Background: an optimization exercise with open tools, aiming at small area. Do not read the settings as production practice.
Only simulation tests tie the RTL to the original design; equivalence was not proved.
Not every run is shown, and edits may drop behaviour that the tests do not exercise.

### flow/run.sh
#!/bin/bash
# synth_recipe.tcl (not shown) runs the flow's synth.tcl, then flattens the netlist and writes it again
# the make line also repeats each setting of config.mk as NAME=value (left out here)
make -C /OpenROAD-flow-scripts/flow DESIGN_CONFIG=/design/flow/config.mk WORK_HOME=/design/flow/orfs CLKGATE_MAP_FILE= SYNTH_SCRIPT=/design/flow/synth_recipe.tcl finish
### flow/config.mk
export PLATFORM = sky130hd
export DESIGN_NAME = sha2in
export DESIGN_NICKNAME = sha2in
export VERILOG_FILES = /design/flow/design.v
export SDC_FILE = /design/flow/constraint.sdc
export NUM_CORES = 4
export LEC_CHECK = 0
export CAP_MARGIN = 20
export CORE_MARGIN = 2
export CORE_UTILIZATION = 40
export SLEW_MARGIN = 20
### flow/constraint.sdc
create_clock -name core_clock -period 4.0 [get_ports {clk}]
set_input_delay 0.8000 -clock core_clock [delete_from_list [all_inputs] [get_ports {clk}]]
set_output_delay 0.8000 -clock core_clock [all_outputs]
set_load 0.01 [all_outputs]
### flow/design.v
module dec #(parameter w=2)(
	input [w-1:0] s,
	input e,
	output reg [2**w-1:0] o
);
	always @ (*) begin
		o = 0;
		if (e)
  		  o[s] = 1;
	end
endmodule
module rgst #(
	parameter w=8
)(
	input clk, rst_b, ld, clr,
	input [w-1:0] d,
	output reg [w-1:0] q
);
	always @ (posedge clk, negedge rst_b)
		if (!rst_b)			q <= 0;
		else if (clr)			q <= 0;
		else if (ld)			q <= d;
endmodule
module cntr #(parameter w=8)(
	input clk, rst_b,c_up,clr,
	output reg [w-1:0] q
);
	always @ (posedge clk, negedge rst_b)
		if (!rst_b)			q <= 0;
		else if (c_up)			q <= q+1;
		else if (clr)			q <= 0;
endmodule
module pktmux(
  input [63:0] pkt,msg_len,
  input pad_pkt,zero_pkt,mgln_pkt,
  output reg [63:0] o
);
  always @ (*)
    if (pad_pkt == 1)         o=(1<<63);
    else if (zero_pkt == 1)   o=0;
    else if (mgln_pkt == 1)   o=msg_len;
    else                      o=pkt;
endmodule
module regfl(
  input clk,rst_b,we,
  input [2:0] s,
  input [63:0] d,
  output [511:0] q
);
  wire [7:0] dout;
  dec #(.w(3)) inst1(.s(s),.e(we),.o(dout));
  generate
    genvar i;
    for (i=0; i<8; i=i+1) begin:v
      rgst #(.w(64)) gi(.clk(clk),.rst_b(rst_b),.clr(1'b0),.d(d),.ld(dout[i]),
          .q(q[511-i*64:448-i*64]));
    end
  endgenerate
endmodule
module sha2indpath(
  input clk,rst_b,clr,st_pkt,pad_pkt,zero_pkt,mgln_pkt,
  input [63:0] pkt,
  output [2:0] idx,
  output [511:0] blk
);
  wire [63:0] mlen, mout;
  wire [21:0] mlen_r;
  assign mlen = {42'b0, mlen_r};
  pktmux inst1(.pkt(pkt),.pad_pkt(pad_pkt),.zero_pkt(zero_pkt),
      .mgln_pkt(mgln_pkt),.msg_len(mlen),.o(mout));
  regfl inst2(.clk(clk),.rst_b(rst_b),.we(st_pkt),.d(mout),
      .s(idx),.q(blk));
  cntr #(.w(3)) inst3(.clk(clk),.rst_b(rst_b),.clr(clr),.c_up(st_pkt),.q(idx));
  rgst #(.w(22)) inst4(.clk(clk),.rst_b(rst_b),.clr(clr),.q(mlen_r),
      .ld(st_pkt&(~(pad_pkt|zero_pkt|mgln_pkt))),
      .d(mlen_r+22'd64));
endmodule
module sha2inctrl(
  input clk,rst_b,lst_pkt,
  input [2:0] idx,
  output reg st_pkt,pad_pkt,
  output reg zero_pkt,mgln_pkt,
  output reg blk_val,msg_end
);
  localparam START=0,RX_PKT=1,PAD=2,ZERO=3,MGLN=4,MSG_END=5,STOP=6;
  reg [2:0] st,st_nxt;
  always @ (*)
    case(st)
      START,RX_PKT: if (lst_pkt == 0)             st_nxt=RX_PKT;
                    else                          st_nxt=PAD;
      PAD,ZERO:     if (idx == 6)                 st_nxt=MGLN;
                    else                          st_nxt=ZERO;
      MGLN:                                       st_nxt=MSG_END;
      MSG_END,STOP:                               st_nxt=STOP;
      default:                                    st_nxt=STOP;
    endcase
  always @ (*) begin
    blk_val=0;
    msg_end=0;
    st_pkt=0;
    pad_pkt=0;
    zero_pkt=0;
    mgln_pkt=0;
    case(st)
      START: begin
        st_pkt=1; end
      RX_PKT: begin
        st_pkt=1;
        if (idx == 0)
          blk_val=1; end
      PAD: begin
        st_pkt=1;
        pad_pkt=1;
        if (idx == 0)
          blk_val=1; end
      ZERO: begin
        st_pkt=1;
        zero_pkt=1;
        if (idx == 0)
          blk_val=1; end
      MGLN: begin
        st_pkt=1;
        mgln_pkt=1; end
      MSG_END: begin
        blk_val=1;
        msg_end=1; end
    endcase
  end
  always @ (posedge clk, negedge rst_b)
    if (rst_b == 0)                                 st<=START;
    else                                            st<=st_nxt;
endmodule
module sha2in(
  input clk,rst_b,lst_pkt,
  input [63:0] pkt,
  output [511:0] blk,
  output blk_val,msg_end
);
  wire [2:0] idx;
  wire st_pkt,pad_pkt,zero_pkt,mgln_pkt;
  sha2inctrl ctrl(.clk(clk),.rst_b(rst_b),.lst_pkt(lst_pkt),.idx(idx),
      .st_pkt(st_pkt),.pad_pkt(pad_pkt),.zero_pkt(zero_pkt),
      .mgln_pkt(mgln_pkt),.blk_val(blk_val),.msg_end(msg_end));
  sha2indpath dpath(.clk(clk),.rst_b(rst_b),.clr(1'b0),.st_pkt(st_pkt),
      .pad_pkt(pad_pkt),.zero_pkt(zero_pkt),.mgln_pkt(mgln_pkt),
      .pkt(pkt),.idx(idx),.blk(blk));
endmodule
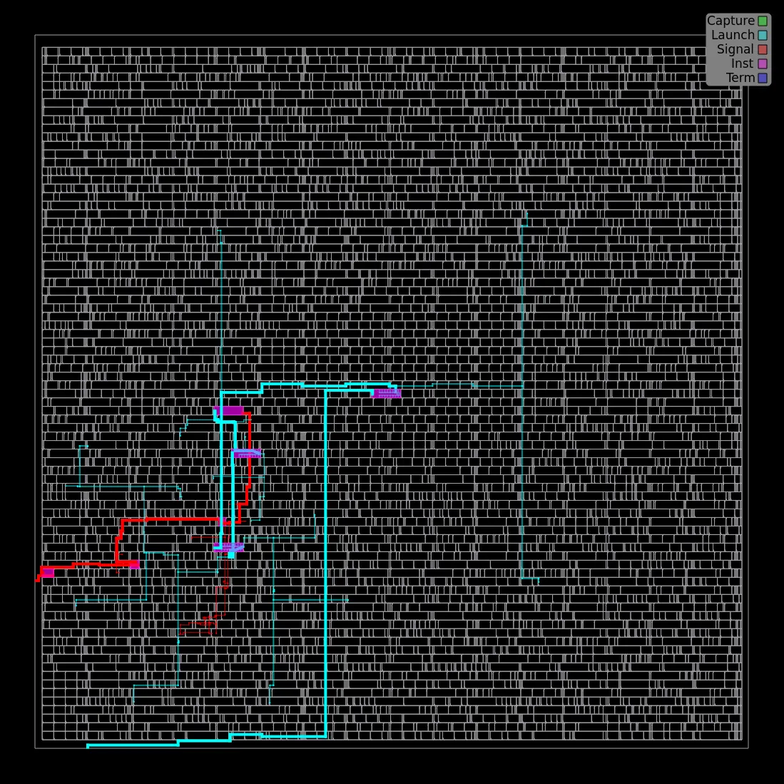
Fig. 1. Worst path highlighted (run 1).
PnR worst setup slack: 0.590 ns
utilization after layout: 57.4%
Post-Route Setup TNS: 0 ns
non-filler cells, final: 3096

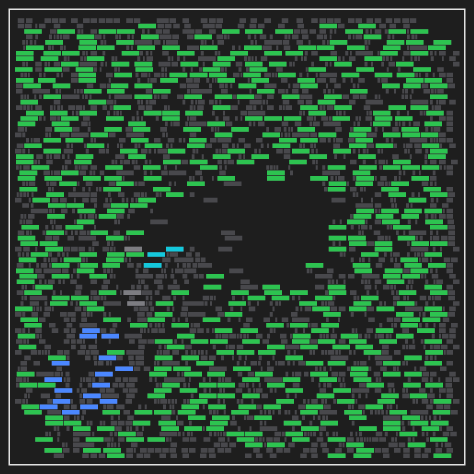
Fig. 2. Where the registers sit (run 1).
Drawn at 2 px/um.
- `dpath.inst3.q`: cyan (flops 3)
- `dpath.inst2.v.gi.q`: green (flops 512; where all over the die)
- `dpath.inst4.q`: blue (flops 16; where bottom left)

==> metrics.md, run 1 <==
| Metric | Value |
|---|---|
| Status | `timing/DRC/antenna clean` |
| Clk_skew | `0.0102 ns` |
| Antenna violations before repair | `3` |
| Final Hold Fails | `0` |
| DP Cell Count | `3001` |
| Final instance area | `0.0282 mm^2` |
| IO Count | `between 500 and 600` |
| Tmin final | `3.41 ns` |
| Root buf cell | `clkbuf_16` |
| MaxCap Viol Count | `0` |
| Worst R2R Start | `dpath.inst3.q[0]` |
| Crit. End Element | `primary output` |
| TritonCTS clock tree | `done` |
| Initial Util | `40.5%` |
| # rows | `81` |
| Core Area | `0.0491 mm^2` |
| Hold_ws | `0.178 ns` |
| Ys Warns | `6` |
| Clock sink count | `534` |
| Antenna cell count | `0` |
| 1st-iter DRT viols | `796` |
| #FFs+latches synth | `534` |
| Die X | `227 um` |
| Number of flops mapped to enable cells by yosys | `0` |
| DR DRC count | `0` |
| Hold crit path type | `primary input to asynchronous set/reset pin` |
| Die area | `roughly 0.052 mm^2` |
| Area of the multi-input gates | `0.00593 mm^2` |
| Fraction of layout instances using a drive strength above 1 | `6.99%` |
| DR pass1 iterations | `5` |
| Ys async rst share | `100%` |
| Clock Tree Buf Depth | `3` |
| Mapped Cells | `around 1900` |
| CP max FO | `17` |
| Setup crit start kind | `register` |
| Most frequent cells in the layout | `clkdlybuf4s50_1, dfrtp_1, nand2_1, o21ai_0, o21ai_1` |
| Worst-Margin Slew | `~1.0 ns` |
| Post-CTS setup buffer count | `0` |
| Final wirelength | `about 67000 um` |
| Fmax | `293 MHz` |
| Global-route wire length before repair | `between 100000 and 150000 um` |
| Via density | `5.02` |
| Final Setup Violations | `0` |
| RSZ-0062 raised after global routing | `false` |
| Pin count of the biggest net entering global routing | `89` |
| CTS buffer count | `between 50 and 60` |
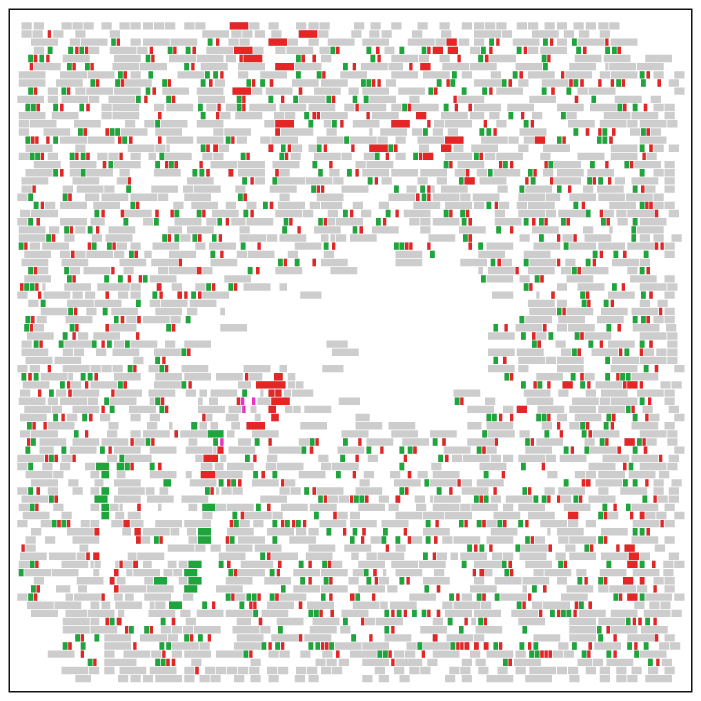
Fig. 3. Logic cells by family (run 1).
Drawn at 3 px/um.
- NAND gates: red (cells 588; where all over the die)
- inverters: magenta (cells 4)
- inverting AOI/OAI gates: green (cells 533; where all over the die)
multi-input gate share of the layout cell area: 21.1%
commonest non-fill, non-tap cell in the layout: clkdlybuf4s50_1

[run 1: critical path, cell delays in order, from the launching register on]
cell and delay, ns:
dfrtp_1 0.74, nor2_2 0.30, a211oi_1 0.37, clkdlybuf4s50_1 0.60
[run 1: cell type report]
type                    instances  share of cell area, %
clock inverters                15                  0.724
multi-input cells            1187                   21.1
clock buffers                  80                   5.84
repair buffers                612                   21.9
flip-flops and latches        534                   47.5
well taps                     664                   2.95
inverters                       4                 0.0533
[run 1: final timing paths]
path / endpoint / slack, ns / cells past startpoint
max in group asynchronous: dpath.inst2.v[1].gi.q[54] / 2.70 / 3
max: blk_val / 0.59 / 3
min: dpath.inst2.v[6].gi.q[16] / 0.18 / 1
min reg2reg: dpath.inst2.v[3].gi.q[53] / 0.47 / 2
min in group core_clock: dpath.inst2.v[3].gi.q[53] / 0.47 / 2
max reg2reg: dpath.inst2.v[0].gi.q[46] / 1.19 / 7
[run 1: kinds of logic (layout without fill, tap and decap cells)]
group | count (synthesis) | after routing | share of synthesized area [%]
and+or+nand+nor | 611 | 611 | 13.6
AOI/OAI and AO/OA | 551 | 551 | 14.7
DFF | 534 | 534 | 67.2
buffers and inverters | 136 | 711 | 3.26
xor gates and xnor gates | 17 | 17 | 0.749
adders and majority gates | 7 | 7 | 0.440
muxes | 1 | 1 | 0.0566
[run 1: through the flow]
stage               worst slack, ns  utilization [%]
floorplan                      1.99                -
global route                  0.438             57.4
detailed placement             1.16             53.6
CTS                           0.515             57.4
finish                        0.590             57.4
global placement               1.27             53.6
[run 1: per-layer routing]
layer / wire length (um) / global-route usage [%] / up-vias
met3: 5510 / 8.32 / 157
li1: - / - / 7328
met1: 26600 / 32.1 / 7572
met4: 3390 / 12.6 / 6
met2: 31600 / 41.6 / 485
met5: 41 / 0 / -
[run 1: flip-flops by register name (all words and copies together) (netlist names)]
signal              count
dpath.inst4.q          16
dpath.inst3.q           3
dpath.inst2.v.gi.q    512
ctrl.st                 3
==> run 2: changes to the inputs <==
==> flow/design.v (replaced) <==
module sha2in(
  input clk,rst_b,lst_pkt,
  input [63:0] pkt,
  output [511:0] blk,
  output blk_val,msg_end
);
  localparam DATA=2'd0, PAD=2'd1, ZERO=2'd2, STOP=2'd3;
  reg [1:0] st;
  reg [2:0] idx;       
  reg [15:0] n;        
  reg bv;
  reg [511:0] sr;
  wire data = (st == DATA);
  wire mgln = (st == ZERO) & (&idx);
  wire [63:0] w = data ? pkt : {st == PAD, 41'b0, mgln ? n : 16'b0, 6'b0};
  always @(posedge clk)
    sr <= {sr[447:0], w};
  assign blk = sr;
  always @(posedge clk or negedge rst_b)
    if (!rst_b) begin
      st <= DATA;
      idx <= 3'd0;
      n <= 16'd0;
      bv <= 1'b0;
    end else begin
      idx <= idx + 3'd1;
      if (data) n <= n + 16'd1;
      bv <= (&idx) & (st != STOP);
      case (st)
        DATA: if (lst_pkt) st <= PAD;
        PAD:  st <= ZERO;
        ZERO: if (&idx) st <= STOP;
        default: ;
      endcase
    end
  assign blk_val = bv;
  assign msg_end = bv & (st == STOP);
endmodule
--- a/flow/config.mk
+++ b/flow/config.mk
@@ -8,4 +8,7 @@
 export CAP_MARGIN = 20
 export CORE_MARGIN = 2
-export CORE_UTILIZATION = 40
+export CORE_UTILIZATION = 70
+export CTS_BUF_LIST = sky130_fd_sc_hd__clkbuf_4
+export CTS_CLUSTER_DIAMETER = 60
+export CTS_CLUSTER_SIZE = 20
 export SLEW_MARGIN = 20
==> run 2 against run 1 <==
The flow now stops in 3_2_place_iop. Synthesized area down 41%. Synthesized cell count decreased by 64%.
==> metrics.md, run 2 <==
| Metric | Value |
|---|---|
| Number of flops mapped to enable cells by yosys | `0 (unchanged)` |
| Netlist cell types | `22` |
| Post-Syn Area | `roughly 0.012 mm^2` |
| Ys async rst share | `4.12% (-96 points)` |
| Cell with the most instances after synthesis | `dfxtp_1` |
| Ys Warns | `1 (-5)` |
| Die H | `134 um` |
| Top cell type's share of synthesized area | `86.9%` |
| Synth cell count leaders | `dfxtp_1, and2_1, dfrtp_1, a22o_1, xor2_1` |
| Syn avg cell area | `approximately 18 um^2` |
| Initial Util | `71.4% (+31 points)` |
| Die X | `134 um (-41%)` |
| #FFs+latches synth | `534 (unchanged)` |
| Mapped Nets | `744` |
| Synth Flop Type | `dfxtp_1` |
| # rows | `47 (-42%)` |
| Mapped Cells | `669 (-64%)` |
| Run-stopping error | `[ERROR PPL-0024] Number of IO pins (581) exceeds maximum number of available positions (478). Increase the die perimeter from 535.14um to 790.16um.` |
| Fail Step | `3_2_place_iop` |
| Yosys top cell by area | `dfxtp_1` |
| Status | `stopped before the end` |
| Sequential area share after synthesis | `91.6%` |
| Ranking of synthesized cells by area | `dfxtp_1, dfrtp_1, and2_1` |
run 2: changes by cell type after synthesis, moves of 10 or more:
cell      change
nand2_1     -514
dfrtp_1     -512
dfxtp_1     +512
o21ai_0     -419
o21ai_1      -95
buf_2        -68
and2_1       +47
clkbuf_1     -41
nand3_1      -23
nand3_2      -18
a22oi_2      -11
nand3_4      -11
xnor2_1      -10
run 2: logic make-up after synthesis:
group	share of synthesized area (%)
buffers and inverters	0.509
AO/OA/AOI/OAI	1.32
multiplexers	0.371
flip-flops	91.6
adder cells (fa/ha/maj)	0.849
XOR/XNOR	1.11
AND/OR/NAND/NOR	4.24
==> run 3: changes to the inputs <==
--- a/flow/config.mk
+++ b/flow/config.mk
@@ -8,7 +8,4 @@
 export CAP_MARGIN = 20
 export CORE_MARGIN = 2
-export CORE_UTILIZATION = 70
-export CTS_BUF_LIST = sky130_fd_sc_hd__clkbuf_4
-export CTS_CLUSTER_DIAMETER = 60
-export CTS_CLUSTER_SIZE = 20
+export CORE_UTILIZATION = 40
 export SLEW_MARGIN = 20
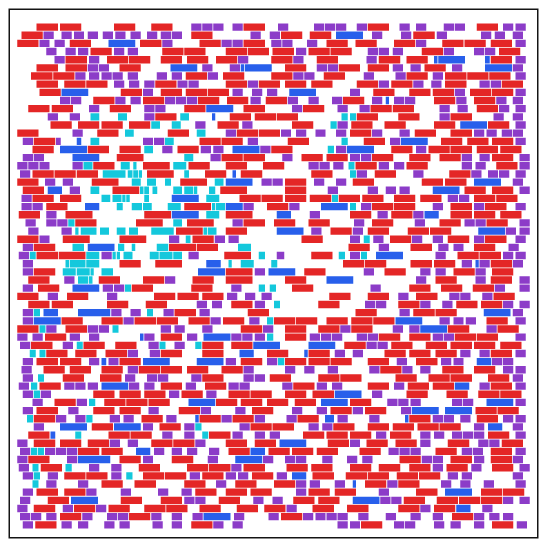
Fig. 4. Cells colored by class (run 3).
Drawn at 3 px/um.
- clock drivers and dummy loads: blue (cells 86)
- all other logic: cyan (cells 126)
- other buffers and delay cells: purple (cells 581)
- flip-flops: red (cells 534)
final instance area: 0.0197 mm^2
# rows: 62
utilization after layout: 68.4%

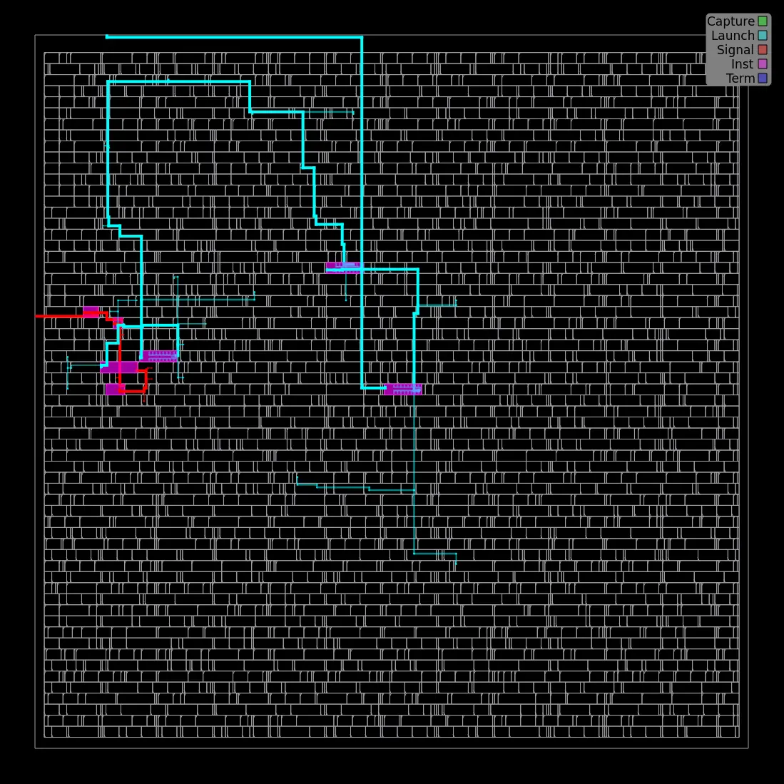
Fig. 5. Worst path highlighted (run 3).
Tmin final: 2.67 ns
non-filler cells, final: 1719
PnR worst setup slack: 1.33 ns

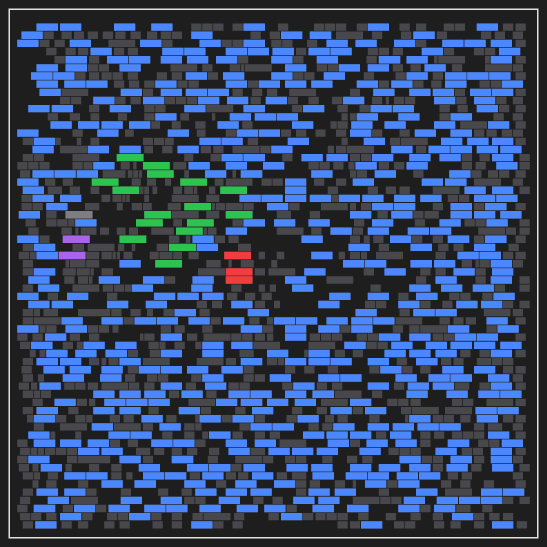
Fig. 6. Where the registers sit (run 3).
Drawn at 3 px/um.
- `n`: green (flops 16)
- `st`: purple (flops 2)
- `sr`: blue (flops 512; where all over the die)
- `idx`: red (flops 3)
Seq area share: 54.7%
Register Area: 0.0108 mm^2

==> run 3 against run 2 <==
The run now finishes clean. Synthesized area stayed put. Synthesized cell count unchanged.
==> metrics.md, run 3 <==
| Metric | Value |
|---|---|
| Synth Flop Type | `dfxtp_1` |
| Ranking of synthesized cells by area | `dfxtp_1, dfrtp_1, and2_1` |
| CP Cell Sequence | `ha_1, and2_1, clkdlybuf4s50_1` |
| Status | `timing/DRC/antenna clean` |
| Pins Over Slew Limit | `0` |
| Die X | `176 um (+31%)` |
| Die H | `176 um (+31%)` |
| Number of global-route vias before repair | `7060` |
| Final Setup Violations | `0` |
| Nets | `1369` |
| Ys async rst share | `4.12% (unchanged)` |
| Mapped Nets | `744 (unchanged)` |
| Cell with the most instances after synthesis | `dfxtp_1` |
| Mapped Cells | `669 (unchanged)` |
| Most flop-heavy register | `sr` |
| Synth cell count leaders | `dfxtp_1, and2_1, dfrtp_1, a22o_1, xor2_1` |
| Top cell type's share of synthesized area | `86.9% (unchanged)` |
| Number of flops mapped to enable cells by yosys | `0 (unchanged)` |
| Netlist cell types | `22 (unchanged)` |
| Post-Syn Area | `0.0118 mm^2 (unchanged)` |
| Yosys top cell by area | `dfxtp_1` |
| TritonCTS clock tree | `done` |
| Setup crit start kind | `register` |
| Initial Util | `40.9% (-30 points)` |
| Sequential area share after synthesis | `91.6% (unchanged)` |
| Syn avg cell area | `17.6 um^2 (unchanged)` |
| Max reg flops | `512` |
| Ys Warns | `1 (unchanged)` |
| #FFs+latches synth | `534 (unchanged)` |
| Slowest stage delay, CP | `approximately 0.54 ns` |
| ANT nets after route | `0` |
[run 3: cell counts after synthesis]
Identical to the previous run, type by type.
[run 3: cell type report]
cell class                 instances  area [um^2]  area share, %
inverter                           6         22.5          0.114
tap                              384          480           2.44
clock inverter                     8          105          0.533
antenna                            8         20.0          0.101
clock buffer                      78         1560           7.91
timing repair buffer             581         5810           29.4
multi-input combinational        120          933           4.73
sequential                       534        10800           54.7
[run 3: per-stage QoR]
step / util (%) / std cells
floorplan: - / 669
global placement: 62.5 / 1625
detailed placement: 62.5 / 1625
CTS: 68.3 / 1711
global route: 68.3 / 1712
finish: 68.4 / 1719
[run 3: logic make-up (layout without fill, tap and decap cells)]
group | Yosys count | count (layout) | synth area share [%]
xor+xnor | 15 | 15 | 1.11
flops | 534 | 534 | 91.6
other cells | 0 | 8 | 0
buf+inv | 15 | 673 | 0.509
compound gates | 17 | 17 | 1.32
mux | 4 | 4 | 0.371
fa+ha+maj | 8 | 8 | 0.849
simple gates | 76 | 76 | 4.24
[run 3: per-layer routing]
layer	up-vias	share of wire (%)	track usage, %
met5	-	0.053	0
met4	4	3.4	9.19
met3	76	12	12.5
met2	323	50	43.5
met1	3309	35	25.2
li1	3400	-	-
[run 3: worst paths after layout]
path | from | to | slack, ns | cells past startpoint
hold reg to reg | sr[276] | sr[340] | 0.34 | 0
setup / recovery | st[0] | msg_end | 1.33 | 3
hold / removal | rst_b | idx[0] | 0.22 | 1
min in group core_clock | sr[276] | sr[340] | 0.34 | 0
max in group asynchronous | rst_b | n[15] | 3.42 | 1
setup reg to reg | st[0] | st[1] | 1.80 | 5
==> run 4: changes to the inputs <==
==> flow/flow/run.sh (new file) <==
#!/bin/bash
# Standard layout, with the port buffers made from the smallest buffer cell
# (buf_1) instead of the one buffer_ports picks by default.
set -euo pipefail
export BUFFER_PORTS_ARGS="-buffer_cell sky130_fd_sc_hd__buf_1"
bash standard.sh > standard.log 2>&1
==> flow/standard.sh (new file) <==
#!/bin/bash
# synth_recipe.tcl (not shown) runs the flow's synth.tcl, then flattens the netlist and writes it again
# the make line also repeats each setting of config.mk as NAME=value (left out here)
make -C /OpenROAD-flow-scripts/flow DESIGN_CONFIG=/design/flow/config.mk WORK_HOME=/design/flow/orfs CLKGATE_MAP_FILE= SYNTH_SCRIPT=/design/flow/synth_recipe.tcl "${@:-finish}"
--- a/flow/config.mk
+++ b/flow/config.mk
@@ -9,3 +9,6 @@
 export CORE_MARGIN = 2
 export CORE_UTILIZATION = 40
+export CTS_BUF_LIST = sky130_fd_sc_hd__clkbuf_8
+export CTS_CLUSTER_DIAMETER = 50
+export CTS_CLUSTER_SIZE = 20
 export SLEW_MARGIN = 20
removed: flow/run.sh
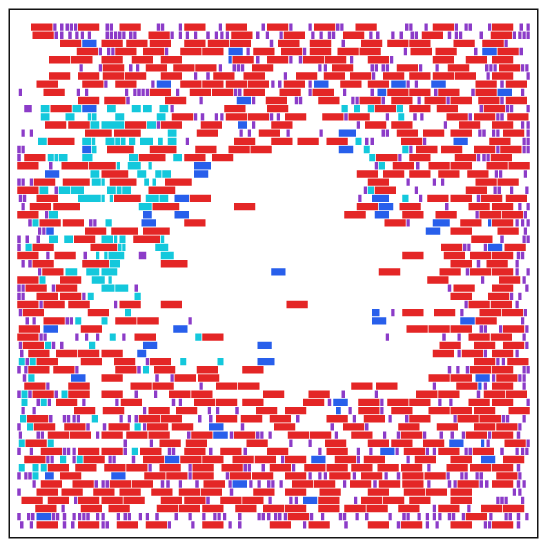
Fig. 7. Cells colored by class (run 4).
Drawn at 3 px/um.
- clock drivers and dummy loads: blue (cells 60)
- all other logic: cyan (cells 126)
- other buffers and delay cells: purple (cells 582)
- flip-flops: red (cells 534)

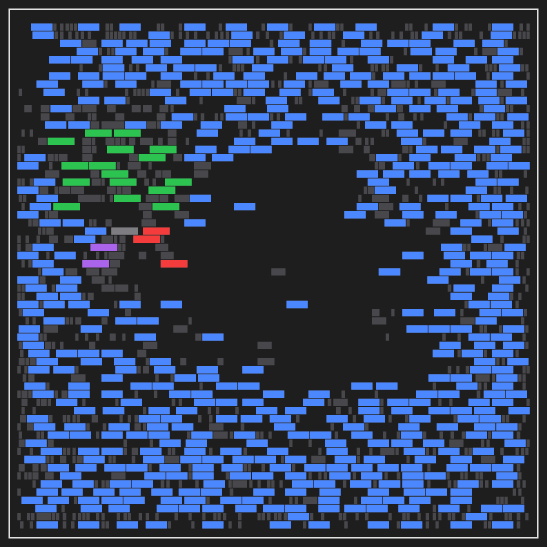
Fig. 8. Where the registers sit (run 4).
Drawn at 3 px/um.
- `st`: purple (flops 2)
- `sr`: blue (flops 512; where all over the die)
- `idx`: red (flops 3)
- `n`: green (flops 16)
- not colored: 1

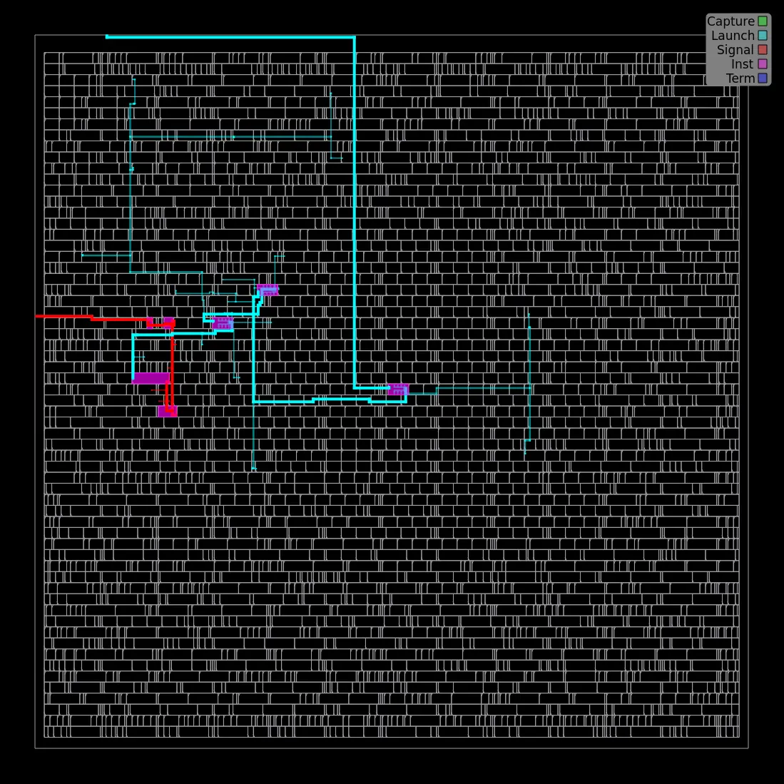
Fig. 9. Worst path highlighted (run 4).
non-filler cells, final: 1687
utilization after layout: 52.6%
PnR worst setup slack: 1.68 ns
Tmin final: 2.32 ns

==> run 4 against run 3 <==
Still clean on timing, DRC and antenna. Register-to-register slack improved by 0.20 ns. Critical path depth unchanged. Synthesized cell count unchanged. Sequential cell count unchanged. Synthesized area unchanged. Critical path type unchanged.
==> metrics.md, run 4 <==
| Metric | Value |
|---|---|
| Status | `timing/DRC/antenna clean` |
| Top cell type's share of synthesized area | `86.9% (unchanged)` |
| CTS buffer count | `38` |
| Syn avg cell area | `17.6 um^2 (unchanged)` |
| Mapped Cells | `669 (unchanged)` |
| Final Hold Fails | `0` |
| Routability cong. | `0.908` |
| Number of flops mapped to enable cells by yosys | `0 (unchanged)` |
| Root buf cell | `clkbuf_8` |
| Max reg flops | `512 (unchanged)` |
| Slowest stage delay, CP | `0.43 ns (-0.11 ns)` |
| Worst-Skew Late Latency | `around 0.56 ns` |
| Post_cts resized | `0` |
| Clk_skew | `between 0.02 and 0.03 ns` |
| Number of global-route vias before repair | `6796 (-3.7%)` |
| Ys Warns | `1 (unchanged)` |
| CP Cell Sequence | `ha_1, and2_1, buf_1` |
| Nets | `1357 (-0.88%)` |
| Die H | `176 um (unchanged)` |
| Crit share post-route | `between 50 and 60%` |
| Worst-Margin Slew | `around 0.68 ns` |
| Mapped Nets | `744 (unchanged)` |
| Ranking of synthesized cells by area | `dfxtp_1, dfrtp_1, and2_1` |
| Netlist cell types | `22 (unchanged)` |
| Via density | `4.10` |
| Sequential area share after synthesis | `91.6% (unchanged)` |
| Initial Util | `40.9% (unchanged)` |
| Pins Over Slew Limit | `0 (unchanged)` |
| CP max FO | `4` |
| Synth cell count leaders | `dfxtp_1, and2_1, dfrtp_1, a22o_1, xor2_1` |
| # rows | `62 (unchanged)` |
| #FFs+latches synth | `534 (unchanged)` |
| Synth Flop Type | `dfxtp_1` |
| Cell with the most instances after synthesis | `dfxtp_1` |
| Post-Syn Area | `0.0118 mm^2 (unchanged)` |
| Yosys top cell by area | `dfxtp_1` |
| MaxCap Viol Count | `0` |
| Final Setup Violations | `0 (unchanged)` |
| ANT nets after route | `0 (unchanged)` |
| Critical path depth | `3 (unchanged)` |
| Die area | `0.0309 mm^2` |
| Most flop-heavy register | `sr` |
| DR pass1 iterations | `4` |
| Clock Tree Buf Depth | `3` |
| Setup crit start kind | `register` |
| TritonCTS clock tree | `done` |
| Ys async rst share | `4.12% (unchanged)` |
| Registers with the most flip-flops | `sr: 512 flops, n: 16 flops, idx: 3 flops` |
| Worst R2R Path Depth | `5 (unchanged)` |
| Die X | `176 um (unchanged)` |
[run 4: cell count changes in the layout (fill, tap and decap cells not counted), moves of 3 or more]
cell             previous run  this run
buf_1                       0       580
clkdlybuf4s50_1           579         0
clkbuf_16                  53         0
clkbuf_8                   14        42
clkbuf_1                   11         0
diode_2                     8         1
inv_1                       6        10
clkinv_2                    4         1
inv_6                       1         4
[run 4: cells by family (layout without fill, tap and decap cells)]
kind of cell,Yosys count,count (layout),synth area share (%)
other cells,0,1,0
fa+ha+maj,8,8,0.849
flops,534,534,91.6
buf+inv,15,648,0.509
compound gates,17,17,1.32
xor+xnor,15,15,1.11
simple gates,76,76,4.24
mux,4,4,0.371
[run 4: path summary, 6_finish.rpt]
kind	startpoint	endpoint	slack, ns
max	st[0]	msg_end	1.68
max reg2reg	st[1]	n[14]	2.00
max in group asynchronous	rst_b	n[14]	3.55
min	rst_b	n[1]	0.20
min reg2reg	sr[236]	sr[300]	0.34
min in group core_clock	sr[236]	sr[300]	0.34
[run 4: metal layers]
layer	part of all wire [%]	vias up	GRT usage, %
met5	0	-	0
met4	2.1	0	5.79
met3	9.0	42	7.25
met2	49	307	35.0
met1	40	3225	24.5
li1	-	3349	-
[run 4: through the flow]
stage / hold slack (ns) / setup slack, ns / area, um^2 / instances
6_report: 0.196 / 1.68 / 15200 / 1687
5_1_grt: 0.189 / 1.55 / 15200 / 1686
4_1_cts: 0.180 / 1.64 / 15200 / 1686
3_5_place_dp: 0.334 / 2.04 / 14400 / 1626
3_3_place_gp: 0.331 / 2.10 / 14400 / 1626
2_1_floorplan: 0.382 / 2.42 / 11800 / 669
[run 4: final cells by class]
| type | count | area, um^2 |
|---|---|---|
| Tap cell | 384 | 480 |
| Fill cell | 2602 | 13700 |
| Timing Repair Buffer | 582 | 2190 |
| Multi-Input combinational cell | 120 | 933 |
| Clock inverter | 18 | 169 |
| Inverter | 6 | 22.5 |
| Clock buffer | 42 | 578 |
| Sequential cell | 534 | 10800 |
| Antenna cell | 1 | 2.50 |
==> run 5: changes to the inputs <==
--- a/flow/config.mk
+++ b/flow/config.mk
@@ -9,6 +9,6 @@
 export CORE_MARGIN = 2
 export CORE_UTILIZATION = 40
-export CTS_BUF_LIST = sky130_fd_sc_hd__clkbuf_8
-export CTS_CLUSTER_DIAMETER = 50
-export CTS_CLUSTER_SIZE = 20
+export CTS_BUF_LIST = sky130_fd_sc_hd__clkbuf_16
+export CTS_CLUSTER_DIAMETER = 60
+export CTS_CLUSTER_SIZE = 30
 export SLEW_MARGIN = 20
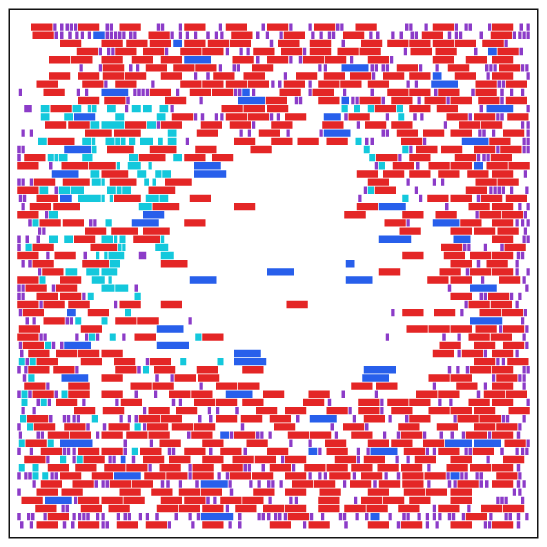
Fig. 10. Cells colored by class (run 5).
Drawn at 3 px/um.
- flip-flops: red (cells 534)
- clock drivers and dummy loads: blue (cells 58)
- other buffers and delay cells: purple (cells 582)
- all other logic: cyan (cells 126)
Core Area: 0.0289 mm^2
final instance area: 0.0157 mm^2
Seq area share: 69.0%
utilization after layout: 54.2%

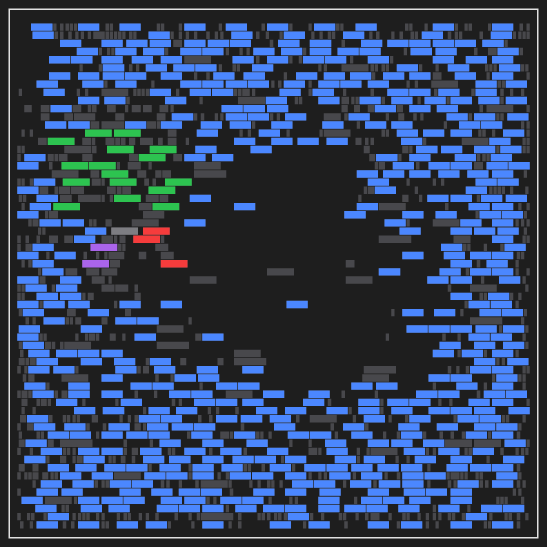
Fig. 11. Where the registers sit (run 5).
Drawn at 3 px/um.
- `sr`: blue (flops 512; where all over the die)
- `n`: green (flops 16)
- `st`: purple (flops 2)
- `idx`: red (flops 3)
- not colored: 1

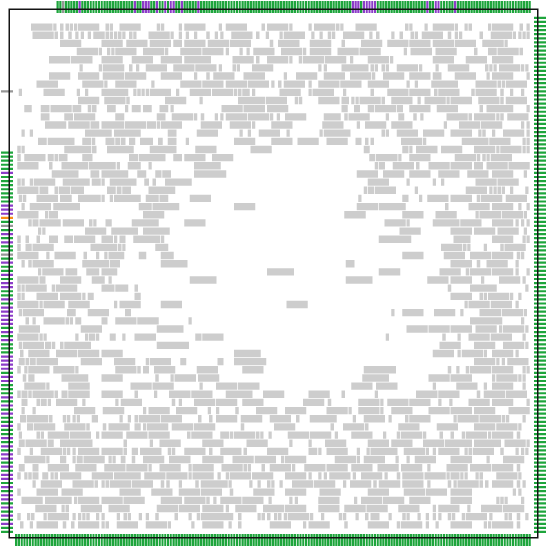
Fig. 12. I/O pins on the die edge (run 5).
Drawn at 3 px/um. Pins as bars across the die edge, other pins in gray.
- `blk`: green (pins 512; direction output; edge 187 bottom, 148 top, 127 right, 50 left)
- `pkt`: purple (pins 64; direction input; edge 41 left, 23 top)
- `msg_end`: orange (pins 1; direction output; edge left)
- all pins by edge: 187 bottom, 172 top, 127 right, 95 left
Die H: 176 um
Port Buffers: 580
Die X: 176 um

==> run 5 against run 4 <==
Die area unchanged. Highest routed layer unchanged. Via count increased by 0.46%. Critical path depth unchanged. Largest cell class unchanged.
==> metrics.md, run 5 <==
| Metric | Value |
|---|---|
| Most frequent cells in the layout | `buf_1, dfxtp_1, and2_1, clkbuf_16, dfrtp_1` |
| Nets | `1350 (-0.52%)` |
| Ys async rst share | `4.12% (unchanged)` |
| Die area | `0.0309 mm^2 (unchanged)` |
| Clk_skew | `0.0240 ns (-0.00163 ns)` |
| Number of flops mapped to enable cells by yosys | `0 (unchanged)` |
| CTS buffer count | `31 (-18%)` |
| Global-route wire length before repair | `45900 um` |
| Mapped Nets | `744 (unchanged)` |
| Clock Tree Buf Depth | `3 (unchanged)` |
| Sequential area share after synthesis | `91.6% (unchanged)` |
| Hold crit path type | `primary input to asynchronous set/reset pin` |
| Mapped Cells | `669 (unchanged)` |
| Syn avg cell area | `17.6 um^2 (unchanged)` |
| CP max FO | `4 (unchanged)` |
| Most flop-heavy register | `sr` |
| Synth Flop Type | `dfxtp_1` |
| Netlist cell types | `22 (unchanged)` |
| Final Hold Fails | `0 (unchanged)` |
| Final Setup Violations | `0 (unchanged)` |
| Status | `timing/DRC/antenna clean` |
| Met2 usage | `35.4% (+0.41 points)` |
| Slowest stage delay, CP | `0.42 ns (about the same)` |
| Via density | `4.13 (+0.52%)` |
| TritonCTS clock tree | `done` |
| DR pass1 iterations | `5 (+1)` |
| Crit share post-route | `58.5% (+0.51 points)` |
| Fillers | `2531 (-2.7%)` |
| Ys Warns | `1 (unchanged)` |
| M1 GR Usage | `24.6% (+0.080 points)` |
| Cell with the most instances after synthesis | `dfxtp_1` |
| MaxCap Viol Count | `0 (unchanged)` |
| Worst-Margin Slew | `0.659 ns (-0.0183 ns)` |
| Top cell type's share of synthesized area | `86.9% (unchanged)` |
| ANT nets after route | `0 (unchanged)` |
| Ranking of synthesized cells by area | `dfxtp_1, dfrtp_1, and2_1` |
| Setup crit start kind | `register` |
| # rows | `62 (unchanged)` |
| Worst-Skew Late Latency | `0.58 ns (+0.02 ns)` |
| Post_cts resized | `0 (unchanged)` |
| Tmin final | `2.34 ns (+0.0203 ns)` |
| Busiest layer in global routing | `met2` |
| Max reg flops | `512 (unchanged)` |
| Yosys top cell by area | `dfxtp_1` |
| Met3 Usage GRT | `6.90% (-0.35 points)` |
| Root buf cell | `clkbuf_16` |
| Initial Util | `40.9% (unchanged)` |
| CP Cell Sequence | `ha_1, and2_1, buf_1` |
| Routability cong. | `0.908 (unchanged)` |
| Post-Syn Area | `0.0118 mm^2 (unchanged)` |
| Pins Over Slew Limit | `0 (unchanged)` |
| #FFs+latches synth | `534 (unchanged)` |
| Buf+Inv Stages, Crit Path | `1` |
| Registers with the most flip-flops | `sr: 512 flops, n: 16 flops, idx: 3 flops` |
| Number of global-route vias before repair | `6782 (-0.21%)` |
[run 5: final timing paths]
check	start	end	slack, ns	cells after the start
max in group asynchronous	rst_b	n[14]	3.58	2
setup / recovery	st[0]	msg_end	1.66	3
min in group core_clock	sr[326]	sr[390]	0.33	0
hold / removal	rst_b	n[0]	0.18	2
hold reg to reg	sr[326]	sr[390]	0.33	0
setup reg to reg	st[1]	n[14]	2.01	5
[run 5: cells by family after synthesis]
group	count (synthesis)	synth area share, %
xor+xnor	15	1.11
flops	534	91.6
compound gates	17	1.32
fa+ha+maj	8	0.849
buf+inv	15	0.509
mux	4	0.371
simple gates	76	4.24
[run 5: metal layers]
metal  part of all wire [%]  up-vias
met5                      0        -
li1                       -     3351
met4                    2.3        0
met2                     49      296
met1                     40     3255
met3                    8.5       53
[run 5: cell type report]
cell class,instances,area (um^2),area share [%]
flip-flops and latches,534,10800,69.0
clock buffers,31,776,4.96
multi-input cells,120,933,5.96
clock inverters,27,443,2.83
repair buffers,582,2190,14.0
well taps,384,480,3.07
inverters,6,22.5,0.144
diodes,2,5.00,0.0320
[run 5: stage by stage]
step / cell area (um^2) / hold WS (ns) / cells / setup slack, ns
after floorplan: 11800 / 0.382 / 669 / 2.42
after global placement: 14400 / 0.331 / 1626 / 2.10
after detailed placement: 14400 / 0.334 / 1626 / 2.04
after CTS: 15600 / 0.164 / 1684 / 1.63
after global routing: 15600 / 0.172 / 1684 / 1.53
final: 15700 / 0.175 / 1686 / 1.66
[run 5: worst reg2reg max path: cells and delay by family, from the launching register on]
| family | cells | cell delay [ns] |
|---|---|---|
| adder cells (fa/ha/maj) | 1 | 0.58 |
| flip-flops | 1 | 0.42 |
| AND/OR/NAND/NOR | 2 | 0.61 |
| buffers and inverters | 1 | 0.12 |
| XOR/XNOR | 1 | 0.17 |
==> run 6: changes to the inputs <==
==> flow/flow/run.sh (replaced) <==
#!/bin/bash
# Standard layout, with the port buffers made from the smallest buffer cell
# (buf_1) and the clock tree built without dummy loads.
set -euo pipefail
export BUFFER_PORTS_ARGS="-buffer_cell sky130_fd_sc_hd__buf_1"
export CTS_ARGS="-sink_clustering_enable -repair_clock_nets -dont_use_dummy_load -buf_list sky130_fd_sc_hd__clkbuf_8 -sink_clustering_size 20 -sink_clustering_max_diameter 50"
bash standard.sh > standard.log 2>&1
--- a/flow/config.mk
+++ b/flow/config.mk
@@ -9,6 +9,3 @@
 export CORE_MARGIN = 2
 export CORE_UTILIZATION = 40
-export CTS_BUF_LIST = sky130_fd_sc_hd__clkbuf_16
-export CTS_CLUSTER_DIAMETER = 60
-export CTS_CLUSTER_SIZE = 30
 export SLEW_MARGIN = 20
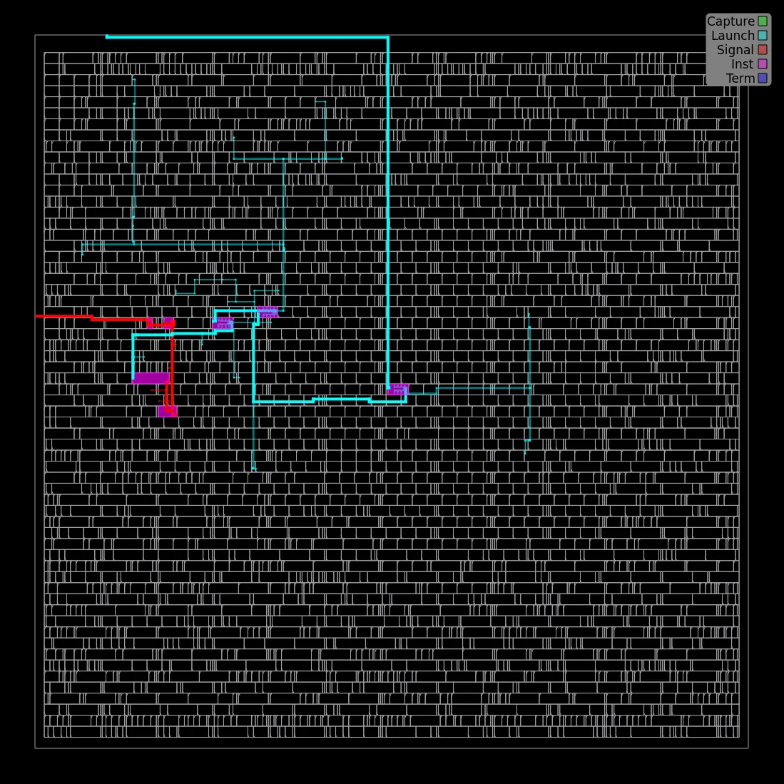
Fig. 13. Worst path highlighted (run 6).
non-filler cells, final: 1665
Tmin final: 2.28 ns

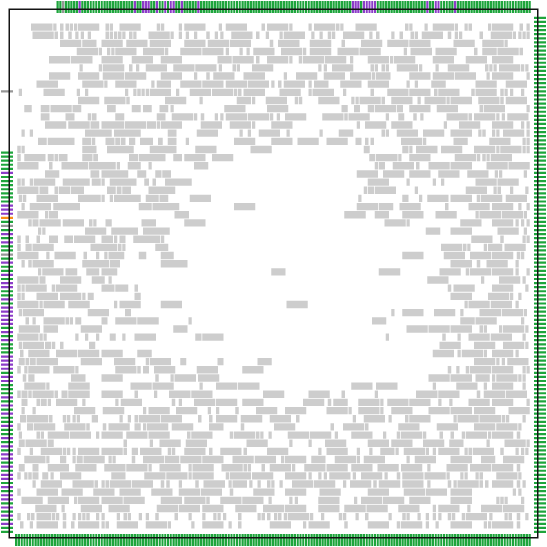
Fig. 14. I/O pins on the die edge (run 6).
Drawn at 3 px/um. Pins as bars across the die edge, other pins in gray.
- `pkt`: purple (pins 64; direction input; edge 41 left, 23 top)
- `msg_end`: orange (pins 1; direction output; edge left)
- `blk`: green (pins 512; direction output; edge 187 bottom, 148 top, 127 right, 50 left)
- all pins by edge: 187 bottom, 172 top, 127 right, 95 left

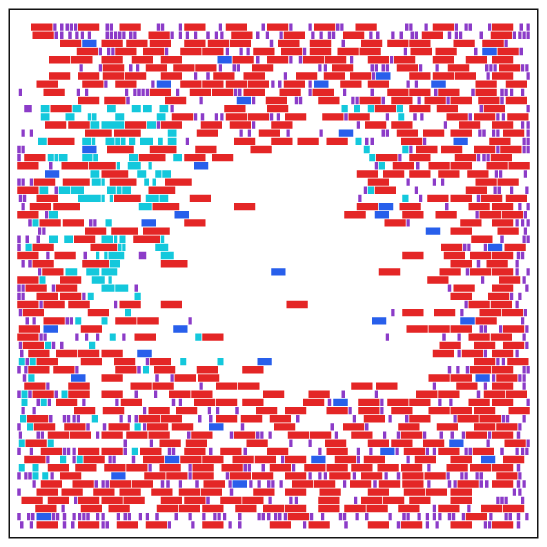
Fig. 15. Cells colored by class (run 6).
Drawn at 3 px/um.
- flip-flops: red (cells 534)
- all other logic: cyan (cells 126)
- cells driving clock nets: blue (cells 38)
- other buffers and delay cells: purple (cells 582)
Seq area share: 72.2%
final instance area: 0.0150 mm^2
utilization after layout: 51.8%

==> run 6 against run 5 <==
Synthesized area stayed put. Worst setup slack better by 0.057 ns. Largest cell class unchanged. Critical path depth did not move. Clock-buffer cell count up 7. Cell area is 4.5% lower. Sequential cell count is the same. Core utilization down 2.4 points. Worst hold slack improved by 0.052 ns. Clock skew up 0.037 ns. Wire length shrank 0.53%. Non-clock buffer count unchanged.
==> metrics.md, run 6 <==
| Metric | Value |
|---|---|
| Post-Syn Area | `0.0118 mm^2 (unchanged)` |
| Worst-Margin Slew | `0.674 ns (+0.0151 ns)` |
| Post_cts resized | `0 (unchanged)` |
| Hold crit path type | `primary input to asynchronous set/reset pin` |
| Worst R2R Path Depth | `5 (unchanged)` |
| CP max FO | `4 (unchanged)` |
| Core Area | `0.0289 mm^2 (unchanged)` |
| DP Cell Count | `1626 (unchanged)` |
| Registers with the most flip-flops | `sr: 512 flops, n: 16 flops, idx: 3 flops` |
| Worst slack, placed | `2.04 ns (unchanged)` |
| Number of flops mapped to enable cells by yosys | `0 (unchanged)` |
| Post-synthesis simple-gate area fraction | `4.24% (unchanged)` |
| Status | `timing/DRC/antenna clean` |
| Netlist cell types | `22 (unchanged)` |
| Clock Tree Buf Depth | `3 (unchanged)` |
| Routability cong. | `0.908 (unchanged)` |
| Sequential area share after synthesis | `91.6% (unchanged)` |
| Cell with the most instances after synthesis | `dfxtp_1` |
| Yosys top cell by area | `dfxtp_1` |
| Most frequent cells in the layout | `buf_1, dfxtp_1, and2_1, clkbuf_8, dfrtp_1` |
| Worst Setup EP | `msg_end` |
| Port Buffers | `580 (unchanged)` |
| Initial Util | `40.9% (unchanged)` |
| Synth Flop Type | `dfxtp_1` |
| Setup crit start kind | `register` |
| Ranking of synthesized cells by area | `dfxtp_1, dfrtp_1, and2_1` |
| Mapped Nets | `744 (unchanged)` |
| Worst R2R Start | `st[1]` |
| Ys Warns | `1 (unchanged)` |
| Die area | `0.0309 mm^2 (unchanged)` |
| Pins Over Slew Limit | `0 (unchanged)` |
| MaxCap Viol Count | `0 (unchanged)` |
| PnR worst setup slack | `1.72 ns (+0.0573 ns)` |
| Global-route wire length before repair | `45600 um (-0.50%)` |
| Syn avg cell area | `17.6 um^2 (unchanged)` |
| Die X | `176 um (unchanged)` |
==> run 6: cell type report <==
| type | count | area (um^2) |
|---|---|---|
| repair buffers | 582 | 2190 |
| flip-flops and latches | 534 | 10800 |
| inverters | 6 | 22.5 |
| multi-input cells | 120 | 933 |
| clock buffers | 38 | 523 |
| well taps | 384 | 480 |
| diodes | 1 | 2.50 |
| fillers | 2618 | 13900 |
==> run 6: critical path, cell delays in order, from the launching register on <==
cell and delay, ns:
dfrtp_1 0.42, ha_1 0.25, and2_1 0.15, buf_1 0.14
==> run 6: how the worst min path moves through the flow <==
stage	startpoint	to	depth (start not counted)
2_1_floorplan	sr[36]	sr[100]	0
3_3_place_gp	sr[376]	sr[440]	0
3_5_place_dp	sr[200]	sr[264]	0
4_1_cts	rst_b	n[0]	2
5_1_grt	rst_b	n[0]	2
6_report	rst_b	n[0]	2
==> run 6: cell families after synthesis <==
logic type	after synthesis
AOI/OAI and AO/OA	17
buffers and inverters	15
muxes	4
DFF	534
and+or+nand+nor	76
adders and majority gates	8
xor gates and xnor gates	15
==> run 6: layer usage <==
metal  up-vias  global-route usage, %  part of all wire (%)
li1       3325                      -                     -
met1      3196                   24.3                    39
met2       316                   34.9                    49
met3        51                   7.21                   9.1
met4         0                   6.34                   2.3
met5         -                      0                     0
==> run 6: stage by stage <==
step | hold slack [ns] | util (%)
final | 0.227 | 51.8
after global routing | 0.222 | 51.8
after CTS | 0.210 | 51.8
after detailed placement | 0.334 | 50.0
after global placement | 0.331 | 50.0
after floorplan | 0.382 | -
==> run 7: changes to the inputs <==
==> flow/flow/run.sh (replaced) <==
#!/bin/bash
# Standard layout, with the port buffers made from the smallest buffer cell
# (buf_1) and the clock tree built without dummy loads.
set -euo pipefail
export BUFFER_PORTS_ARGS="-buffer_cell sky130_fd_sc_hd__buf_1"
export CTS_ARGS="-sink_clustering_enable -repair_clock_nets -dont_use_dummy_load -buf_list sky130_fd_sc_hd__clkbuf_4 -sink_clustering_size 12 -sink_clustering_max_diameter 40"
bash standard.sh > standard.log 2>&1
--- a/flow/config.mk
+++ b/flow/config.mk
@@ -6,4 +6,5 @@
 export NUM_CORES = 4
 export LEC_CHECK = 0
+export ABC_AREA = 1
 export CAP_MARGIN = 20
 export CORE_MARGIN = 2
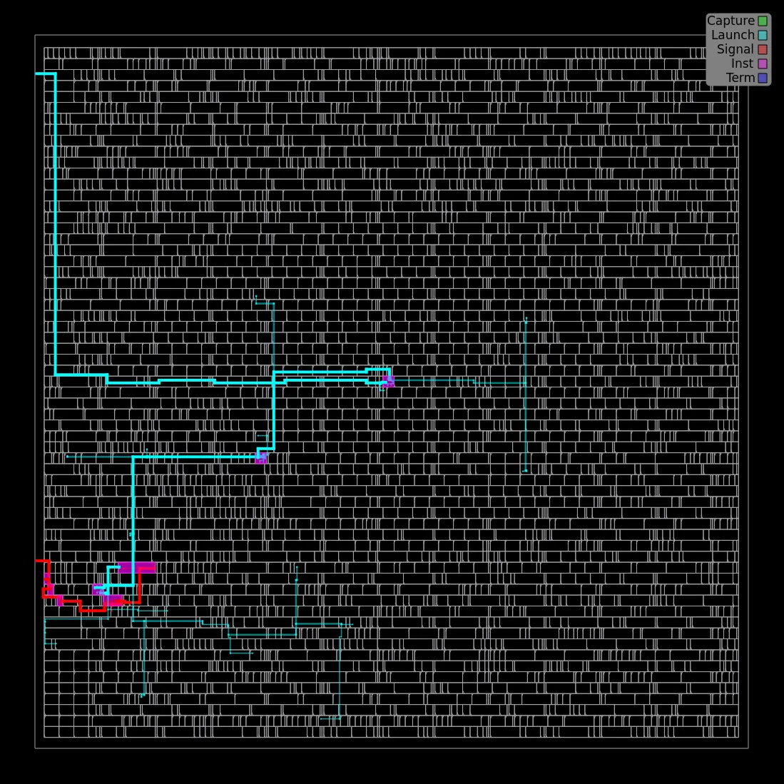
Fig. 16. Worst path highlighted (run 7).
Tmin final: 2.34 ns
utilization after layout: 51.0%
PnR worst setup slack: 1.66 ns
non-filler cells, final: 1814

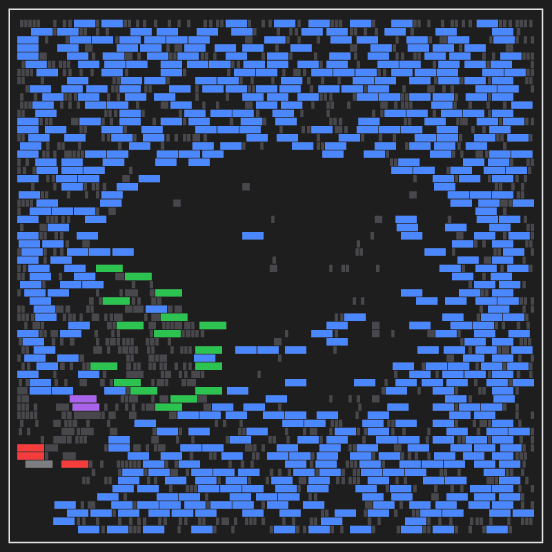
Fig. 17. Where the registers sit (run 7).
Drawn at 3 px/um.
- `st`: purple (flops 2)
- `idx`: red (flops 3)
- `sr`: blue (flops 512; where all over the die)
- `n`: green (flops 16)
- not colored: 1

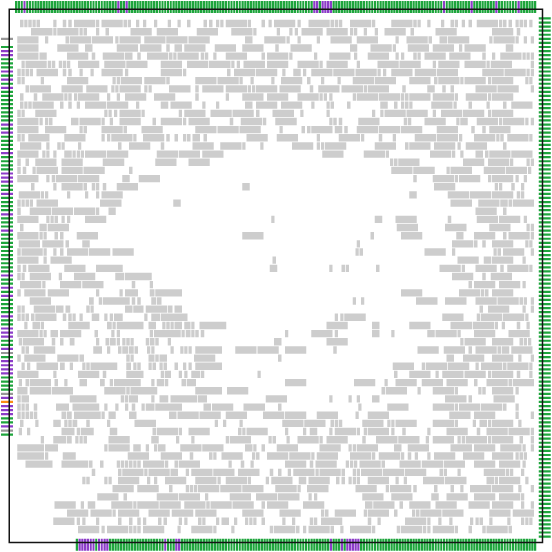
Fig. 18. I/O pins on the die edge (run 7).
Drawn at 3 px/um. Pins as bars across the die edge, other pins in gray.
- `blk`: green (pins 512; direction output; edge 176 top, 147 bottom, 128 right, 61 left)
- `pkt`: purple (pins 64; direction input; edge 31 left, 20 bottom, 13 top)
- `msg_end`: orange (pins 1; direction output; edge left)
- all pins by edge: 189 top, 167 bottom, 128 right, 97 left
Die X: 177 um
Die H: 177 um

==> run 7 against run 6 <==
Via count is 8.4% higher. Cell area is 0.85% higher. Die area increased by 1.8%. Synthesized cell count increased by 18%. First-iteration DRC count up 30%. Sequential share of layout area shrank 0.61 points. Worst hold slack improved by 0.030 ns. Worst setup slack lost 0.060 ns. Critical path type unchanged. Critical endpoint unchanged.
==> metrics.md, run 7 <==
| Metric | Value |
|---|---|
| Area of the multi-input gates | `898 um^2 (-3.8%)` |
| Number of flops mapped to enable cells by yosys | `0 (unchanged)` |
| Hold crit path type | `primary input to register` |
| Netlist cell types | `23 (+4.5%)` |
| Pin count of the biggest net entering global routing | `55` |
| Ranking of synthesized cells by area | `dfxtp_1, dfrtp_1, nand2_1` |
| Sequential area share after synthesis | `90.0% (-1.6 points)` |
| Pins Over Slew Limit | `0 (unchanged)` |
| Most frequent cells in the layout | `buf_1, dfxtp_1, nand2_1, inv_1, clkbuf_4` |
| Register Area | `0.0108 mm^2 (unchanged)` |
| Synth Flop Type | `dfxtp_1` |
| Registers with the most flip-flops | `sr: 512 flops, n: 16 flops, idx: 3 flops` |
| Nets | `1496` |
| Die area | `0.0314 mm^2 (+1.8%)` |
| Worst-Skew Late Latency | `approximately 0.71 ns` |
| Total grt overflow | `0` |
| IO Count | `581` |
| Yosys top cell by area | `dfxtp_1` |
| Clock Tree Buf Depth | `3 (unchanged)` |
| Syn avg cell area | `15.2 um^2 (-14%)` |
| Worst-Margin Slew | `0.637 ns (-0.0372 ns)` |
| Worst rel slew slack | `57.5%` |
| Post-Syn Area | `0.0120 mm^2 (+1.8%)` |
| Hpwl dp | `26400 um` |
| Global-route wire length before repair | `45400 um (-0.45%)` |
| Initial Util | `40.6% (-0.25 points)` |
| MaxCap Viol Count | `0 (unchanged)` |
| Worst R2R Path Depth | `7 (+2)` |
| Fillers | `2715 (+3.7%)` |
| Hold wc startpoint | `pkt[23]` |
| Cell with the most instances after synthesis | `dfxtp_1` |
| Mapped Nets | `866 (+16%)` |
| Worst R2R Start | `st[1]` |
| DR pass1 iterations | `4` |
| Hold Crit Endpoint | `sr[23]` |
| Max reg flops | `around 510` |
| Antenna violations before repair | `4` |
| CP max FO | `5 (+1)` |
| Core Area | `0.0296 mm^2 (+2.4%)` |
| Port Buffers | `580 (unchanged)` |
| Ys Warns | `1 (unchanged)` |
| Routability cong. | `0.847 (-6.7%)` |
| Status | `timing/DRC/antenna clean` |
-- run 7: changes by cell type after synthesis, sizes merged, moves of 10 or more --
cell   previous run  this run
nand2             6       104
inv               6        69
and2             48         0
a22o             16         0
nor2              5        19
o21ai             0        10
o31ai             0        10
-- run 7: how the worst max path moves through the flow --
stage	depth (start not counted)	startpoint	slack (ns)	endpoint
5_1_grt	4	st[0]	1.49	msg_end
6_report	4	st[0]	1.66	msg_end
4_1_cts	4	st[0]	1.57	msg_end
3_5_place_dp	6	st[1]	1.85	n[12]
3_3_place_gp	7	st[0]	1.94	n[6]
2_1_floorplan	3	st[0]	2.46	msg_end
-- run 7: critical path, cell delays in order (launching register included) --
cell,delay (ns)
dfrtp_1,0.43
ha_1,0.23
nand2_1,0.07
inv_1,0.05
buf_1,0.14
-- run 7: cells by family after synthesis --
family	share of synthesized area [%]
XOR/XNOR	0.730
buffers and inverters	2.65
adder cells (fa/ha/maj)	0.834
flip-flops	90.0
AND/OR/NAND/NOR	4.59
AO/OA/AOI/OAI	1.23
-- run 7: layer usage --
metal	up-vias	part of all wire [%]	GRT usage, %
li1	3658	-	-
met1	3408	38	22.7
met2	333	50	34.5
met3	63	9.7	6.96
met4	2	2.3	6.10
met5	-	0.040	0
-- run 7: per-stage QoR --
| step | worst slack, ns | hold WS (ns) | instance area (um^2) |
|---|---|---|---|
| finish | 1.66 | 0.257 | 15100 |
| global route | 1.49 | 0.173 | 15100 |
| CTS | 1.57 | 0.176 | 15100 |
| detailed placement | 1.85 | 0.333 | 14600 |
| global placement | 1.94 | 0.331 | 14600 |
| floorplan | 2.46 | 0.382 | 12000 |
-- run 7: area by class of cell --
type | instances | area share (%)
well taps | 390 | 3.24
clock buffers | 56 | 2.79
flip-flops and latches | 534 | 71.6
multi-input cells | 177 | 5.96
repair buffers | 583 | 14.6
diodes | 5 | 0.0830
inverters | 69 | 1.72
-- run 7: repair_timing --
| item | CTS | global route |
|---|---|---|
| hold buffers | 1 | 0 |
| gates resized for setup | 0 | 0 |
| endpoints found under the hold margin | 3 | 0 |
==> run 8: changes to the inputs <==
--- a/flow/config.mk
+++ b/flow/config.mk
@@ -6,5 +6,4 @@
 export NUM_CORES = 4
 export LEC_CHECK = 0
-export ABC_AREA = 1
 export CAP_MARGIN = 20
 export CORE_MARGIN = 2
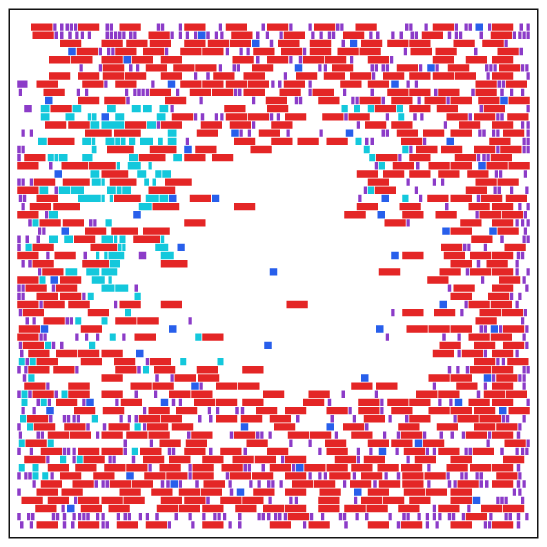
Fig. 19. Cells colored by class (run 8).
Drawn at 3 px/um.
- other buffers and delay cells: purple (cells 583)
- flip-flops: red (cells 534)
- all other logic: cyan (cells 126)
- cells driving clock nets: blue (cells 57)

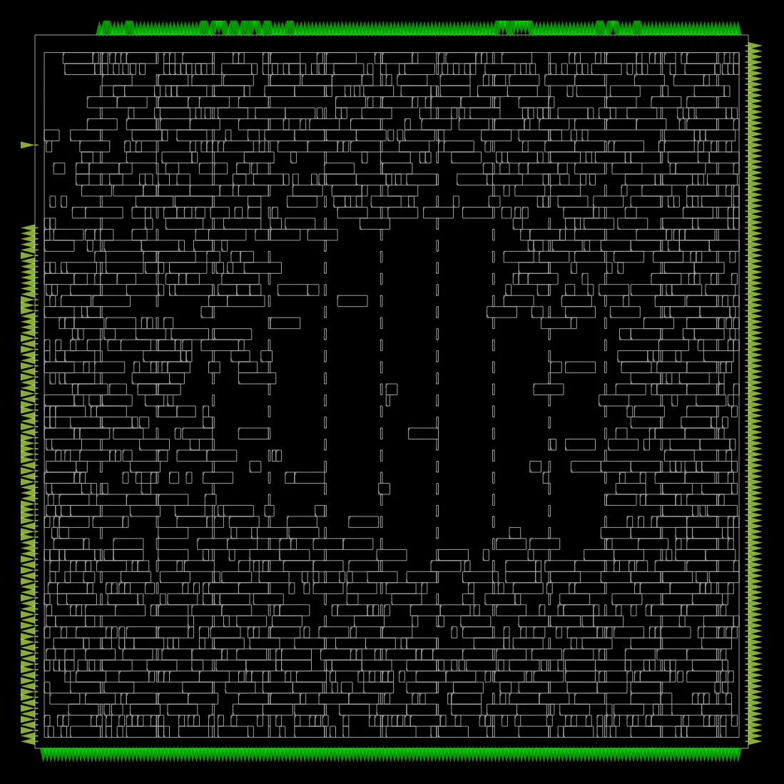
Fig. 20. Placed standard cells (run 8).
Seq area share: 72.6%
non-filler cells, final: 1688
utilization after layout: 51.6%
Well Taps: 384
fillers: 2630

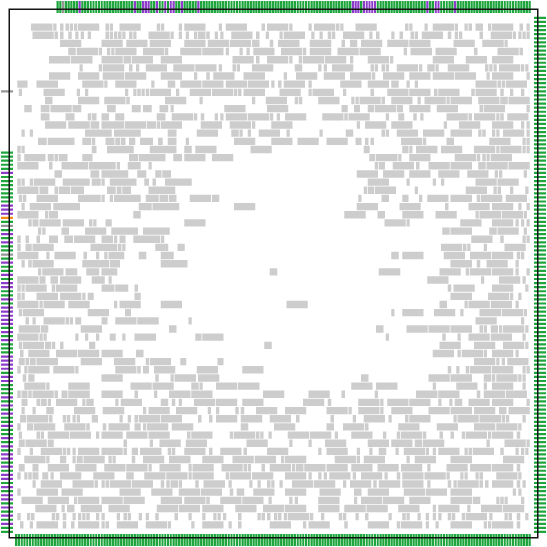
Fig. 21. I/O pins on the die edge (run 8).
Drawn at 3 px/um. Pins as bars across the die edge, other pins in gray.
- `pkt`: purple (pins 64; direction input; edge 41 left, 23 top)
- `msg_end`: orange (pins 1; direction output; edge left)
- `blk`: green (pins 512; direction output; edge 187 bottom, 148 top, 127 right, 50 left)
- all pins by edge: 187 bottom, 172 top, 127 right, 95 left
Die H: 176 um
Die X: 176 um

==> run 8 against run 7 <==
Die area shrank 1.7%. Final cell count shrank 6.9%. Critical endpoint unchanged. Global-route usage grew 0.92 points. Core utilization grew 0.53 points. Highest routed layer is now met4. Sequential share of layout area grew 0.98 points. Cell area shrank 1.4%. Maximum frequency shrank 5.6%. Critical path depth shrank 1. Via count shrank 5.7%.
==> metrics.md, run 8 <==
| Metric | Value |
|---|---|
| Total grt overflow | `0 (unchanged)` |
| CP Cell Sequence | `ha_1, and2_1, buf_1` |
| Busiest layer in global routing | `met2` |
| Routability cong. | `0.908 (+7.2%)` |
| Worst Setup EP | `msg_end` |
| Syn avg cell area | `17.6 um^2 (+16%)` |
| Mapped Nets | `744 (-14%)` |
| Worst R2R Path Depth | `5 (-2)` |
| Crit path required time | `3.20 ns` |
| Die area | `0.0309 mm^2 (-1.7%)` |
| Delay-heaviest family, CP | `flip-flops` |
| Number of flops mapped to enable cells by yosys | `0 (unchanged)` |
| Nets | `1377 (-8.0%)` |
| Most frequent cells in the layout | `buf_1, dfxtp_1, clkbuf_4, and2_1, dfrtp_1` |
| Tmin final | `2.48 ns (+0.140 ns)` |
| Synth Flop Type | `dfxtp_1` |
| Hpwl dp | `27800 um (+5.2%)` |
| Clock Tree Buf Depth | `3 (unchanged)` |
| Slowest stage delay, CP | `0.43 ns (about the same)` |
| Cell with the most instances after synthesis | `dfxtp_1` |
| MaxCap Viol Count | `0 (unchanged)` |
| ANT nets after route | `0` |
| Hold crit path type | `primary input to register` |
| Worst R2R Start | `st[1]` |
| Pins Over Slew Limit | `0 (unchanged)` |
| Worst slack, placed | `2.04 ns (+0.189 ns)` |
| Critical path depth | `3 (-1)` |
| Cell with the largest stage delay on the worst path | `dfrtp_1` |
| Initial Util | `40.9% (+0.25 points)` |
| Port Buffers | `580 (unchanged)` |
| Buf+Inv Stages, Crit Path | `1 (-1)` |
| Met2 usage | `35.2% (+0.69 points)` |
| Ys Warns | `1 (unchanged)` |
| Clk_skew | `between 0.07 and 0.08 ns` |
| Antenna violations before repair | `3 (-1)` |
| Worst rel slew slack | `56.2% (-1.4 points)` |
| Status | `timing/DRC/antenna clean` |
| CP max FO | `4 (-1)` |
| Crit share post-route | `between 60% and 70%` |
| Yosys top cell by area | `dfxtp_1` |
| Post-Syn Area | `0.0118 mm^2 (-1.8%)` |
| IO Count | `581 (unchanged)` |
| M1 GR Usage | `24.3% (+1.5 points)` |
| DR pass1 iterations | `4 (unchanged)` |
| Registers with the most flip-flops | `sr: 512 flops, n: 16 flops, idx: 3 flops` |
| Ranking of synthesized cells by area | `dfxtp_1, dfrtp_1, and2_1` |
| Global-route wire length before repair | `46100 um (+1.5%)` |
| Met3 Usage GRT | `7.64% (+0.68 points)` |
| Core Area | `0.0289 mm^2 (-2.4%)` |
| Netlist cell types | `22 (-4.3%)` |
| Fraction of layout instances using a drive strength above 1 | `5.54%` |
| Max reg flops | `512 (unchanged)` |
| PnR worst setup slack | `1.52 ns (-0.140 ns)` |
| Worst setup startpoint | `st[0]` |
| Worst-Margin Slew | `0.657 ns (+0.0196 ns)` |
run 8: cell types whose count changed in the layout (fill, tap and decap cells not counted), sizes merged, moves of 14 or more:
cell / change
a22o: +16
nand2: -98
inv: -63
and2: +48
nor2: -14
run 8: cell families (layout without fill, tap and decap cells):
family	count (synthesis)	count (layout)	synth area share, %
AO/OA/AOI/OAI	17	17	1.32
XOR/XNOR	15	15	1.11
adder cells (fa/ha/maj)	8	8	0.849
buffers and inverters	15	646	0.509
flip-flops	534	534	91.6
multiplexers	4	4	0.371
other	0	4	0
AND/OR/NAND/NOR	76	76	4.24
run 8: worst min path at each step:
stage	slack (ns)	to	start
after detailed placement	0.33	sr[264]	sr[200]
final	0.28	sr[51]	pkt[51]
after global routing	0.19	sr[61]	pkt[61]
after global placement	0.33	sr[440]	sr[376]
after floorplan	0.38	sr[100]	sr[36]
after CTS	0.19	sr[28]	pkt[28]
run 8: per-stage QoR:
| step | hold slack [ns] | cells | cell area (um^2) |
|---|---|---|---|
| after floorplan | 0.382 | 669 | 11800 |
| after detailed placement | 0.334 | 1626 | 14400 |
| after global placement | 0.331 | 1626 | 14400 |
| final | 0.282 | 1688 | 14900 |
| after CTS | 0.192 | 1684 | 14900 |
| after global routing | 0.192 | 1685 | 14900 |
run 8: final cells by class:
cell class / count / area (um^2) / share of cell area [%]
multi-input combinational: 120 / 933 / 6.27
tap: 384 / 480 / 3.23
antenna: 4 / 10.0 / 0.0673
inverter: 6 / 22.5 / 0.151
clock buffer: 57 / 428 / 2.88
sequential: 534 / 10800 / 72.6
timing repair buffer: 583 / 2200 / 14.8
run 8: worst register-to-register path: stages (launching register included):
cell and delay, ns:
dfrtp_1 0.43, inv_1 0.12, ha_2 0.57, nand3_2 0.27, nor4_2 0.34, xor2_1 0.17
run 8: timing repair:
item | CTS | global route
hold endpoints to repair | 8 | 0
resized for setup | 0 | 0
hold buffers | 1 | 0
run 8: layer usage:
metal / vias to the layer above / part of all wire (%) / routed length [um]
met2: 325 / 49 / 16600
met1: 3259 / 39 / 13300
met4: 0 / 2.4 / 818
li1: 3398 / - / -
met5: - / 0 / 0
met3: 58 / 9.2 / 3110
==> run 9: changes to the inputs <==
==> flow/design.v (replaced) <==
module sha2in(
  input clk,rst_b,lst_pkt,
  input [63:0] pkt,
  output [511:0] blk,
  output blk_val,msg_end
);
  reg d, z;
  reg [2:0] idx;       
  reg [15:0] n;        
  reg bv;
  reg [511:0] sr;
  wire last = &idx;
  wire mgln = ~d & z & last;
  wire [63:0] w = d ? pkt : {~z, 41'b0, mgln ? n : 16'b0, 6'b0};
  always @(posedge clk)
    sr <= {sr[447:0], w};
  assign blk = sr;
  always @(posedge clk or negedge rst_b)
    if (!rst_b) begin
      d <= 1'b1;
      z <= 1'b0;
      idx <= 3'd0;
      n <= 16'd0;
      bv <= 1'b0;
    end else begin
      idx <= idx + 3'd1;
      n <= n + {15'd0, d};
      bv <= last & ~(d & z);
      d <= d ? (z | ~lst_pkt) : (z & last);
      z <= z | ~d;
    end
  assign blk_val = bv;
  assign msg_end = bv & d & z;
endmodule
==> flow/flow/run.sh (replaced) <==
#!/bin/bash
# Standard layout, with the port buffers made from the smallest buffer cell
# (buf_1) and the clock tree built without dummy loads.
set -euo pipefail
export BUFFER_PORTS_ARGS="-buffer_cell sky130_fd_sc_hd__buf_1"
export CTS_ARGS="-sink_clustering_enable -repair_clock_nets -dont_use_dummy_load -buf_list sky130_fd_sc_hd__clkbuf_4 -sink_clustering_size 10 -sink_clustering_max_diameter 30"
bash standard.sh > standard.log 2>&1
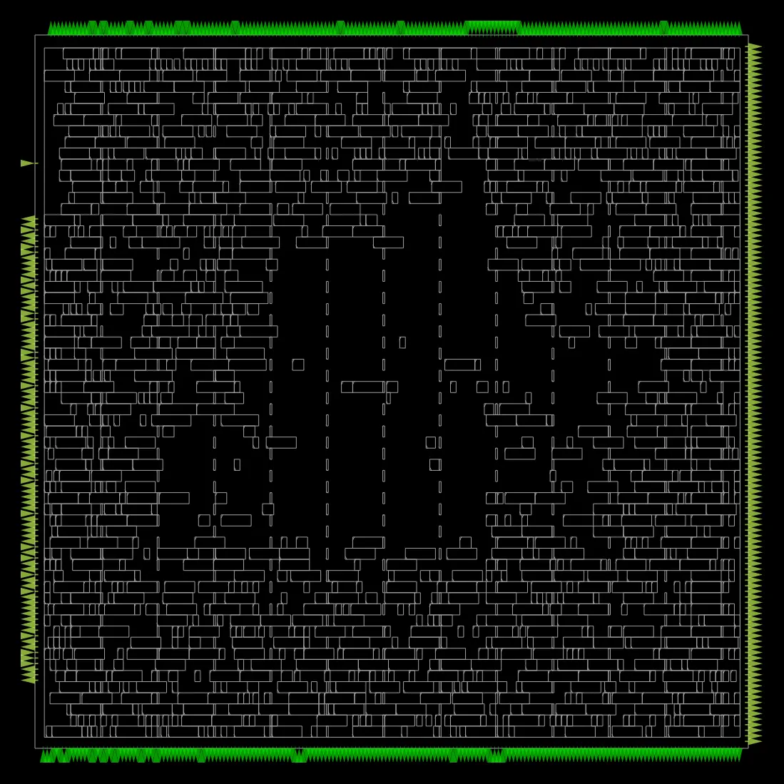
Fig. 22. Placed standard cells (run 9).
non-filler cells, final: 1706
Seq area share: 72.4%
Core Area: 0.0287 mm^2

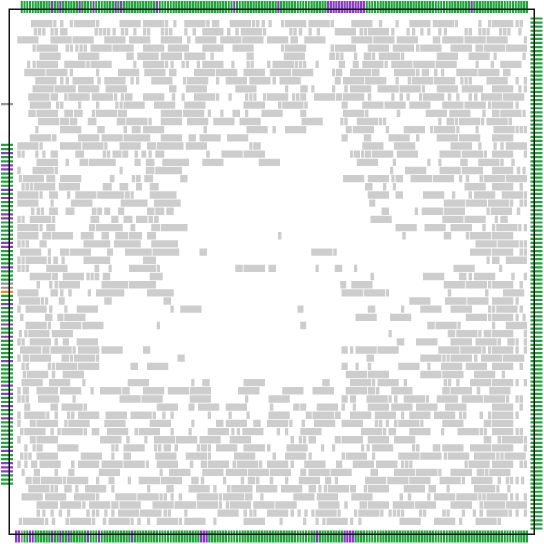
Fig. 23. I/O pins on the die edge (run 9).
Drawn at 3 px/um. Pins as bars across the die edge, other pins in gray.
- `blk`: green (pins 512; direction output; edge 167 bottom, 160 top, 126 right, 59 left)
- `msg_end`: orange (pins 1; direction output; edge left)
- `pkt`: purple (pins 64; direction input; edge 24 top, 22 left, 18 bottom)
Die H: 175 um
Die X: 175 um

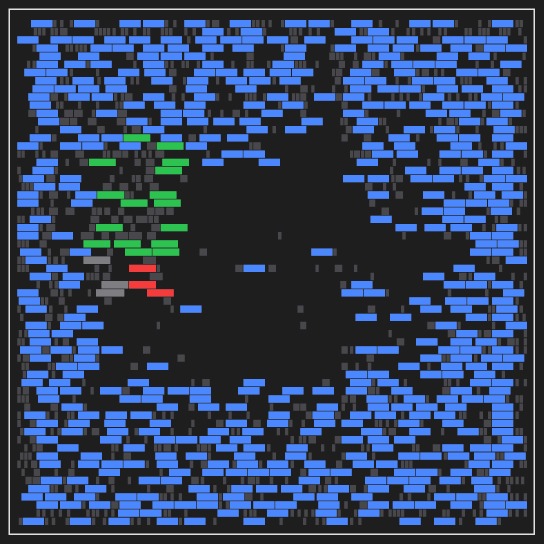
Fig. 24. Where the registers sit (run 9).
Drawn at 3 px/um.
- `n`: green (flops 16)
- `idx`: red (flops 3)
- `sr`: blue (flops 512; where all over the die)

==> run 9 against run 8 <==
Still clean. Sequential share of layout area is 0.25 points lower. Worst hold slack worse by 0.20 ns. Global-route usage is 0.81 points lower. Highest routed layer unchanged.
==> metrics.md, run 9 <==
| Metric | Value |
|---|---|
| Routability cong. | `0.883 (-2.7%)` |
| Worst slack, placed | `1.95 ns (-0.0811 ns)` |
| Post-Syn Area | `0.0116 mm^2 (-1.3%)` |
| CP Cell Sequence | `and3_1, buf_1` |
| Crit path required time | `3.20 ns (about the same)` |
| Clk_skew | `0.102 ns (+0.0243 ns)` |
| Hpwl dp | `25300 um (-9.0%)` |
| Nets | `1393 (+1.2%)` |
| PnR worst setup slack | `1.27 ns (-0.251 ns)` |
| Registers with the most flip-flops | `sr: 512 flops, n: 16 flops, idx: 3 flops` |
| Netlist cell types | `22 (unchanged)` |
| ANT nets after route | `0 (unchanged)` |
| Utilization after layout | `52.0% (+0.46 points)` |
| IO Count | `581 (unchanged)` |
| Ranking of synthesized cells by area | `dfxtp_1, dfrtp_1, and2_1` |
| Syn avg cell area | `17.7 um^2 (+0.15%)` |
| Tmin final | `2.73 ns (+0.251 ns)` |
| CP max FO | `27 (+23)` |
| Worst R2R Path Depth | `5 (unchanged)` |
| Hold crit path type | `primary input to asynchronous set/reset pin` |
| Die area | `0.0305 mm^2 (-1.3%)` |
| Antenna violations before repair | `4 (+1)` |
| Ys Warns | `1 (unchanged)` |
| MaxCap Viol Count | `0 (unchanged)` |
| Status | `timing/DRC/antenna clean` |
| Number of flops mapped to enable cells by yosys | `0 (unchanged)` |
| Worst-Margin Slew | `0.688 ns (+0.0311 ns)` |
| Most frequent cells in the layout | `buf_1, dfxtp_1, clkbuf_4, and2_1, dfrtp_1` |
| Synth Flop Type | `dfxtp_1` |
| Yosys top cell by area | `dfxtp_1` |
| Cell with the most instances after synthesis | `dfxtp_1` |
| Worst rel slew slack | `54.1% (-2.1 points)` |
| Initial Util | `40.5% (-0.33 points)` |
| Max reg flops | `512 (unchanged)` |
| Cell with the largest stage delay on the worst path | `dfstp_2` |
| Port Buffers | `580 (unchanged)` |
| Post_cts resized | `0 (unchanged)` |
| Pins Over Slew Limit | `0 (unchanged)` |
| Post-cts hold buffer count | `0 (-1)` |
run 9: cell count changes after synthesis, sizes merged, moves of 2 or more:
cell   delta
and3      +3
a21oi     +2
nor3      -2
mux2      -3
xnor2     +5
xor2      -6
nor4      -4
nand3     +3
ha        -3
inv       -3
run 9: critical path: cells and delay by family (launching register included):
kind                   cells  cell delay (ns)
buffers and inverters      1             0.16
flip-flops                 1             0.85
AND/OR/NAND/NOR            1             0.24
run 9: path summary, 6_finish.rpt:
check | from | end
worst max register to register | d | n[10]
worst min-delay path | rst_b | n[0]
min in group core_clock | sr[247] | sr[311]
max in group asynchronous | rst_b | n[6]
worst max-delay path | d | msg_end
worst min register to register | sr[247] | sr[311]
run 9: final cells by class:
cell class                      count  area (um^2)
Antenna cell                        3         7.51
Clock buffer                       88          661
Fill cell                        2553        13800
Inverter                            3         11.3
Multi-Input combinational cell    113          782
Sequential cell                   534        10800
Tap cell                          384          480
Timing Repair Buffer              581         2190
run 9: kinds of logic (layout without fill, tap and decap cells):
kind of cell,after synthesis,count (layout),share of synthesized area [%]
other,0,3,0
AOI/OAI and AO/OA,20,20,1.40
DFF,534,534,92.9
adders and majority gates,5,5,0.538
and+or+nand+nor,74,74,3.73
xor gates and xnor gates,14,14,1.05
buffers and inverters,12,672,0.419
run 9: per-layer routing:
layer / GRT usage, % / up-vias / share of wire [%]
met5: 0 / - / 0
li1: - / 3417 / -
met2: 34.7 / 349 / 50
met3: 7.48 / 60 / 8.5
met4: 7.74 / 0 / 2.5
met1: 22.0 / 3322 / 39
run 9: per-stage QoR:
| stage | cells | area [um^2] | hold slack (ns) |
|---|---|---|---|
| 2_1_floorplan | 659 | 11600 | 0.382 |
| 3_3_place_gp | 1615 | 14300 | 0.332 |
| 3_5_place_dp | 1615 | 14300 | 0.333 |
| 4_1_cts | 1703 | 14900 | 0.00962 |
| 5_1_grt | 1704 | 14900 | 0.0457 |
| 6_report | 1706 | 14900 | 0.0782 |
==> run 10: changes to the inputs <==
==> flow/flow/run.sh (replaced) <==
#!/bin/bash
# Standard layout, with the port buffers made from the smallest buffer cell
# (buf_1) and the clock tree built without dummy loads.
set -euo pipefail
export BUFFER_PORTS_ARGS="-buffer_cell sky130_fd_sc_hd__buf_1"
export CTS_ARGS="-sink_clustering_enable -repair_clock_nets -dont_use_dummy_load -buf_list sky130_fd_sc_hd__clkbuf_2 -sink_clustering_size 6 -sink_clustering_max_diameter 25"
bash standard.sh > standard.log 2>&1
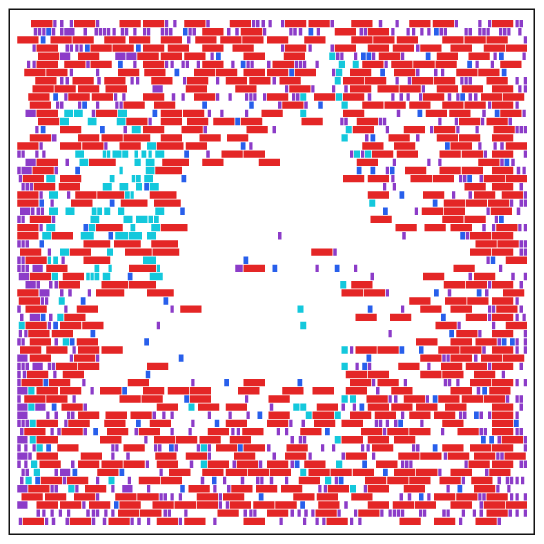
Fig. 25. Cells colored by class (run 10).
Drawn at 3 px/um.
- other buffers and delay cells: purple (cells 607)
- all other logic: cyan (cells 116)
- cells driving clock nets: blue (cells 116)
- flip-flops: red (cells 534)

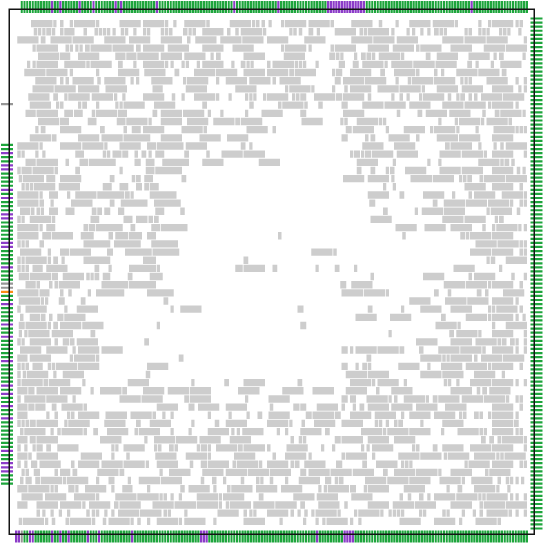
Fig. 26. I/O pins on the die edge (run 10).
Drawn at 3 px/um. Pins as bars across the die edge, other pins in gray.
- `pkt`: purple (pins 64; direction input; edge 24 top, 22 left, 18 bottom)
- `blk`: green (pins 512; direction output; edge 167 bottom, 160 top, 126 right, 59 left)
- `msg_end`: orange (pins 1; direction output; edge left)
- all pins by edge: 186 bottom, 184 top, 126 right, 85 left

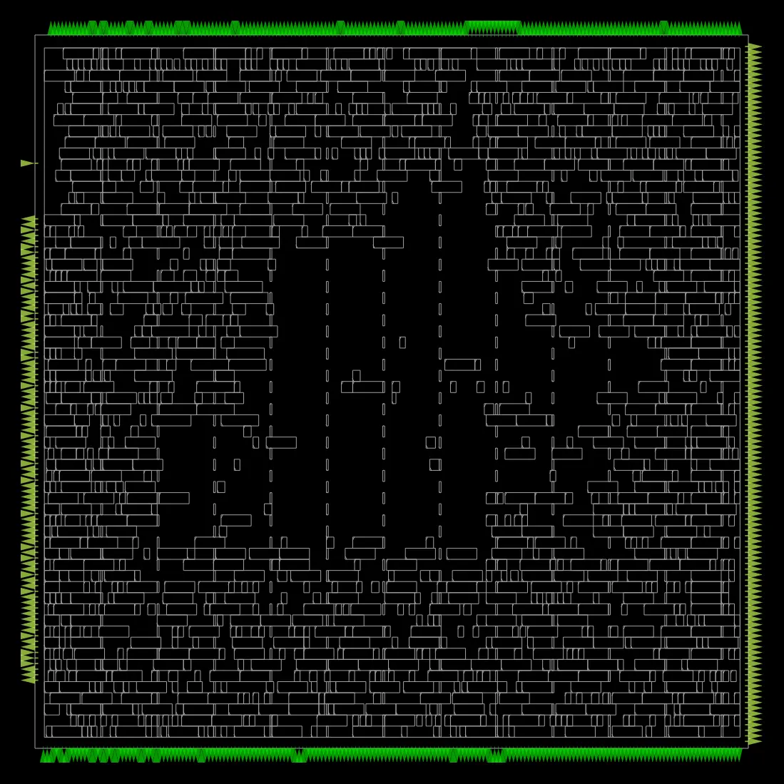
Fig. 27. Placed standard cells (run 10).
fillers: 2559
non-filler cells, final: 1760
Seq area share: 71.5%

==> run 10 against run 9 <==
Core utilization rose by 0.63 points. Maximum frequency fell by 8.6%. Wire length rose by 1.5%. Highest routed layer unchanged. Final cell count rose by 3.2%. Critical path depth did not move.
==> metrics.md, run 10 <==
| Metric | Value |
|---|---|
| Die X | `175 um (unchanged)` |
| Hpwl dp | `25300 um (unchanged)` |
| Worst-Skew Late Latency | `0.92 ns` |
| Most frequent cells in the layout | `buf_1, dfxtp_1, clkbuf_2, and2_1, dlygate4sd3_1` |
| Number of flops mapped to enable cells by yosys | `0 (unchanged)` |
| Ys Warns | `1 (unchanged)` |
| CP max FO | `27 (unchanged)` |
| Hold crit path type | `primary input to register` |
| Crit path required time | `3.20 ns (about the same)` |
| Port Buffers | `580 (unchanged)` |
| Worst R2R Start | `d` |
| Hold wc startpoint | `pkt[12]` |
| MaxCap Viol Count | `0 (unchanged)` |
| Status | `timing/DRC/antenna clean` |
| H-tree depth | `3` |
| Core Area | `0.0287 mm^2 (unchanged)` |
| Syn avg cell area | `17.7 um^2 (unchanged)` |
| DR top layer | `met4` |
| Worst R2R Path Depth | `5 (unchanged)` |
| IO Count | `581 (unchanged)` |
| Registers with the most flip-flops | `sr: 512 flops, n: 16 flops, idx: 3 flops` |
| Netlist cell types | `22 (unchanged)` |
| Cell with the most instances after synthesis | `dfxtp_1` |
| Post_cts resized | `0 (unchanged)` |
| Crit Reg-Reg Endpoint | `n[12]` |
| Nets | `1447 (+3.9%)` |
| Tmin final | `2.99 ns (+0.257 ns)` |
| Pins Over Slew Limit | `0 (unchanged)` |
| Routability cong. | `0.883 (unchanged)` |
| Hold_ws | `0.130 ns (+0.0517 ns)` |
| Met1 WL | `12600 um (+3.1%)` |
| Worst-Margin Slew | `0.654 ns (-0.0336 ns)` |
| Yosys top cell by area | `dfxtp_1` |
| Worst Setup EP | `msg_end` |
| Synth Flop Type | `dfxtp_1` |
| Ranking of synthesized cells by area | `dfxtp_1, dfrtp_1, and2_1` |
| Top cell type's share of synthesized area | `88.1%` |
| Clk_skew | `0.211 ns (+0.109 ns)` |
| Die area | `0.0305 mm^2 (unchanged)` |
| Max reg flops | `512 (unchanged)` |
| Via density | `4.20` |
| Initial Util | `40.5% (unchanged)` |
| Post-cts hold buffer count | `26 (+26)` |
| Worst rel slew slack | `56.3% (+2.2 points)` |
| Worst setup startpoint | `d` |
| Antenna violations before repair | `4 (unchanged)` |
-- run 10: cell count changes in the layout (fill, tap and decap cells not counted), sizes merged --
cell,delta
clkbuf,+28
dlygate4sd3,+26
-- run 10: layer usage --
layer	vias up	global-route usage (%)
li1	3526	-
met1	3450	22.6
met2	354	35.2
met3	61	7.13
met4	0	7.88
met5	-	0
-- run 10: logic make-up (layout without fill, tap and decap cells) --
| family | after synthesis | count (layout) | synth area share [%] |
|---|---|---|---|
| DFF | 534 | 534 | 92.9 |
| other | 0 | 3 | 0 |
| adders and majority gates | 5 | 5 | 0.538 |
| xor gates and xnor gates | 14 | 14 | 1.05 |
| buffers and inverters | 12 | 726 | 0.419 |
| and+or+nand+nor | 74 | 74 | 3.73 |
| AOI/OAI and AO/OA | 20 | 20 | 1.40 |
-- run 10: worst min path at each step --
stage               to  slack, ns  cells past startpoint
6_report        sr[12]       0.13                      2
2_1_floorplan  sr[100]       0.38                      0
3_5_place_dp   sr[101]       0.33                      0
5_1_grt         sr[53]       0.02                      2
3_3_place_gp   sr[365]       0.33                      0
4_1_cts         sr[12]      0.007                      2
-- run 10: cell type report --
| type | instances | area, um^2 |
|---|---|---|
| Antenna cell | 3 | 7.51 |
| Clock buffer | 116 | 581 |
| Fill cell | 2559 | 13600 |
| Inverter | 3 | 11.3 |
| Multi-Input combinational cell | 113 | 782 |
| Sequential cell | 534 | 10800 |
| Tap cell | 384 | 480 |
| Timing Repair Buffer | 607 | 2450 |
-- run 10: per-stage QoR --
step | utilization (%) | cells | worst slack, ns | area [um^2]
3_3_place_gp | 49.7 | 1615 | 1.93 | 14300
4_1_cts | 52.6 | 1757 | 0.868 | 15100
6_report | 52.6 | 1760 | 1.01 | 15100
3_5_place_dp | 49.7 | 1615 | 1.95 | 14300
2_1_floorplan | - | 659 | 2.03 | 11600
5_1_grt | 52.6 | 1758 | 0.762 | 15100
-- run 10: worst max-delay path, cell delays in order (launching register included) --
cell and delay (ns):
dfstp_2 0.87, and3_1 0.24, buf_1 0.16
==> run 11: changes to the inputs <==
==> flow/flow/run.sh (replaced) <==
#!/bin/bash
# Standard layout, with the port buffers made from the smallest buffer cell
# (buf_1) and the clock tree built without dummy loads.
set -euo pipefail
export BUFFER_PORTS_ARGS="-buffer_cell sky130_fd_sc_hd__buf_1"
export CTS_ARGS="-sink_clustering_enable -repair_clock_nets -dont_use_dummy_load -buf_list sky130_fd_sc_hd__clkbuf_4 -sink_clustering_size 12 -sink_clustering_max_diameter 55"
bash standard.sh > standard.log 2>&1
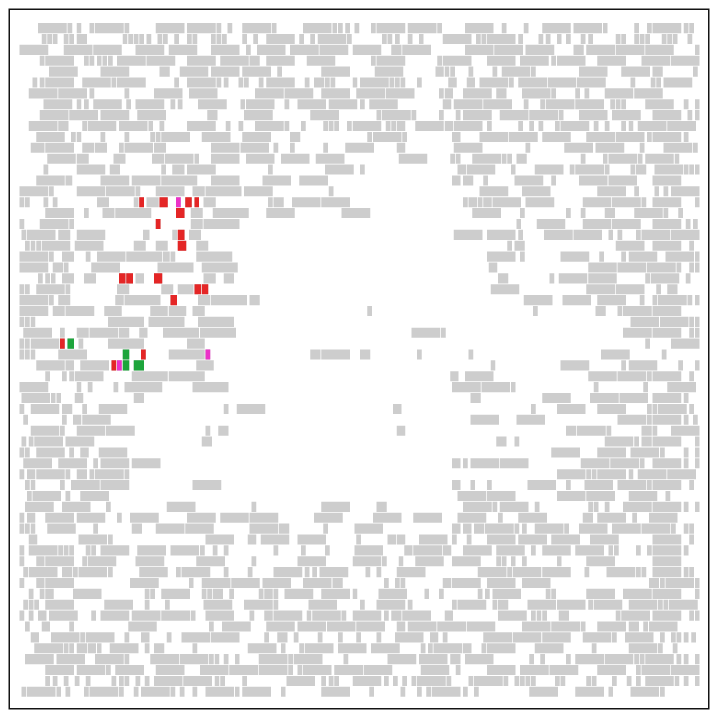
Fig. 28. Logic cells by family (run 11).
Drawn at 4 px/um.
- inverting AOI/OAI gates: green (cells 4; where left middle)
- inverters: magenta (cells 3)
- NAND gates: red (cells 17; where left middle)
non-filler cells, final: 1672
commonest non-fill, non-tap cell in the layout: buf_1
multi-input gate share of the layout cell area: 5.33%

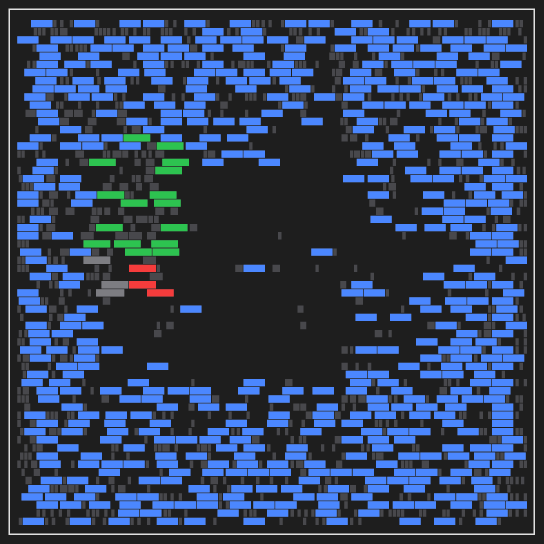
Fig. 29. Where the registers sit (run 11).
Drawn at 3 px/um.
- `n`: green (flops 16)
- `idx`: red (flops 3)
- `sr`: blue (flops 512; where all over the die)
Seq area share: 73.6%
utilization after layout: 51.1%
Register Area: 0.0108 mm^2

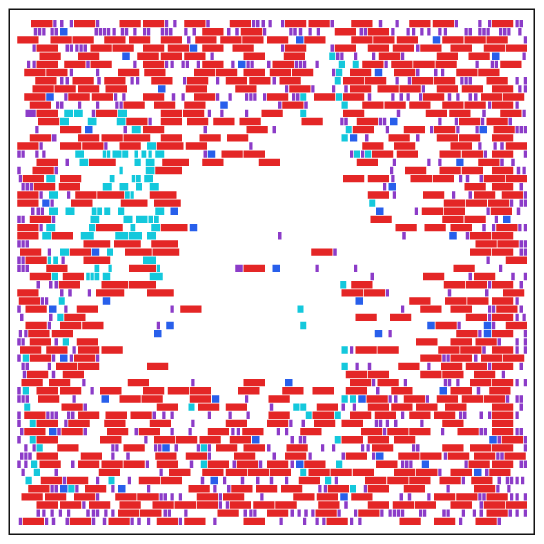
Fig. 30. Cells colored by class (run 11).
Drawn at 3 px/um.
- flip-flops: red (cells 534)
- cells driving clock nets: blue (cells 53)
- other buffers and delay cells: purple (cells 582)
- all other logic: cyan (cells 116)
final instance area: 0.0147 mm^2

==> run 11 against run 10 <==
Still clean on timing, DRC and antenna. Final cell count down 5.0%. Clock skew fell by 0.15 ns. Register-to-register slack gained 0.15 ns. Synthesized area stayed put. Maximum frequency is 11% higher. Worst setup slack gained 0.28 ns. Via count fell by 6.2%. Critical endpoint unchanged.
==> metrics.md, run 11 <==
| Metric | Value |
|---|---|
| Die area | `0.0305 mm^2 (unchanged)` |
| Tmin final | `2.71 ns (-0.285 ns)` |
| Antenna violations before repair | `4 (unchanged)` |
| Hold Crit Endpoint | `sr[486]` |
| Post-synthesis simple-gate area fraction | `3.73% (unchanged)` |
| Hold Path Depth | `0 (-2)` |
| Initial Util | `40.5% (unchanged)` |
| Worst setup startpoint | `d` |
| Status | `timing/DRC/antenna clean` |
| H-tree depth | `2 (-1)` |
| Clk_skew | `0.0636 ns (-0.147 ns)` |
| Core Area | `0.0287 mm^2 (unchanged)` |
| Routability cong. | `0.883 (unchanged)` |
| Registers with the most flip-flops | `sr: 512 flops, n: 16 flops, idx: 3 flops` |
| Crit Reg-Reg Endpoint | `n[10]` |
| Worst-Skew Late Latency | `0.70 ns (-0.22 ns)` |
| Synth Flop Type | `dfxtp_1` |
| PnR worst setup slack | `1.29 ns (+0.285 ns)` |
| Worst R2R Path Depth | `5 (unchanged)` |
| Worst slack, placed | `1.95 ns (unchanged)` |
| Port Buffers | `580 (unchanged)` |
| Worst-Margin Slew | `0.670 ns (+0.0159 ns)` |
| XOR/XNOR Fraction of Synth Area | `1.05% (unchanged)` |
| Via density | `4.15 (-1.3%)` |
| Ys Warns | `1 (unchanged)` |
| Hold_ws | `0.294 ns (+0.164 ns)` |
| Largest family of logic cells by synthesized area | `simple AND/OR/NAND/NOR gates` |
| Nets | `1359 (-6.1%)` |
| CP max FO | `27 (unchanged)` |
| Top cell type's share of synthesized area | `88.1% (unchanged)` |
| Pins Over Slew Limit | `0 (unchanged)` |
| Yosys top cell by area | `dfxtp_1` |
| Die X | `175 um (unchanged)` |
| Worst R2R Start | `d` |
| MaxCap Viol Count | `0 (unchanged)` |
| Cell with the most instances after synthesis | `dfxtp_1` |
| Hpwl dp | `25300 um (unchanged)` |
| Post-synthesis adder-cell area fraction | `0.538% (unchanged)` |
| Netlist cell types | `22 (unchanged)` |
| Hold wc startpoint | `sr[422]` |
| IO Count | `581 (unchanged)` |
| Post-synthesis mux area share | `0% (unchanged)` |
| Syn avg cell area | `17.7 um^2 (unchanged)` |
| Ranking of synthesized cells by area | `dfxtp_1, dfrtp_1, and2_1` |
| Compound-cell area share of the yosys netlist | `1.40% (unchanged)` |
| Number of flops mapped to enable cells by yosys | `0 (unchanged)` |
==> run 11: logic make-up after synthesis <==
logic type	after synthesis
flip-flops	534
AND/OR/NAND/NOR	74
AO/OA/AOI/OAI	20
XOR/XNOR	14
buffers and inverters	12
adder cells (fa/ha/maj)	5
==> run 11: final cells by class <==
class,count,area [um^2]
flip-flops and latches,534,10800
inverters,3,11.3
repair buffers,582,2200
multi-input cells,113,782
well taps,384,480
clock buffers,53,398
fillers,2565,14000
diodes,3,7.51
==> run 11: how the worst max path moves through the flow <==
stage | to | slack [ns]
after floorplan | msg_end | 2.03
after global placement | msg_end | 1.93
after detailed placement | msg_end | 1.95
after CTS | msg_end | 1.19
after global routing | msg_end | 1.11
final | msg_end | 1.29
==> run 11: per-layer routing <==
metal	part of all wire, %	track usage [%]	vias to the layer above
met5	0	0	-
met4	2.4	5.90	0
met3	9.1	6.87	59
met2	50	34.7	314
met1	38	22.2	3222
li1	-	-	3338
==> run 11: worst max-delay path: stages (launching register included) <==
cell	delay, ns
dfstp_2	0.86
and3_1	0.24
buf_1	0.16
==> run 11: what timing repair did <==
action,4_1_cts,5_1_grt
hold buffers,1,0
gates resized for setup,0,0
hold endpoints to repair,11,0
==> run 11: stage by stage <==
step	instances	util [%]	instance area, um^2
floorplan	659	-	11600
global placement	1615	49.7	14300
detailed placement	1615	49.7	14300
CTS	1669	51.1	14700
global route	1670	51.1	14700
finish	1672	51.1	14700
==> run 12: changes to the inputs <==
==> flow/flow/run.sh (replaced) <==
#!/bin/bash
# Standard layout, with the port buffers made from the smallest buffer cell
# (buf_1) and the clock tree built without dummy loads.
set -euo pipefail
export BUFFER_PORTS_ARGS="-buffer_cell sky130_fd_sc_hd__buf_1"
export CTS_ARGS="-sink_clustering_enable -repair_clock_nets -dont_use_dummy_load -buf_list {sky130_fd_sc_hd__clkbuf_4 sky130_fd_sc_hd__clkbuf_8 sky130_fd_sc_hd__clkbuf_16}"
bash standard.sh > standard.log 2>&1
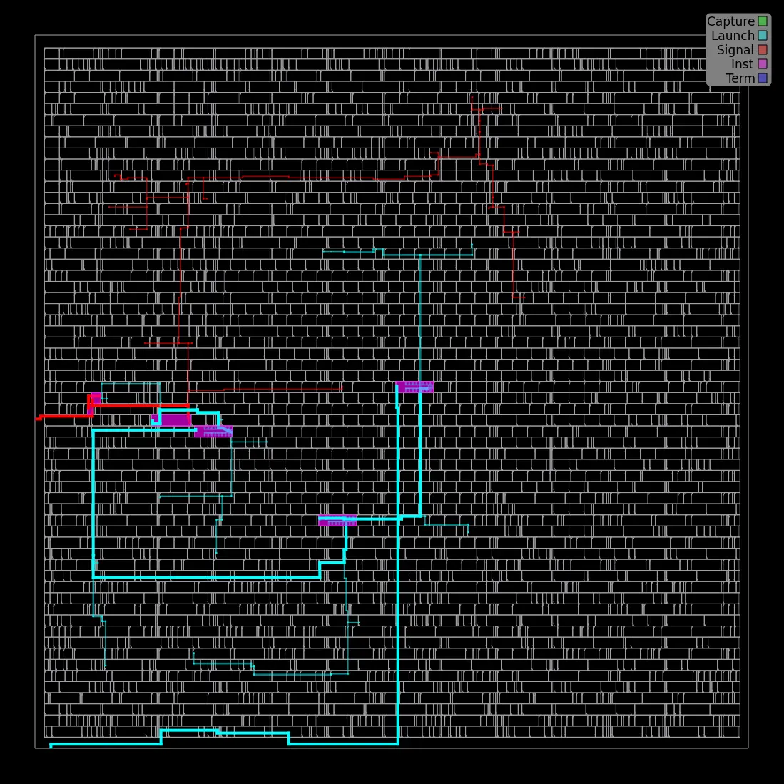
Fig. 31. Worst path highlighted (run 12).
Tmin final: 2.57 ns
utilization after layout: 54.0%

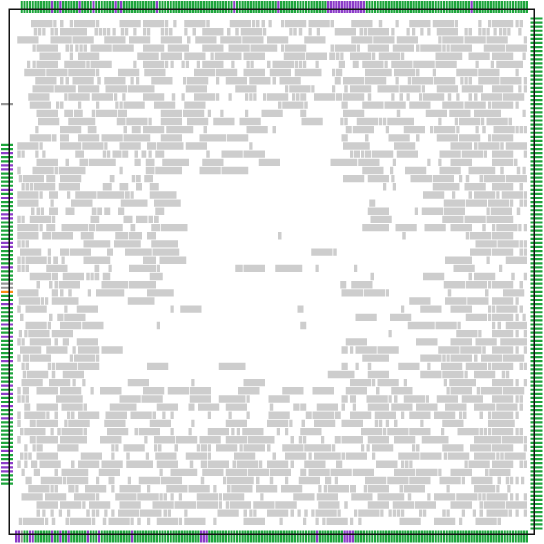
Fig. 32. I/O pins on the die edge (run 12).
Drawn at 3 px/um. Pins as bars across the die edge, other pins in gray.
- `msg_end`: orange (pins 1; direction output; edge left)
- `blk`: green (pins 512; direction output; edge 167 bottom, 160 top, 126 right, 59 left)
- `pkt`: purple (pins 64; direction input; edge 24 top, 22 left, 18 bottom)

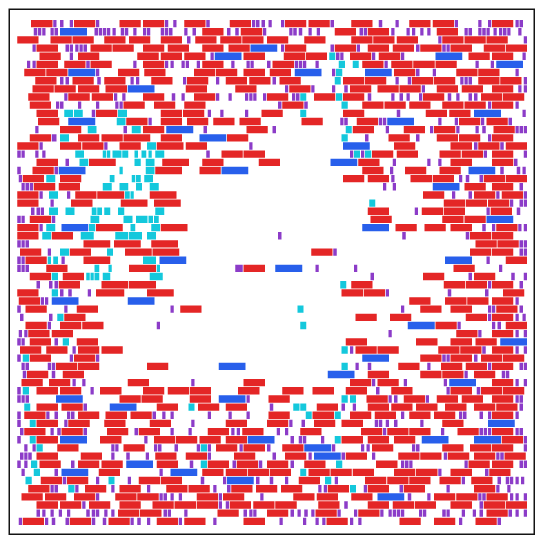
Fig. 33. Cells colored by class (run 12).
Drawn at 3 px/um.
- all other logic: cyan (cells 116)
- flip-flops: red (cells 534)
- other buffers and delay cells: purple (cells 581)
- cells driving clock nets: blue (cells 49)

==> run 12 against run 11 <==
Final cell count shrank 0.30%. Worst hold slack got worse by 0.057 ns. Via count barely moved. Synthesized area unchanged. Cell area grew 5.6%. Clock-buffer cell count down 4. Still clean on timing, DRC and antenna. Worst setup slack improved by 0.14 ns. Critical path type unchanged.
==> metrics.md, run 12 <==
| Metric | Value |
|---|---|
| H-tree depth | `2 (unchanged)` |
| Initial Util | `40.5% (unchanged)` |
| Commonest non-fill, non-tap cell in the layout | `buf_1` |
| Pins Over Slew Limit | `0 (unchanged)` |
| Routability cong. | `0.883 (unchanged)` |
| IO Count | `581 (unchanged)` |
| Antenna violations before repair | `5 (+1)` |
| Status | `timing/DRC/antenna clean` |
| Cell with the most instances after synthesis | `dfxtp_1` |
| CP Cell Sequence | `and3_1, buf_1` |
| Nets | `1354 (-0.37%)` |
| Hpwl dp | `25300 um (unchanged)` |
| Non-filler cells, final | `1667 (-0.30%)` |
| Netlist cell types | `22 (unchanged)` |
| Worst-Skew Late Latency | `0.53 ns (-0.17 ns)` |
| Die area | `0.0305 mm^2 (unchanged)` |
| Ys Warns | `1 (unchanged)` |
| MaxCap Viol Count | `0 (unchanged)` |
| Synth Flop Type | `dfxtp_1` |
| Worst Setup EP | `msg_end` |
| Worst-Margin Slew | `0.674 ns (+0.00372 ns)` |
| Post_cts resized | `0 (unchanged)` |
| Registers with the most flip-flops | `sr: 512 flops, n: 16 flops, idx: 3 flops` |
| CP max FO | `27 (unchanged)` |
| Critical path depth | `2 (unchanged)` |
| Yosys top cell by area | `dfxtp_1` |
| Slowest stage delay, CP | `0.85 ns (about the same)` |
| Buf+Inv Stages, Crit Path | `1 (unchanged)` |
| Die X | `175 um (unchanged)` |
## run 12: cell types whose count changed in the layout (fill, tap and decap cells not counted)
cell	previous run	this run
clkbuf_16	0	49
dlygate4sd3_1	1	0
clkbuf_4	53	0
## run 12: metal layers
layer | part of all wire, % | wire length, um | GRT usage [%] | vias up
met3 | 8.0 | 2550 | 6.32 | 48
met2 | 50 | 16000 | 34.3 | 324
met1 | 39 | 12500 | 22.8 | 3248
li1 | - | - | - | 3310
met4 | 2.7 | 845 | 7.40 | 0
met5 | 0 | 0 | 0 | -
## run 12: metrics by stage
stage / area, um^2 / setup WS, ns / hold WS [ns] / utilization [%]
after global placement: 14300 / 1.93 / 0.332 / 49.7
after global routing: 15500 / 1.28 / 0.252 / 54.0
final: 15500 / 1.43 / 0.237 / 54.0
after CTS: 15500 / 1.37 / 0.228 / 54.0
after detailed placement: 14300 / 1.95 / 0.333 / 49.7
after floorplan: 11600 / 2.03 / 0.382 / -
## run 12: cell families (layout without fill, tap and decap cells)
logic type | Yosys count | in the layout | synth area share (%)
compound gates | 20 | 20 | 1.40
xor+xnor | 14 | 14 | 1.05
fa+ha+maj | 5 | 5 | 0.538
buf+inv | 12 | 633 | 0.419
flops | 534 | 534 | 92.9
other cells | 0 | 3 | 0
simple gates | 74 | 74 | 3.73
## run 12: worst min-delay path by stage
| stage | to | start | slack (ns) |
|---|---|---|---|
| 6_report | n[10] | rst_b | 0.24 |
| 5_1_grt | n[13] | rst_b | 0.25 |
| 4_1_cts | n[12] | rst_b | 0.23 |
| 3_5_place_dp | sr[101] | sr[37] | 0.33 |
| 3_3_place_gp | sr[365] | sr[301] | 0.33 |
| 2_1_floorplan | sr[100] | sr[36] | 0.38 |
## run 12: final cells by class
cell class	instances	area [um^2]
diodes	3	7.51
well taps	384	480
inverters	3	11.3
repair buffers	581	2190
flip-flops and latches	534	10800
fillers	2468	13200
multi-input cells	113	782
clock buffers	49	1230
==> run 13: changes to the inputs <==
==> flow/flow/run.sh (replaced) <==
#!/bin/bash
# Standard layout, with the port buffers made from the smallest buffer cell
# (buf_1) and the clock tree built without dummy loads.
set -euo pipefail
export BUFFER_PORTS_ARGS="-buffer_cell sky130_fd_sc_hd__buf_1"
export CTS_ARGS="-sink_clustering_enable -repair_clock_nets -dont_use_dummy_load -buf_list sky130_fd_sc_hd__clkbuf_8 -sink_clustering_size 24 -sink_clustering_max_diameter 40"
bash standard.sh > standard.log 2>&1
--- a/flow/config.mk
+++ b/flow/config.mk
@@ -9,3 +9,4 @@
 export CORE_MARGIN = 2
 export CORE_UTILIZATION = 40
+export PLACE_DENSITY = 0.9
 export SLEW_MARGIN = 20
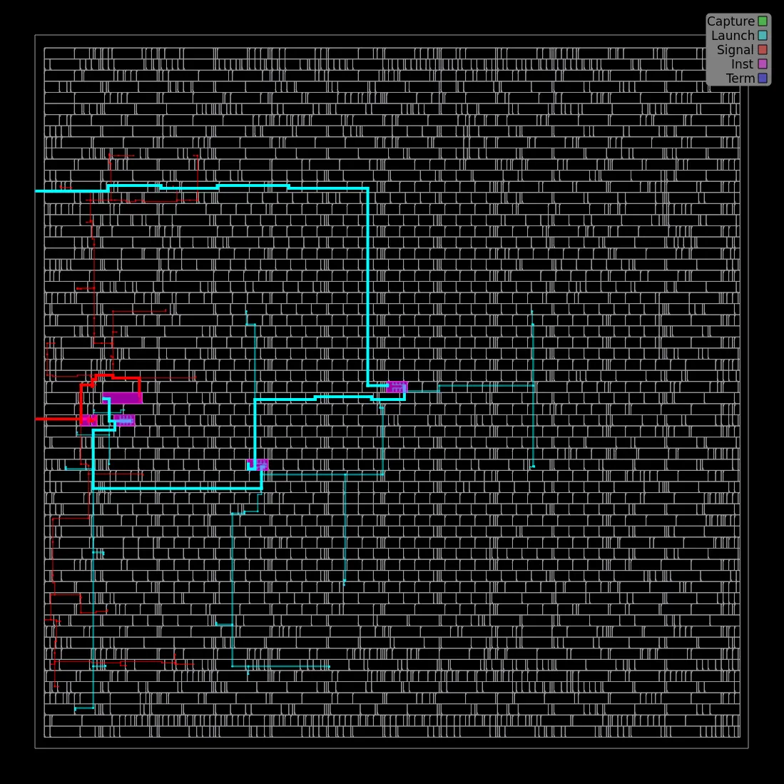
Fig. 34. Worst path highlighted (run 13).
utilization after layout: 51.9%
PnR worst setup slack: 1.24 ns
Tmin final: 2.76 ns
non-filler cells, final: 1662

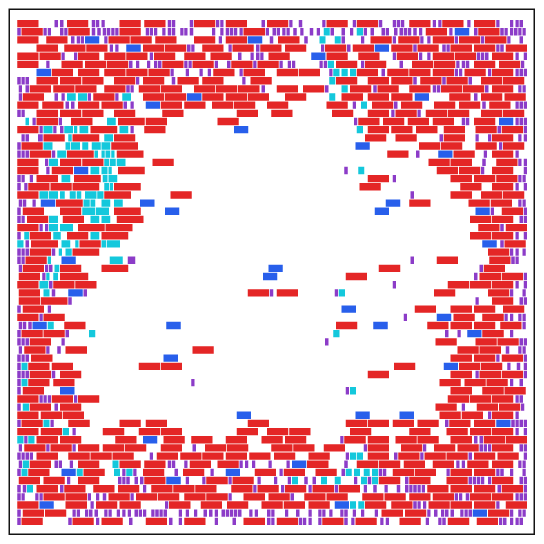
Fig. 35. Cells colored by class (run 13).
Drawn at 3 px/um.
- all other logic: cyan (cells 116)
- flip-flops: red (cells 534)
- other buffers and delay cells: purple (cells 581)
- cells driving clock nets: blue (cells 47)
final instance area: 0.0149 mm^2
Seq area share: 72.5%

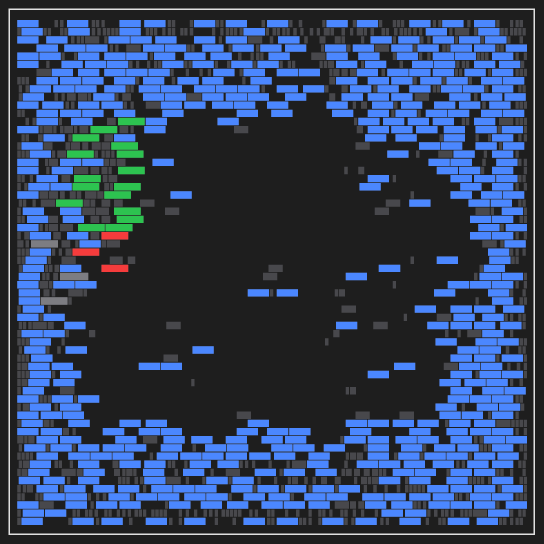
Fig. 36. Where the registers sit (run 13).
Drawn at 3 px/um.
- `n`: green (flops 16)
- `idx`: red (flops 3)
- `sr`: blue (flops 512; where all over the die)
- not colored: 3

==> run 13 against run 12 <==
Via count is 3.4% higher. Clock-buffer cell count shrank 2. Maximum frequency shrank 7.0%. Critical path depth stayed put. Worst setup slack worse by 0.19 ns. Synthesized cell count did not move. Register-to-register slack got worse by 0.18 ns. Non-clock buffer count unchanged.
==> metrics.md, run 13 <==
| Metric | Value |
|---|---|
| Registers with the most flip-flops | `sr: 512 flops, n: 16 flops, idx: 3 flops` |
| ANT nets after route | `0` |
| Area delta synth->final | `28.2%` |
| DR pass1 iterations | `6` |
| Die area | `0.0305 mm^2 (unchanged)` |
| # rows | `62` |
| Worst slack, placed | `1.78 ns (-0.169 ns)` |
| Antenna violations before repair | `0 (-5)` |
| Initial Util | `40.5% (unchanged)` |
| Post-cts hold buffer count | `0` |
| Syn avg cell area | `17.7 um^2` |
| Global-route wire length before repair | `approximately 44000 um` |
| DR DRC count | `0` |
| Synth Flop Type | `dfxtp_1` |
| Post-CTS setup buffer count | `0` |
| Ranking of synthesized cells by area | `dfxtp_1, dfrtp_1, and2_1` |
| Die H | `175 um` |
| DR vias | `7165` |
| Clk_skew | `0.0658 ns` |
| CTS buffer count | `47` |
| Antenna cell count | `0 (-3)` |
| Pins Over Slew Limit | `0 (unchanged)` |
| Post-Syn Area | `0.0116 mm^2` |
| Mapped Nets | `731` |
| Post-place instance area | `0.0143 mm^2 (about the same)` |
| Final Setup Violations | `0` |
| Worst-Skew Late Latency | `0.57 ns (+0.04 ns)` |
| Hpwl dp | `24800 um (-2.0%)` |
| MaxCap Viol Count | `0 (unchanged)` |
| Core Area | `0.0287 mm^2` |
| Netlist cell types | `22 (unchanged)` |
| Cell with the most instances after synthesis | `dfxtp_1` |
| Commonest non-fill, non-tap cell in the layout | `buf_1` |
| Crit Path Class | `register to primary output` |
| Ys Warns | `1 (unchanged)` |
| IO Count | `581 (unchanged)` |
| Hold crit path type | `primary input to asynchronous set/reset pin` |
| Yosys top cell by area | `dfxtp_1` |
| Die X | `175 um (unchanged)` |
| H-tree depth | `2 (unchanged)` |
| Routability cong. | `0.902 (+2.1%)` |
| Post_cts resized | `0 (unchanged)` |
| CP max FO | `43 (+59%)` |
| Status | `timing/DRC/antenna clean` |
| Data arrival time of the critical path | `1.96 ns` |
| Worst-Margin Slew | `0.728 ns (+0.0546 ns)` |
| Nets | `1352 (-0.15%)` |
run 13: worst paths after layout:
kind	startpoint	to	slack, ns	cells after the start
hold / removal	rst_b	n[13]	0.19	1
setup reg to reg	d	n[14]	1.84	5
max in group asynchronous	rst_b	d	3.37	1
setup / recovery	d	msg_end	1.24	2
hold reg to reg	sr[30]	sr[94]	0.28	0
min in group core_clock	sr[30]	sr[94]	0.28	0
run 13: layout make-up:
cell class | instances | area [um^2]
Sequential cell | 534 | 10800
Fill cell | 2374 | 13800
Timing Repair Buffer | 581 | 2190
Tap cell | 384 | 480
Clock buffer | 47 | 647
Inverter | 3 | 11.3
Multi-Input combinational cell | 113 | 782
run 13: cells by family (layout without fill, tap and decap cells):
family / count (synthesis) / after routing / share of synthesized area (%)
buffers and inverters: 12 / 631 / 0.419
adders and majority gates: 5 / 5 / 0.538
AOI/OAI and AO/OA: 20 / 20 / 1.40
DFF: 534 / 534 / 92.9
and+or+nand+nor: 74 / 74 / 3.73
xor gates and xnor gates: 14 / 14 / 1.05
run 13: metrics by stage:
stage / hold WS [ns] / utilization, % / instances
CTS: 0.282 / 51.9 / 1662
finish: 0.191 / 51.9 / 1662
floorplan: 0.382 / - / 659
detailed placement: 0.334 / 49.7 / 1615
global route: 0.184 / 51.9 / 1662
global placement: 0.332 / 49.7 / 1615
run 13: critical path: stages (launching register included):
cell,delay [ns]
dfstp_2,1.00
and3_1,0.26
buf_1,0.16
run 13: metal layers:
| layer | global-route usage [%] | share of wire, % | up-vias |
|---|---|---|---|
| li1 | - | - | 3296 |
| met1 | 21.1 | 37 | 3413 |
| met2 | 34.7 | 52 | 374 |
| met3 | 5.05 | 7.3 | 82 |
| met4 | 8.16 | 3.7 | 0 |
| met5 | 0 | 0 | - |
==> run 14: changes to the inputs <==
==> flow/flow/run.sh (replaced) <==
#!/bin/bash
# Standard layout, with the port buffers made from the smallest buffer cell
# (buf_1) and the clock tree built without dummy loads.
set -euo pipefail
export BUFFER_PORTS_ARGS="-buffer_cell sky130_fd_sc_hd__buf_1"
export CTS_ARGS="-sink_clustering_enable -repair_clock_nets -dont_use_dummy_load -buf_list sky130_fd_sc_hd__clkbuf_4 -sink_clustering_size 12 -sink_clustering_max_diameter 40"
bash standard.sh > standard.log 2>&1
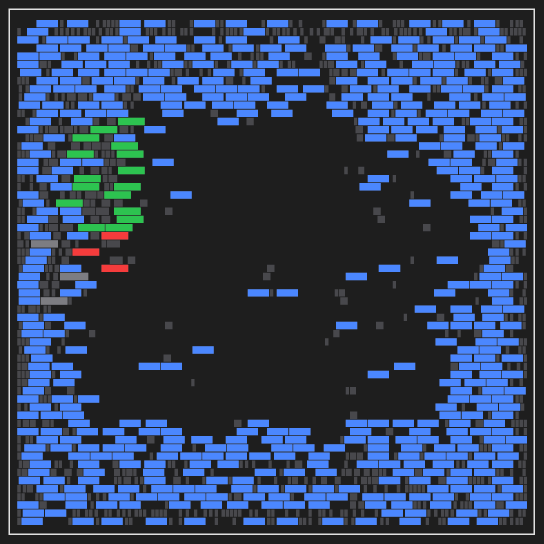
Fig. 37. Where the registers sit (run 14).
Drawn at 3 px/um.
- `n`: green (flops 16)
- `idx`: red (flops 3)
- `sr`: blue (flops 512; where all over the die)
- not colored: 3
utilization after layout: 51.2%
Seq area share: 73.5%

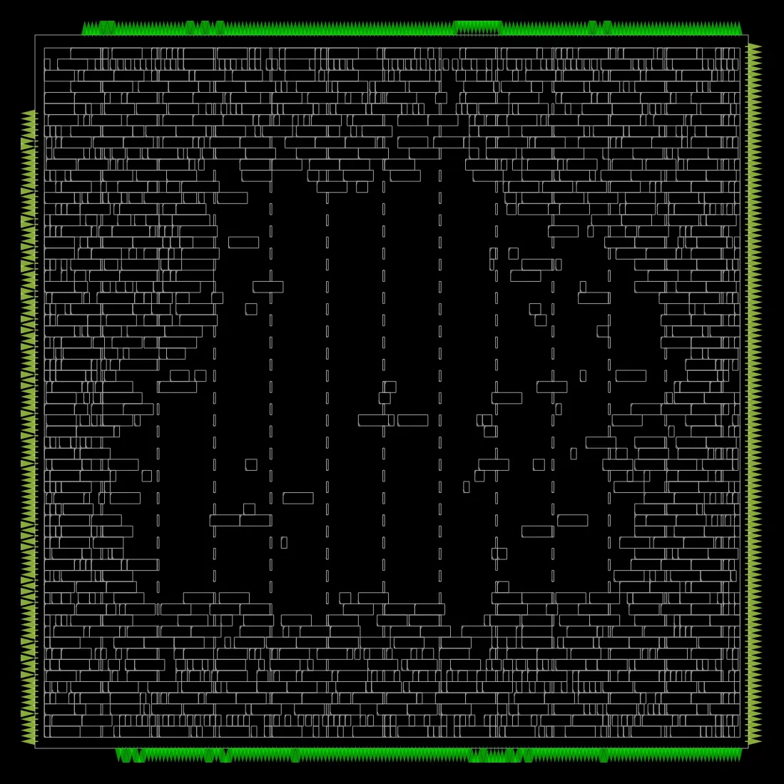
Fig. 38. Placed standard cells (run 14).
non-filler cells, final: 1674
seq_cells: 534
fillers: 2421

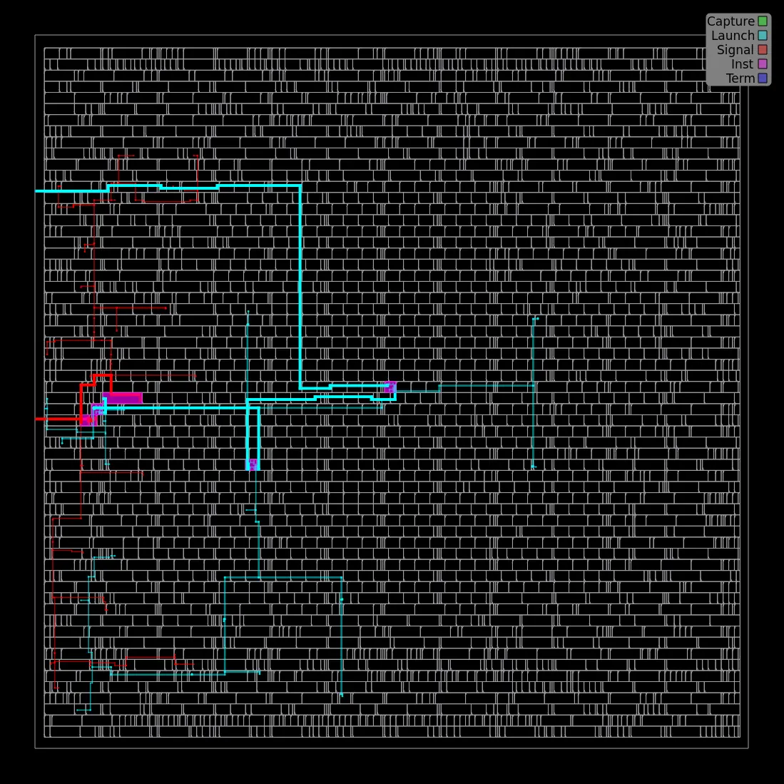
Fig. 39. Worst path highlighted (run 14).
PnR worst setup slack: 1.09 ns
Tmin final: 2.91 ns

==> run 14 against run 13 <==
Still clean. Via count increased by 0.78%. Sequential cell count did not move. Cell area is 1.4% lower. Worst hold slack worse by 0.12 ns. Synthesized cell count unchanged.
==> metrics.md, run 14 <==
| Metric | Value |
|---|---|
| Die X | `175 um (unchanged)` |
| Data arrival time of the critical path | `2.11 ns (+0.15 ns)` |
| CTS buffer count | `57 (+21%)` |
| Worst R2R Path Depth | `5 (unchanged)` |
| Crit Path Class | `register to primary output` |
| DR pass1 iterations | `4 (-2)` |
| Nets | `1362 (+0.74%)` |
| # rows | `62 (unchanged)` |
| Pins Over Slew Limit | `0 (unchanged)` |
| Registers with the most flip-flops | `sr: 512 flops, n: 16 flops, idx: 3 flops` |
| Ys Warns | `1 (unchanged)` |
| DR DRC count | `0 (unchanged)` |
| Cell with the largest stage delay on the worst path | `dfstp_2` |
| Worst-Margin Slew | `0.734 ns (+0.00582 ns)` |
| Clk_skew | `0.0629 ns (-0.00290 ns)` |
| ANT nets after route | `0 (unchanged)` |
| Post_cts resized | `0 (unchanged)` |
| Area delta synth->final | `26.3%` |
| Die area | `0.0305 mm^2 (unchanged)` |
| Yosys top cell by area | `dfxtp_1` |
| Status | `timing/DRC/antenna clean` |
| Syn avg cell area | `17.7 um^2 (unchanged)` |
| Final Setup Violations | `0 (unchanged)` |
| CP max FO | `43 (unchanged)` |
| CP Cell Sequence | `and3_1, buf_1` |
| Synth Flop Type | `dfxtp_1` |
| Hold crit path type | `primary input to asynchronous set/reset pin` |
| Buf+Inv Stages, Crit Path | `1 (unchanged)` |
| MaxCap Viol Count | `0 (unchanged)` |
| Worst setup startpoint | `d` |
| Post-CTS setup buffer count | `0 (unchanged)` |
| Worst R2R Start | `d` |
| Cell with the most instances after synthesis | `dfxtp_1` |
| Core Area | `0.0287 mm^2 (unchanged)` |
| Worst-Skew Late Latency | `0.69 ns (+0.12 ns)` |
| Routability cong. | `0.902 (unchanged)` |
| Post-Syn Area | `0.0116 mm^2 (unchanged)` |
| IO Count | `581 (unchanged)` |
| Slowest stage delay, CP | `1.02 ns (+0.02 ns)` |
| Hold_ws | `0.0673 ns (-0.124 ns)` |
| Antenna violations before repair | `1 (+1)` |
| Hpwl dp | `24800 um (unchanged)` |
| Ranking of synthesized cells by area | `dfxtp_1, dfrtp_1, and2_1` |
| H-tree depth | `2 (unchanged)` |
| Commonest non-fill, non-tap cell in the layout | `buf_1` |
| DR vias | `7221 (+0.78%)` |
| Delay-heaviest family, CP | `flip-flops` |
## run 14: cell types whose count changed in the layout (fill, tap and decap cells not counted)
cell,change
clkbuf_4,+57
clkbuf_8,-47
diode_2,+2
## run 14: how the worst max path moves through the flow
stage	to	slack, ns	depth (start not counted)
after floorplan	msg_end	2.03	3
after global placement	msg_end	1.82	2
after detailed placement	msg_end	1.78	2
after CTS	msg_end	0.98	2
after global routing	msg_end	0.86	2
final	msg_end	1.09	2
## run 14: layout make-up
| type | instances | area (um^2) | share of cell area (%) |
|---|---|---|---|
| inverters | 3 | 11.3 | 0.0766 |
| diodes | 2 | 5.00 | 0.0341 |
| flip-flops and latches | 534 | 10800 | 73.5 |
| clock buffers | 57 | 428 | 2.91 |
| repair buffers | 581 | 2190 | 14.9 |
| multi-input cells | 113 | 782 | 5.32 |
| well taps | 384 | 480 | 3.27 |
## run 14: routing by layer
layer / vias up / track usage, % / wire length [um]
li1: 3341 / - / -
met1: 3423 / 21.1 / 11600
met2: 377 / 34.6 / 16200
met3: 80 / 5.45 / 2320
met4: 0 / 7.99 / 1090
met5: - / 0 / 0
## run 14: cell families after synthesis
logic type / Yosys count / synth area share (%)
compound gates: 20 / 1.40
simple gates: 74 / 3.73
fa+ha+maj: 5 / 0.538
flops: 534 / 92.9
xor+xnor: 14 / 1.05
buf+inv: 12 / 0.419
## run 14: per-stage QoR
| step | setup WS, ns | area (um^2) | instances |
|---|---|---|---|
| after floorplan | 2.03 | 11600 | 659 |
| after global routing | 0.860 | 14700 | 1673 |
| after global placement | 1.82 | 14300 | 1615 |
| after detailed placement | 1.78 | 14300 | 1615 |
| after CTS | 0.983 | 14700 | 1672 |
| final | 1.09 | 14700 | 1674 |

port drivers added, routing unchanged:
In the flow no input, the clock included, has a driving cell. The finished layouts below were timed again as built, in two steps.
Step 1 (the two cells are an assumption about what drives the block):
set clk [get_ports {clk}]
set_driving_cell -lib_cell sky130_fd_sc_hd__clkbuf_16 $clk
set_driving_cell -lib_cell sky130_fd_sc_hd__buf_2 [delete_from_list [all_inputs] $clk]
Step 2 adds t to the input delays and takes it off the output delays; t is the mean of the earliest and latest rising clock arrival at the registers after step 1. Input paths then give back, and output paths get back, about the clock's delay inside the block.
Three values: ideal, step 1, step 2; two values: the first two.
run | shift t [ns] | slack for setup (ns) | clock arrival spread, ns
run 1 | 0.649 | 0.590 / 0.535 / 1.184 | 0.013 / 0.013
run 3 | 0.597 | 1.335 / 1.287 / 1.801 | 0.032 / 0.031
run 4 | 0.589 | 1.680 / 1.637 / 2.002 | 0.033 / 0.033
run 5 | 0.615 | 1.660 / 1.613 / 2.014 | 0.038 / 0.037
run 6 | 0.570 | 1.717 / 1.674 / 2.004 | 0.076 / 0.076
run 7 | 0.710 | 1.657 / 1.609 / 1.826 | 0.094 / 0.094
run 8 | 0.709 | 1.517 / 1.473 / 1.974 | 0.088 / 0.087
run 9 | 0.699 | 1.266 / 1.216 / 1.914 | 0.109 / 0.109
run 10 | 0.861 | 1.008 / 0.962 / 1.823 | 0.220 / 0.220
run 11 | 0.713 | 1.293 / 1.243 / 1.956 | 0.069 / 0.069
run 12 | 0.572 | 1.429 / 1.375 / 1.947 | 0.016 / 0.016
run 13 | 0.583 | 1.236 / 1.195 / 1.778 | 0.097 / 0.097
run 14 | 0.698 | 1.089 / 1.050 / 1.748 | 0.079 / 0.079
After both steps every run listed still meets setup and hold.
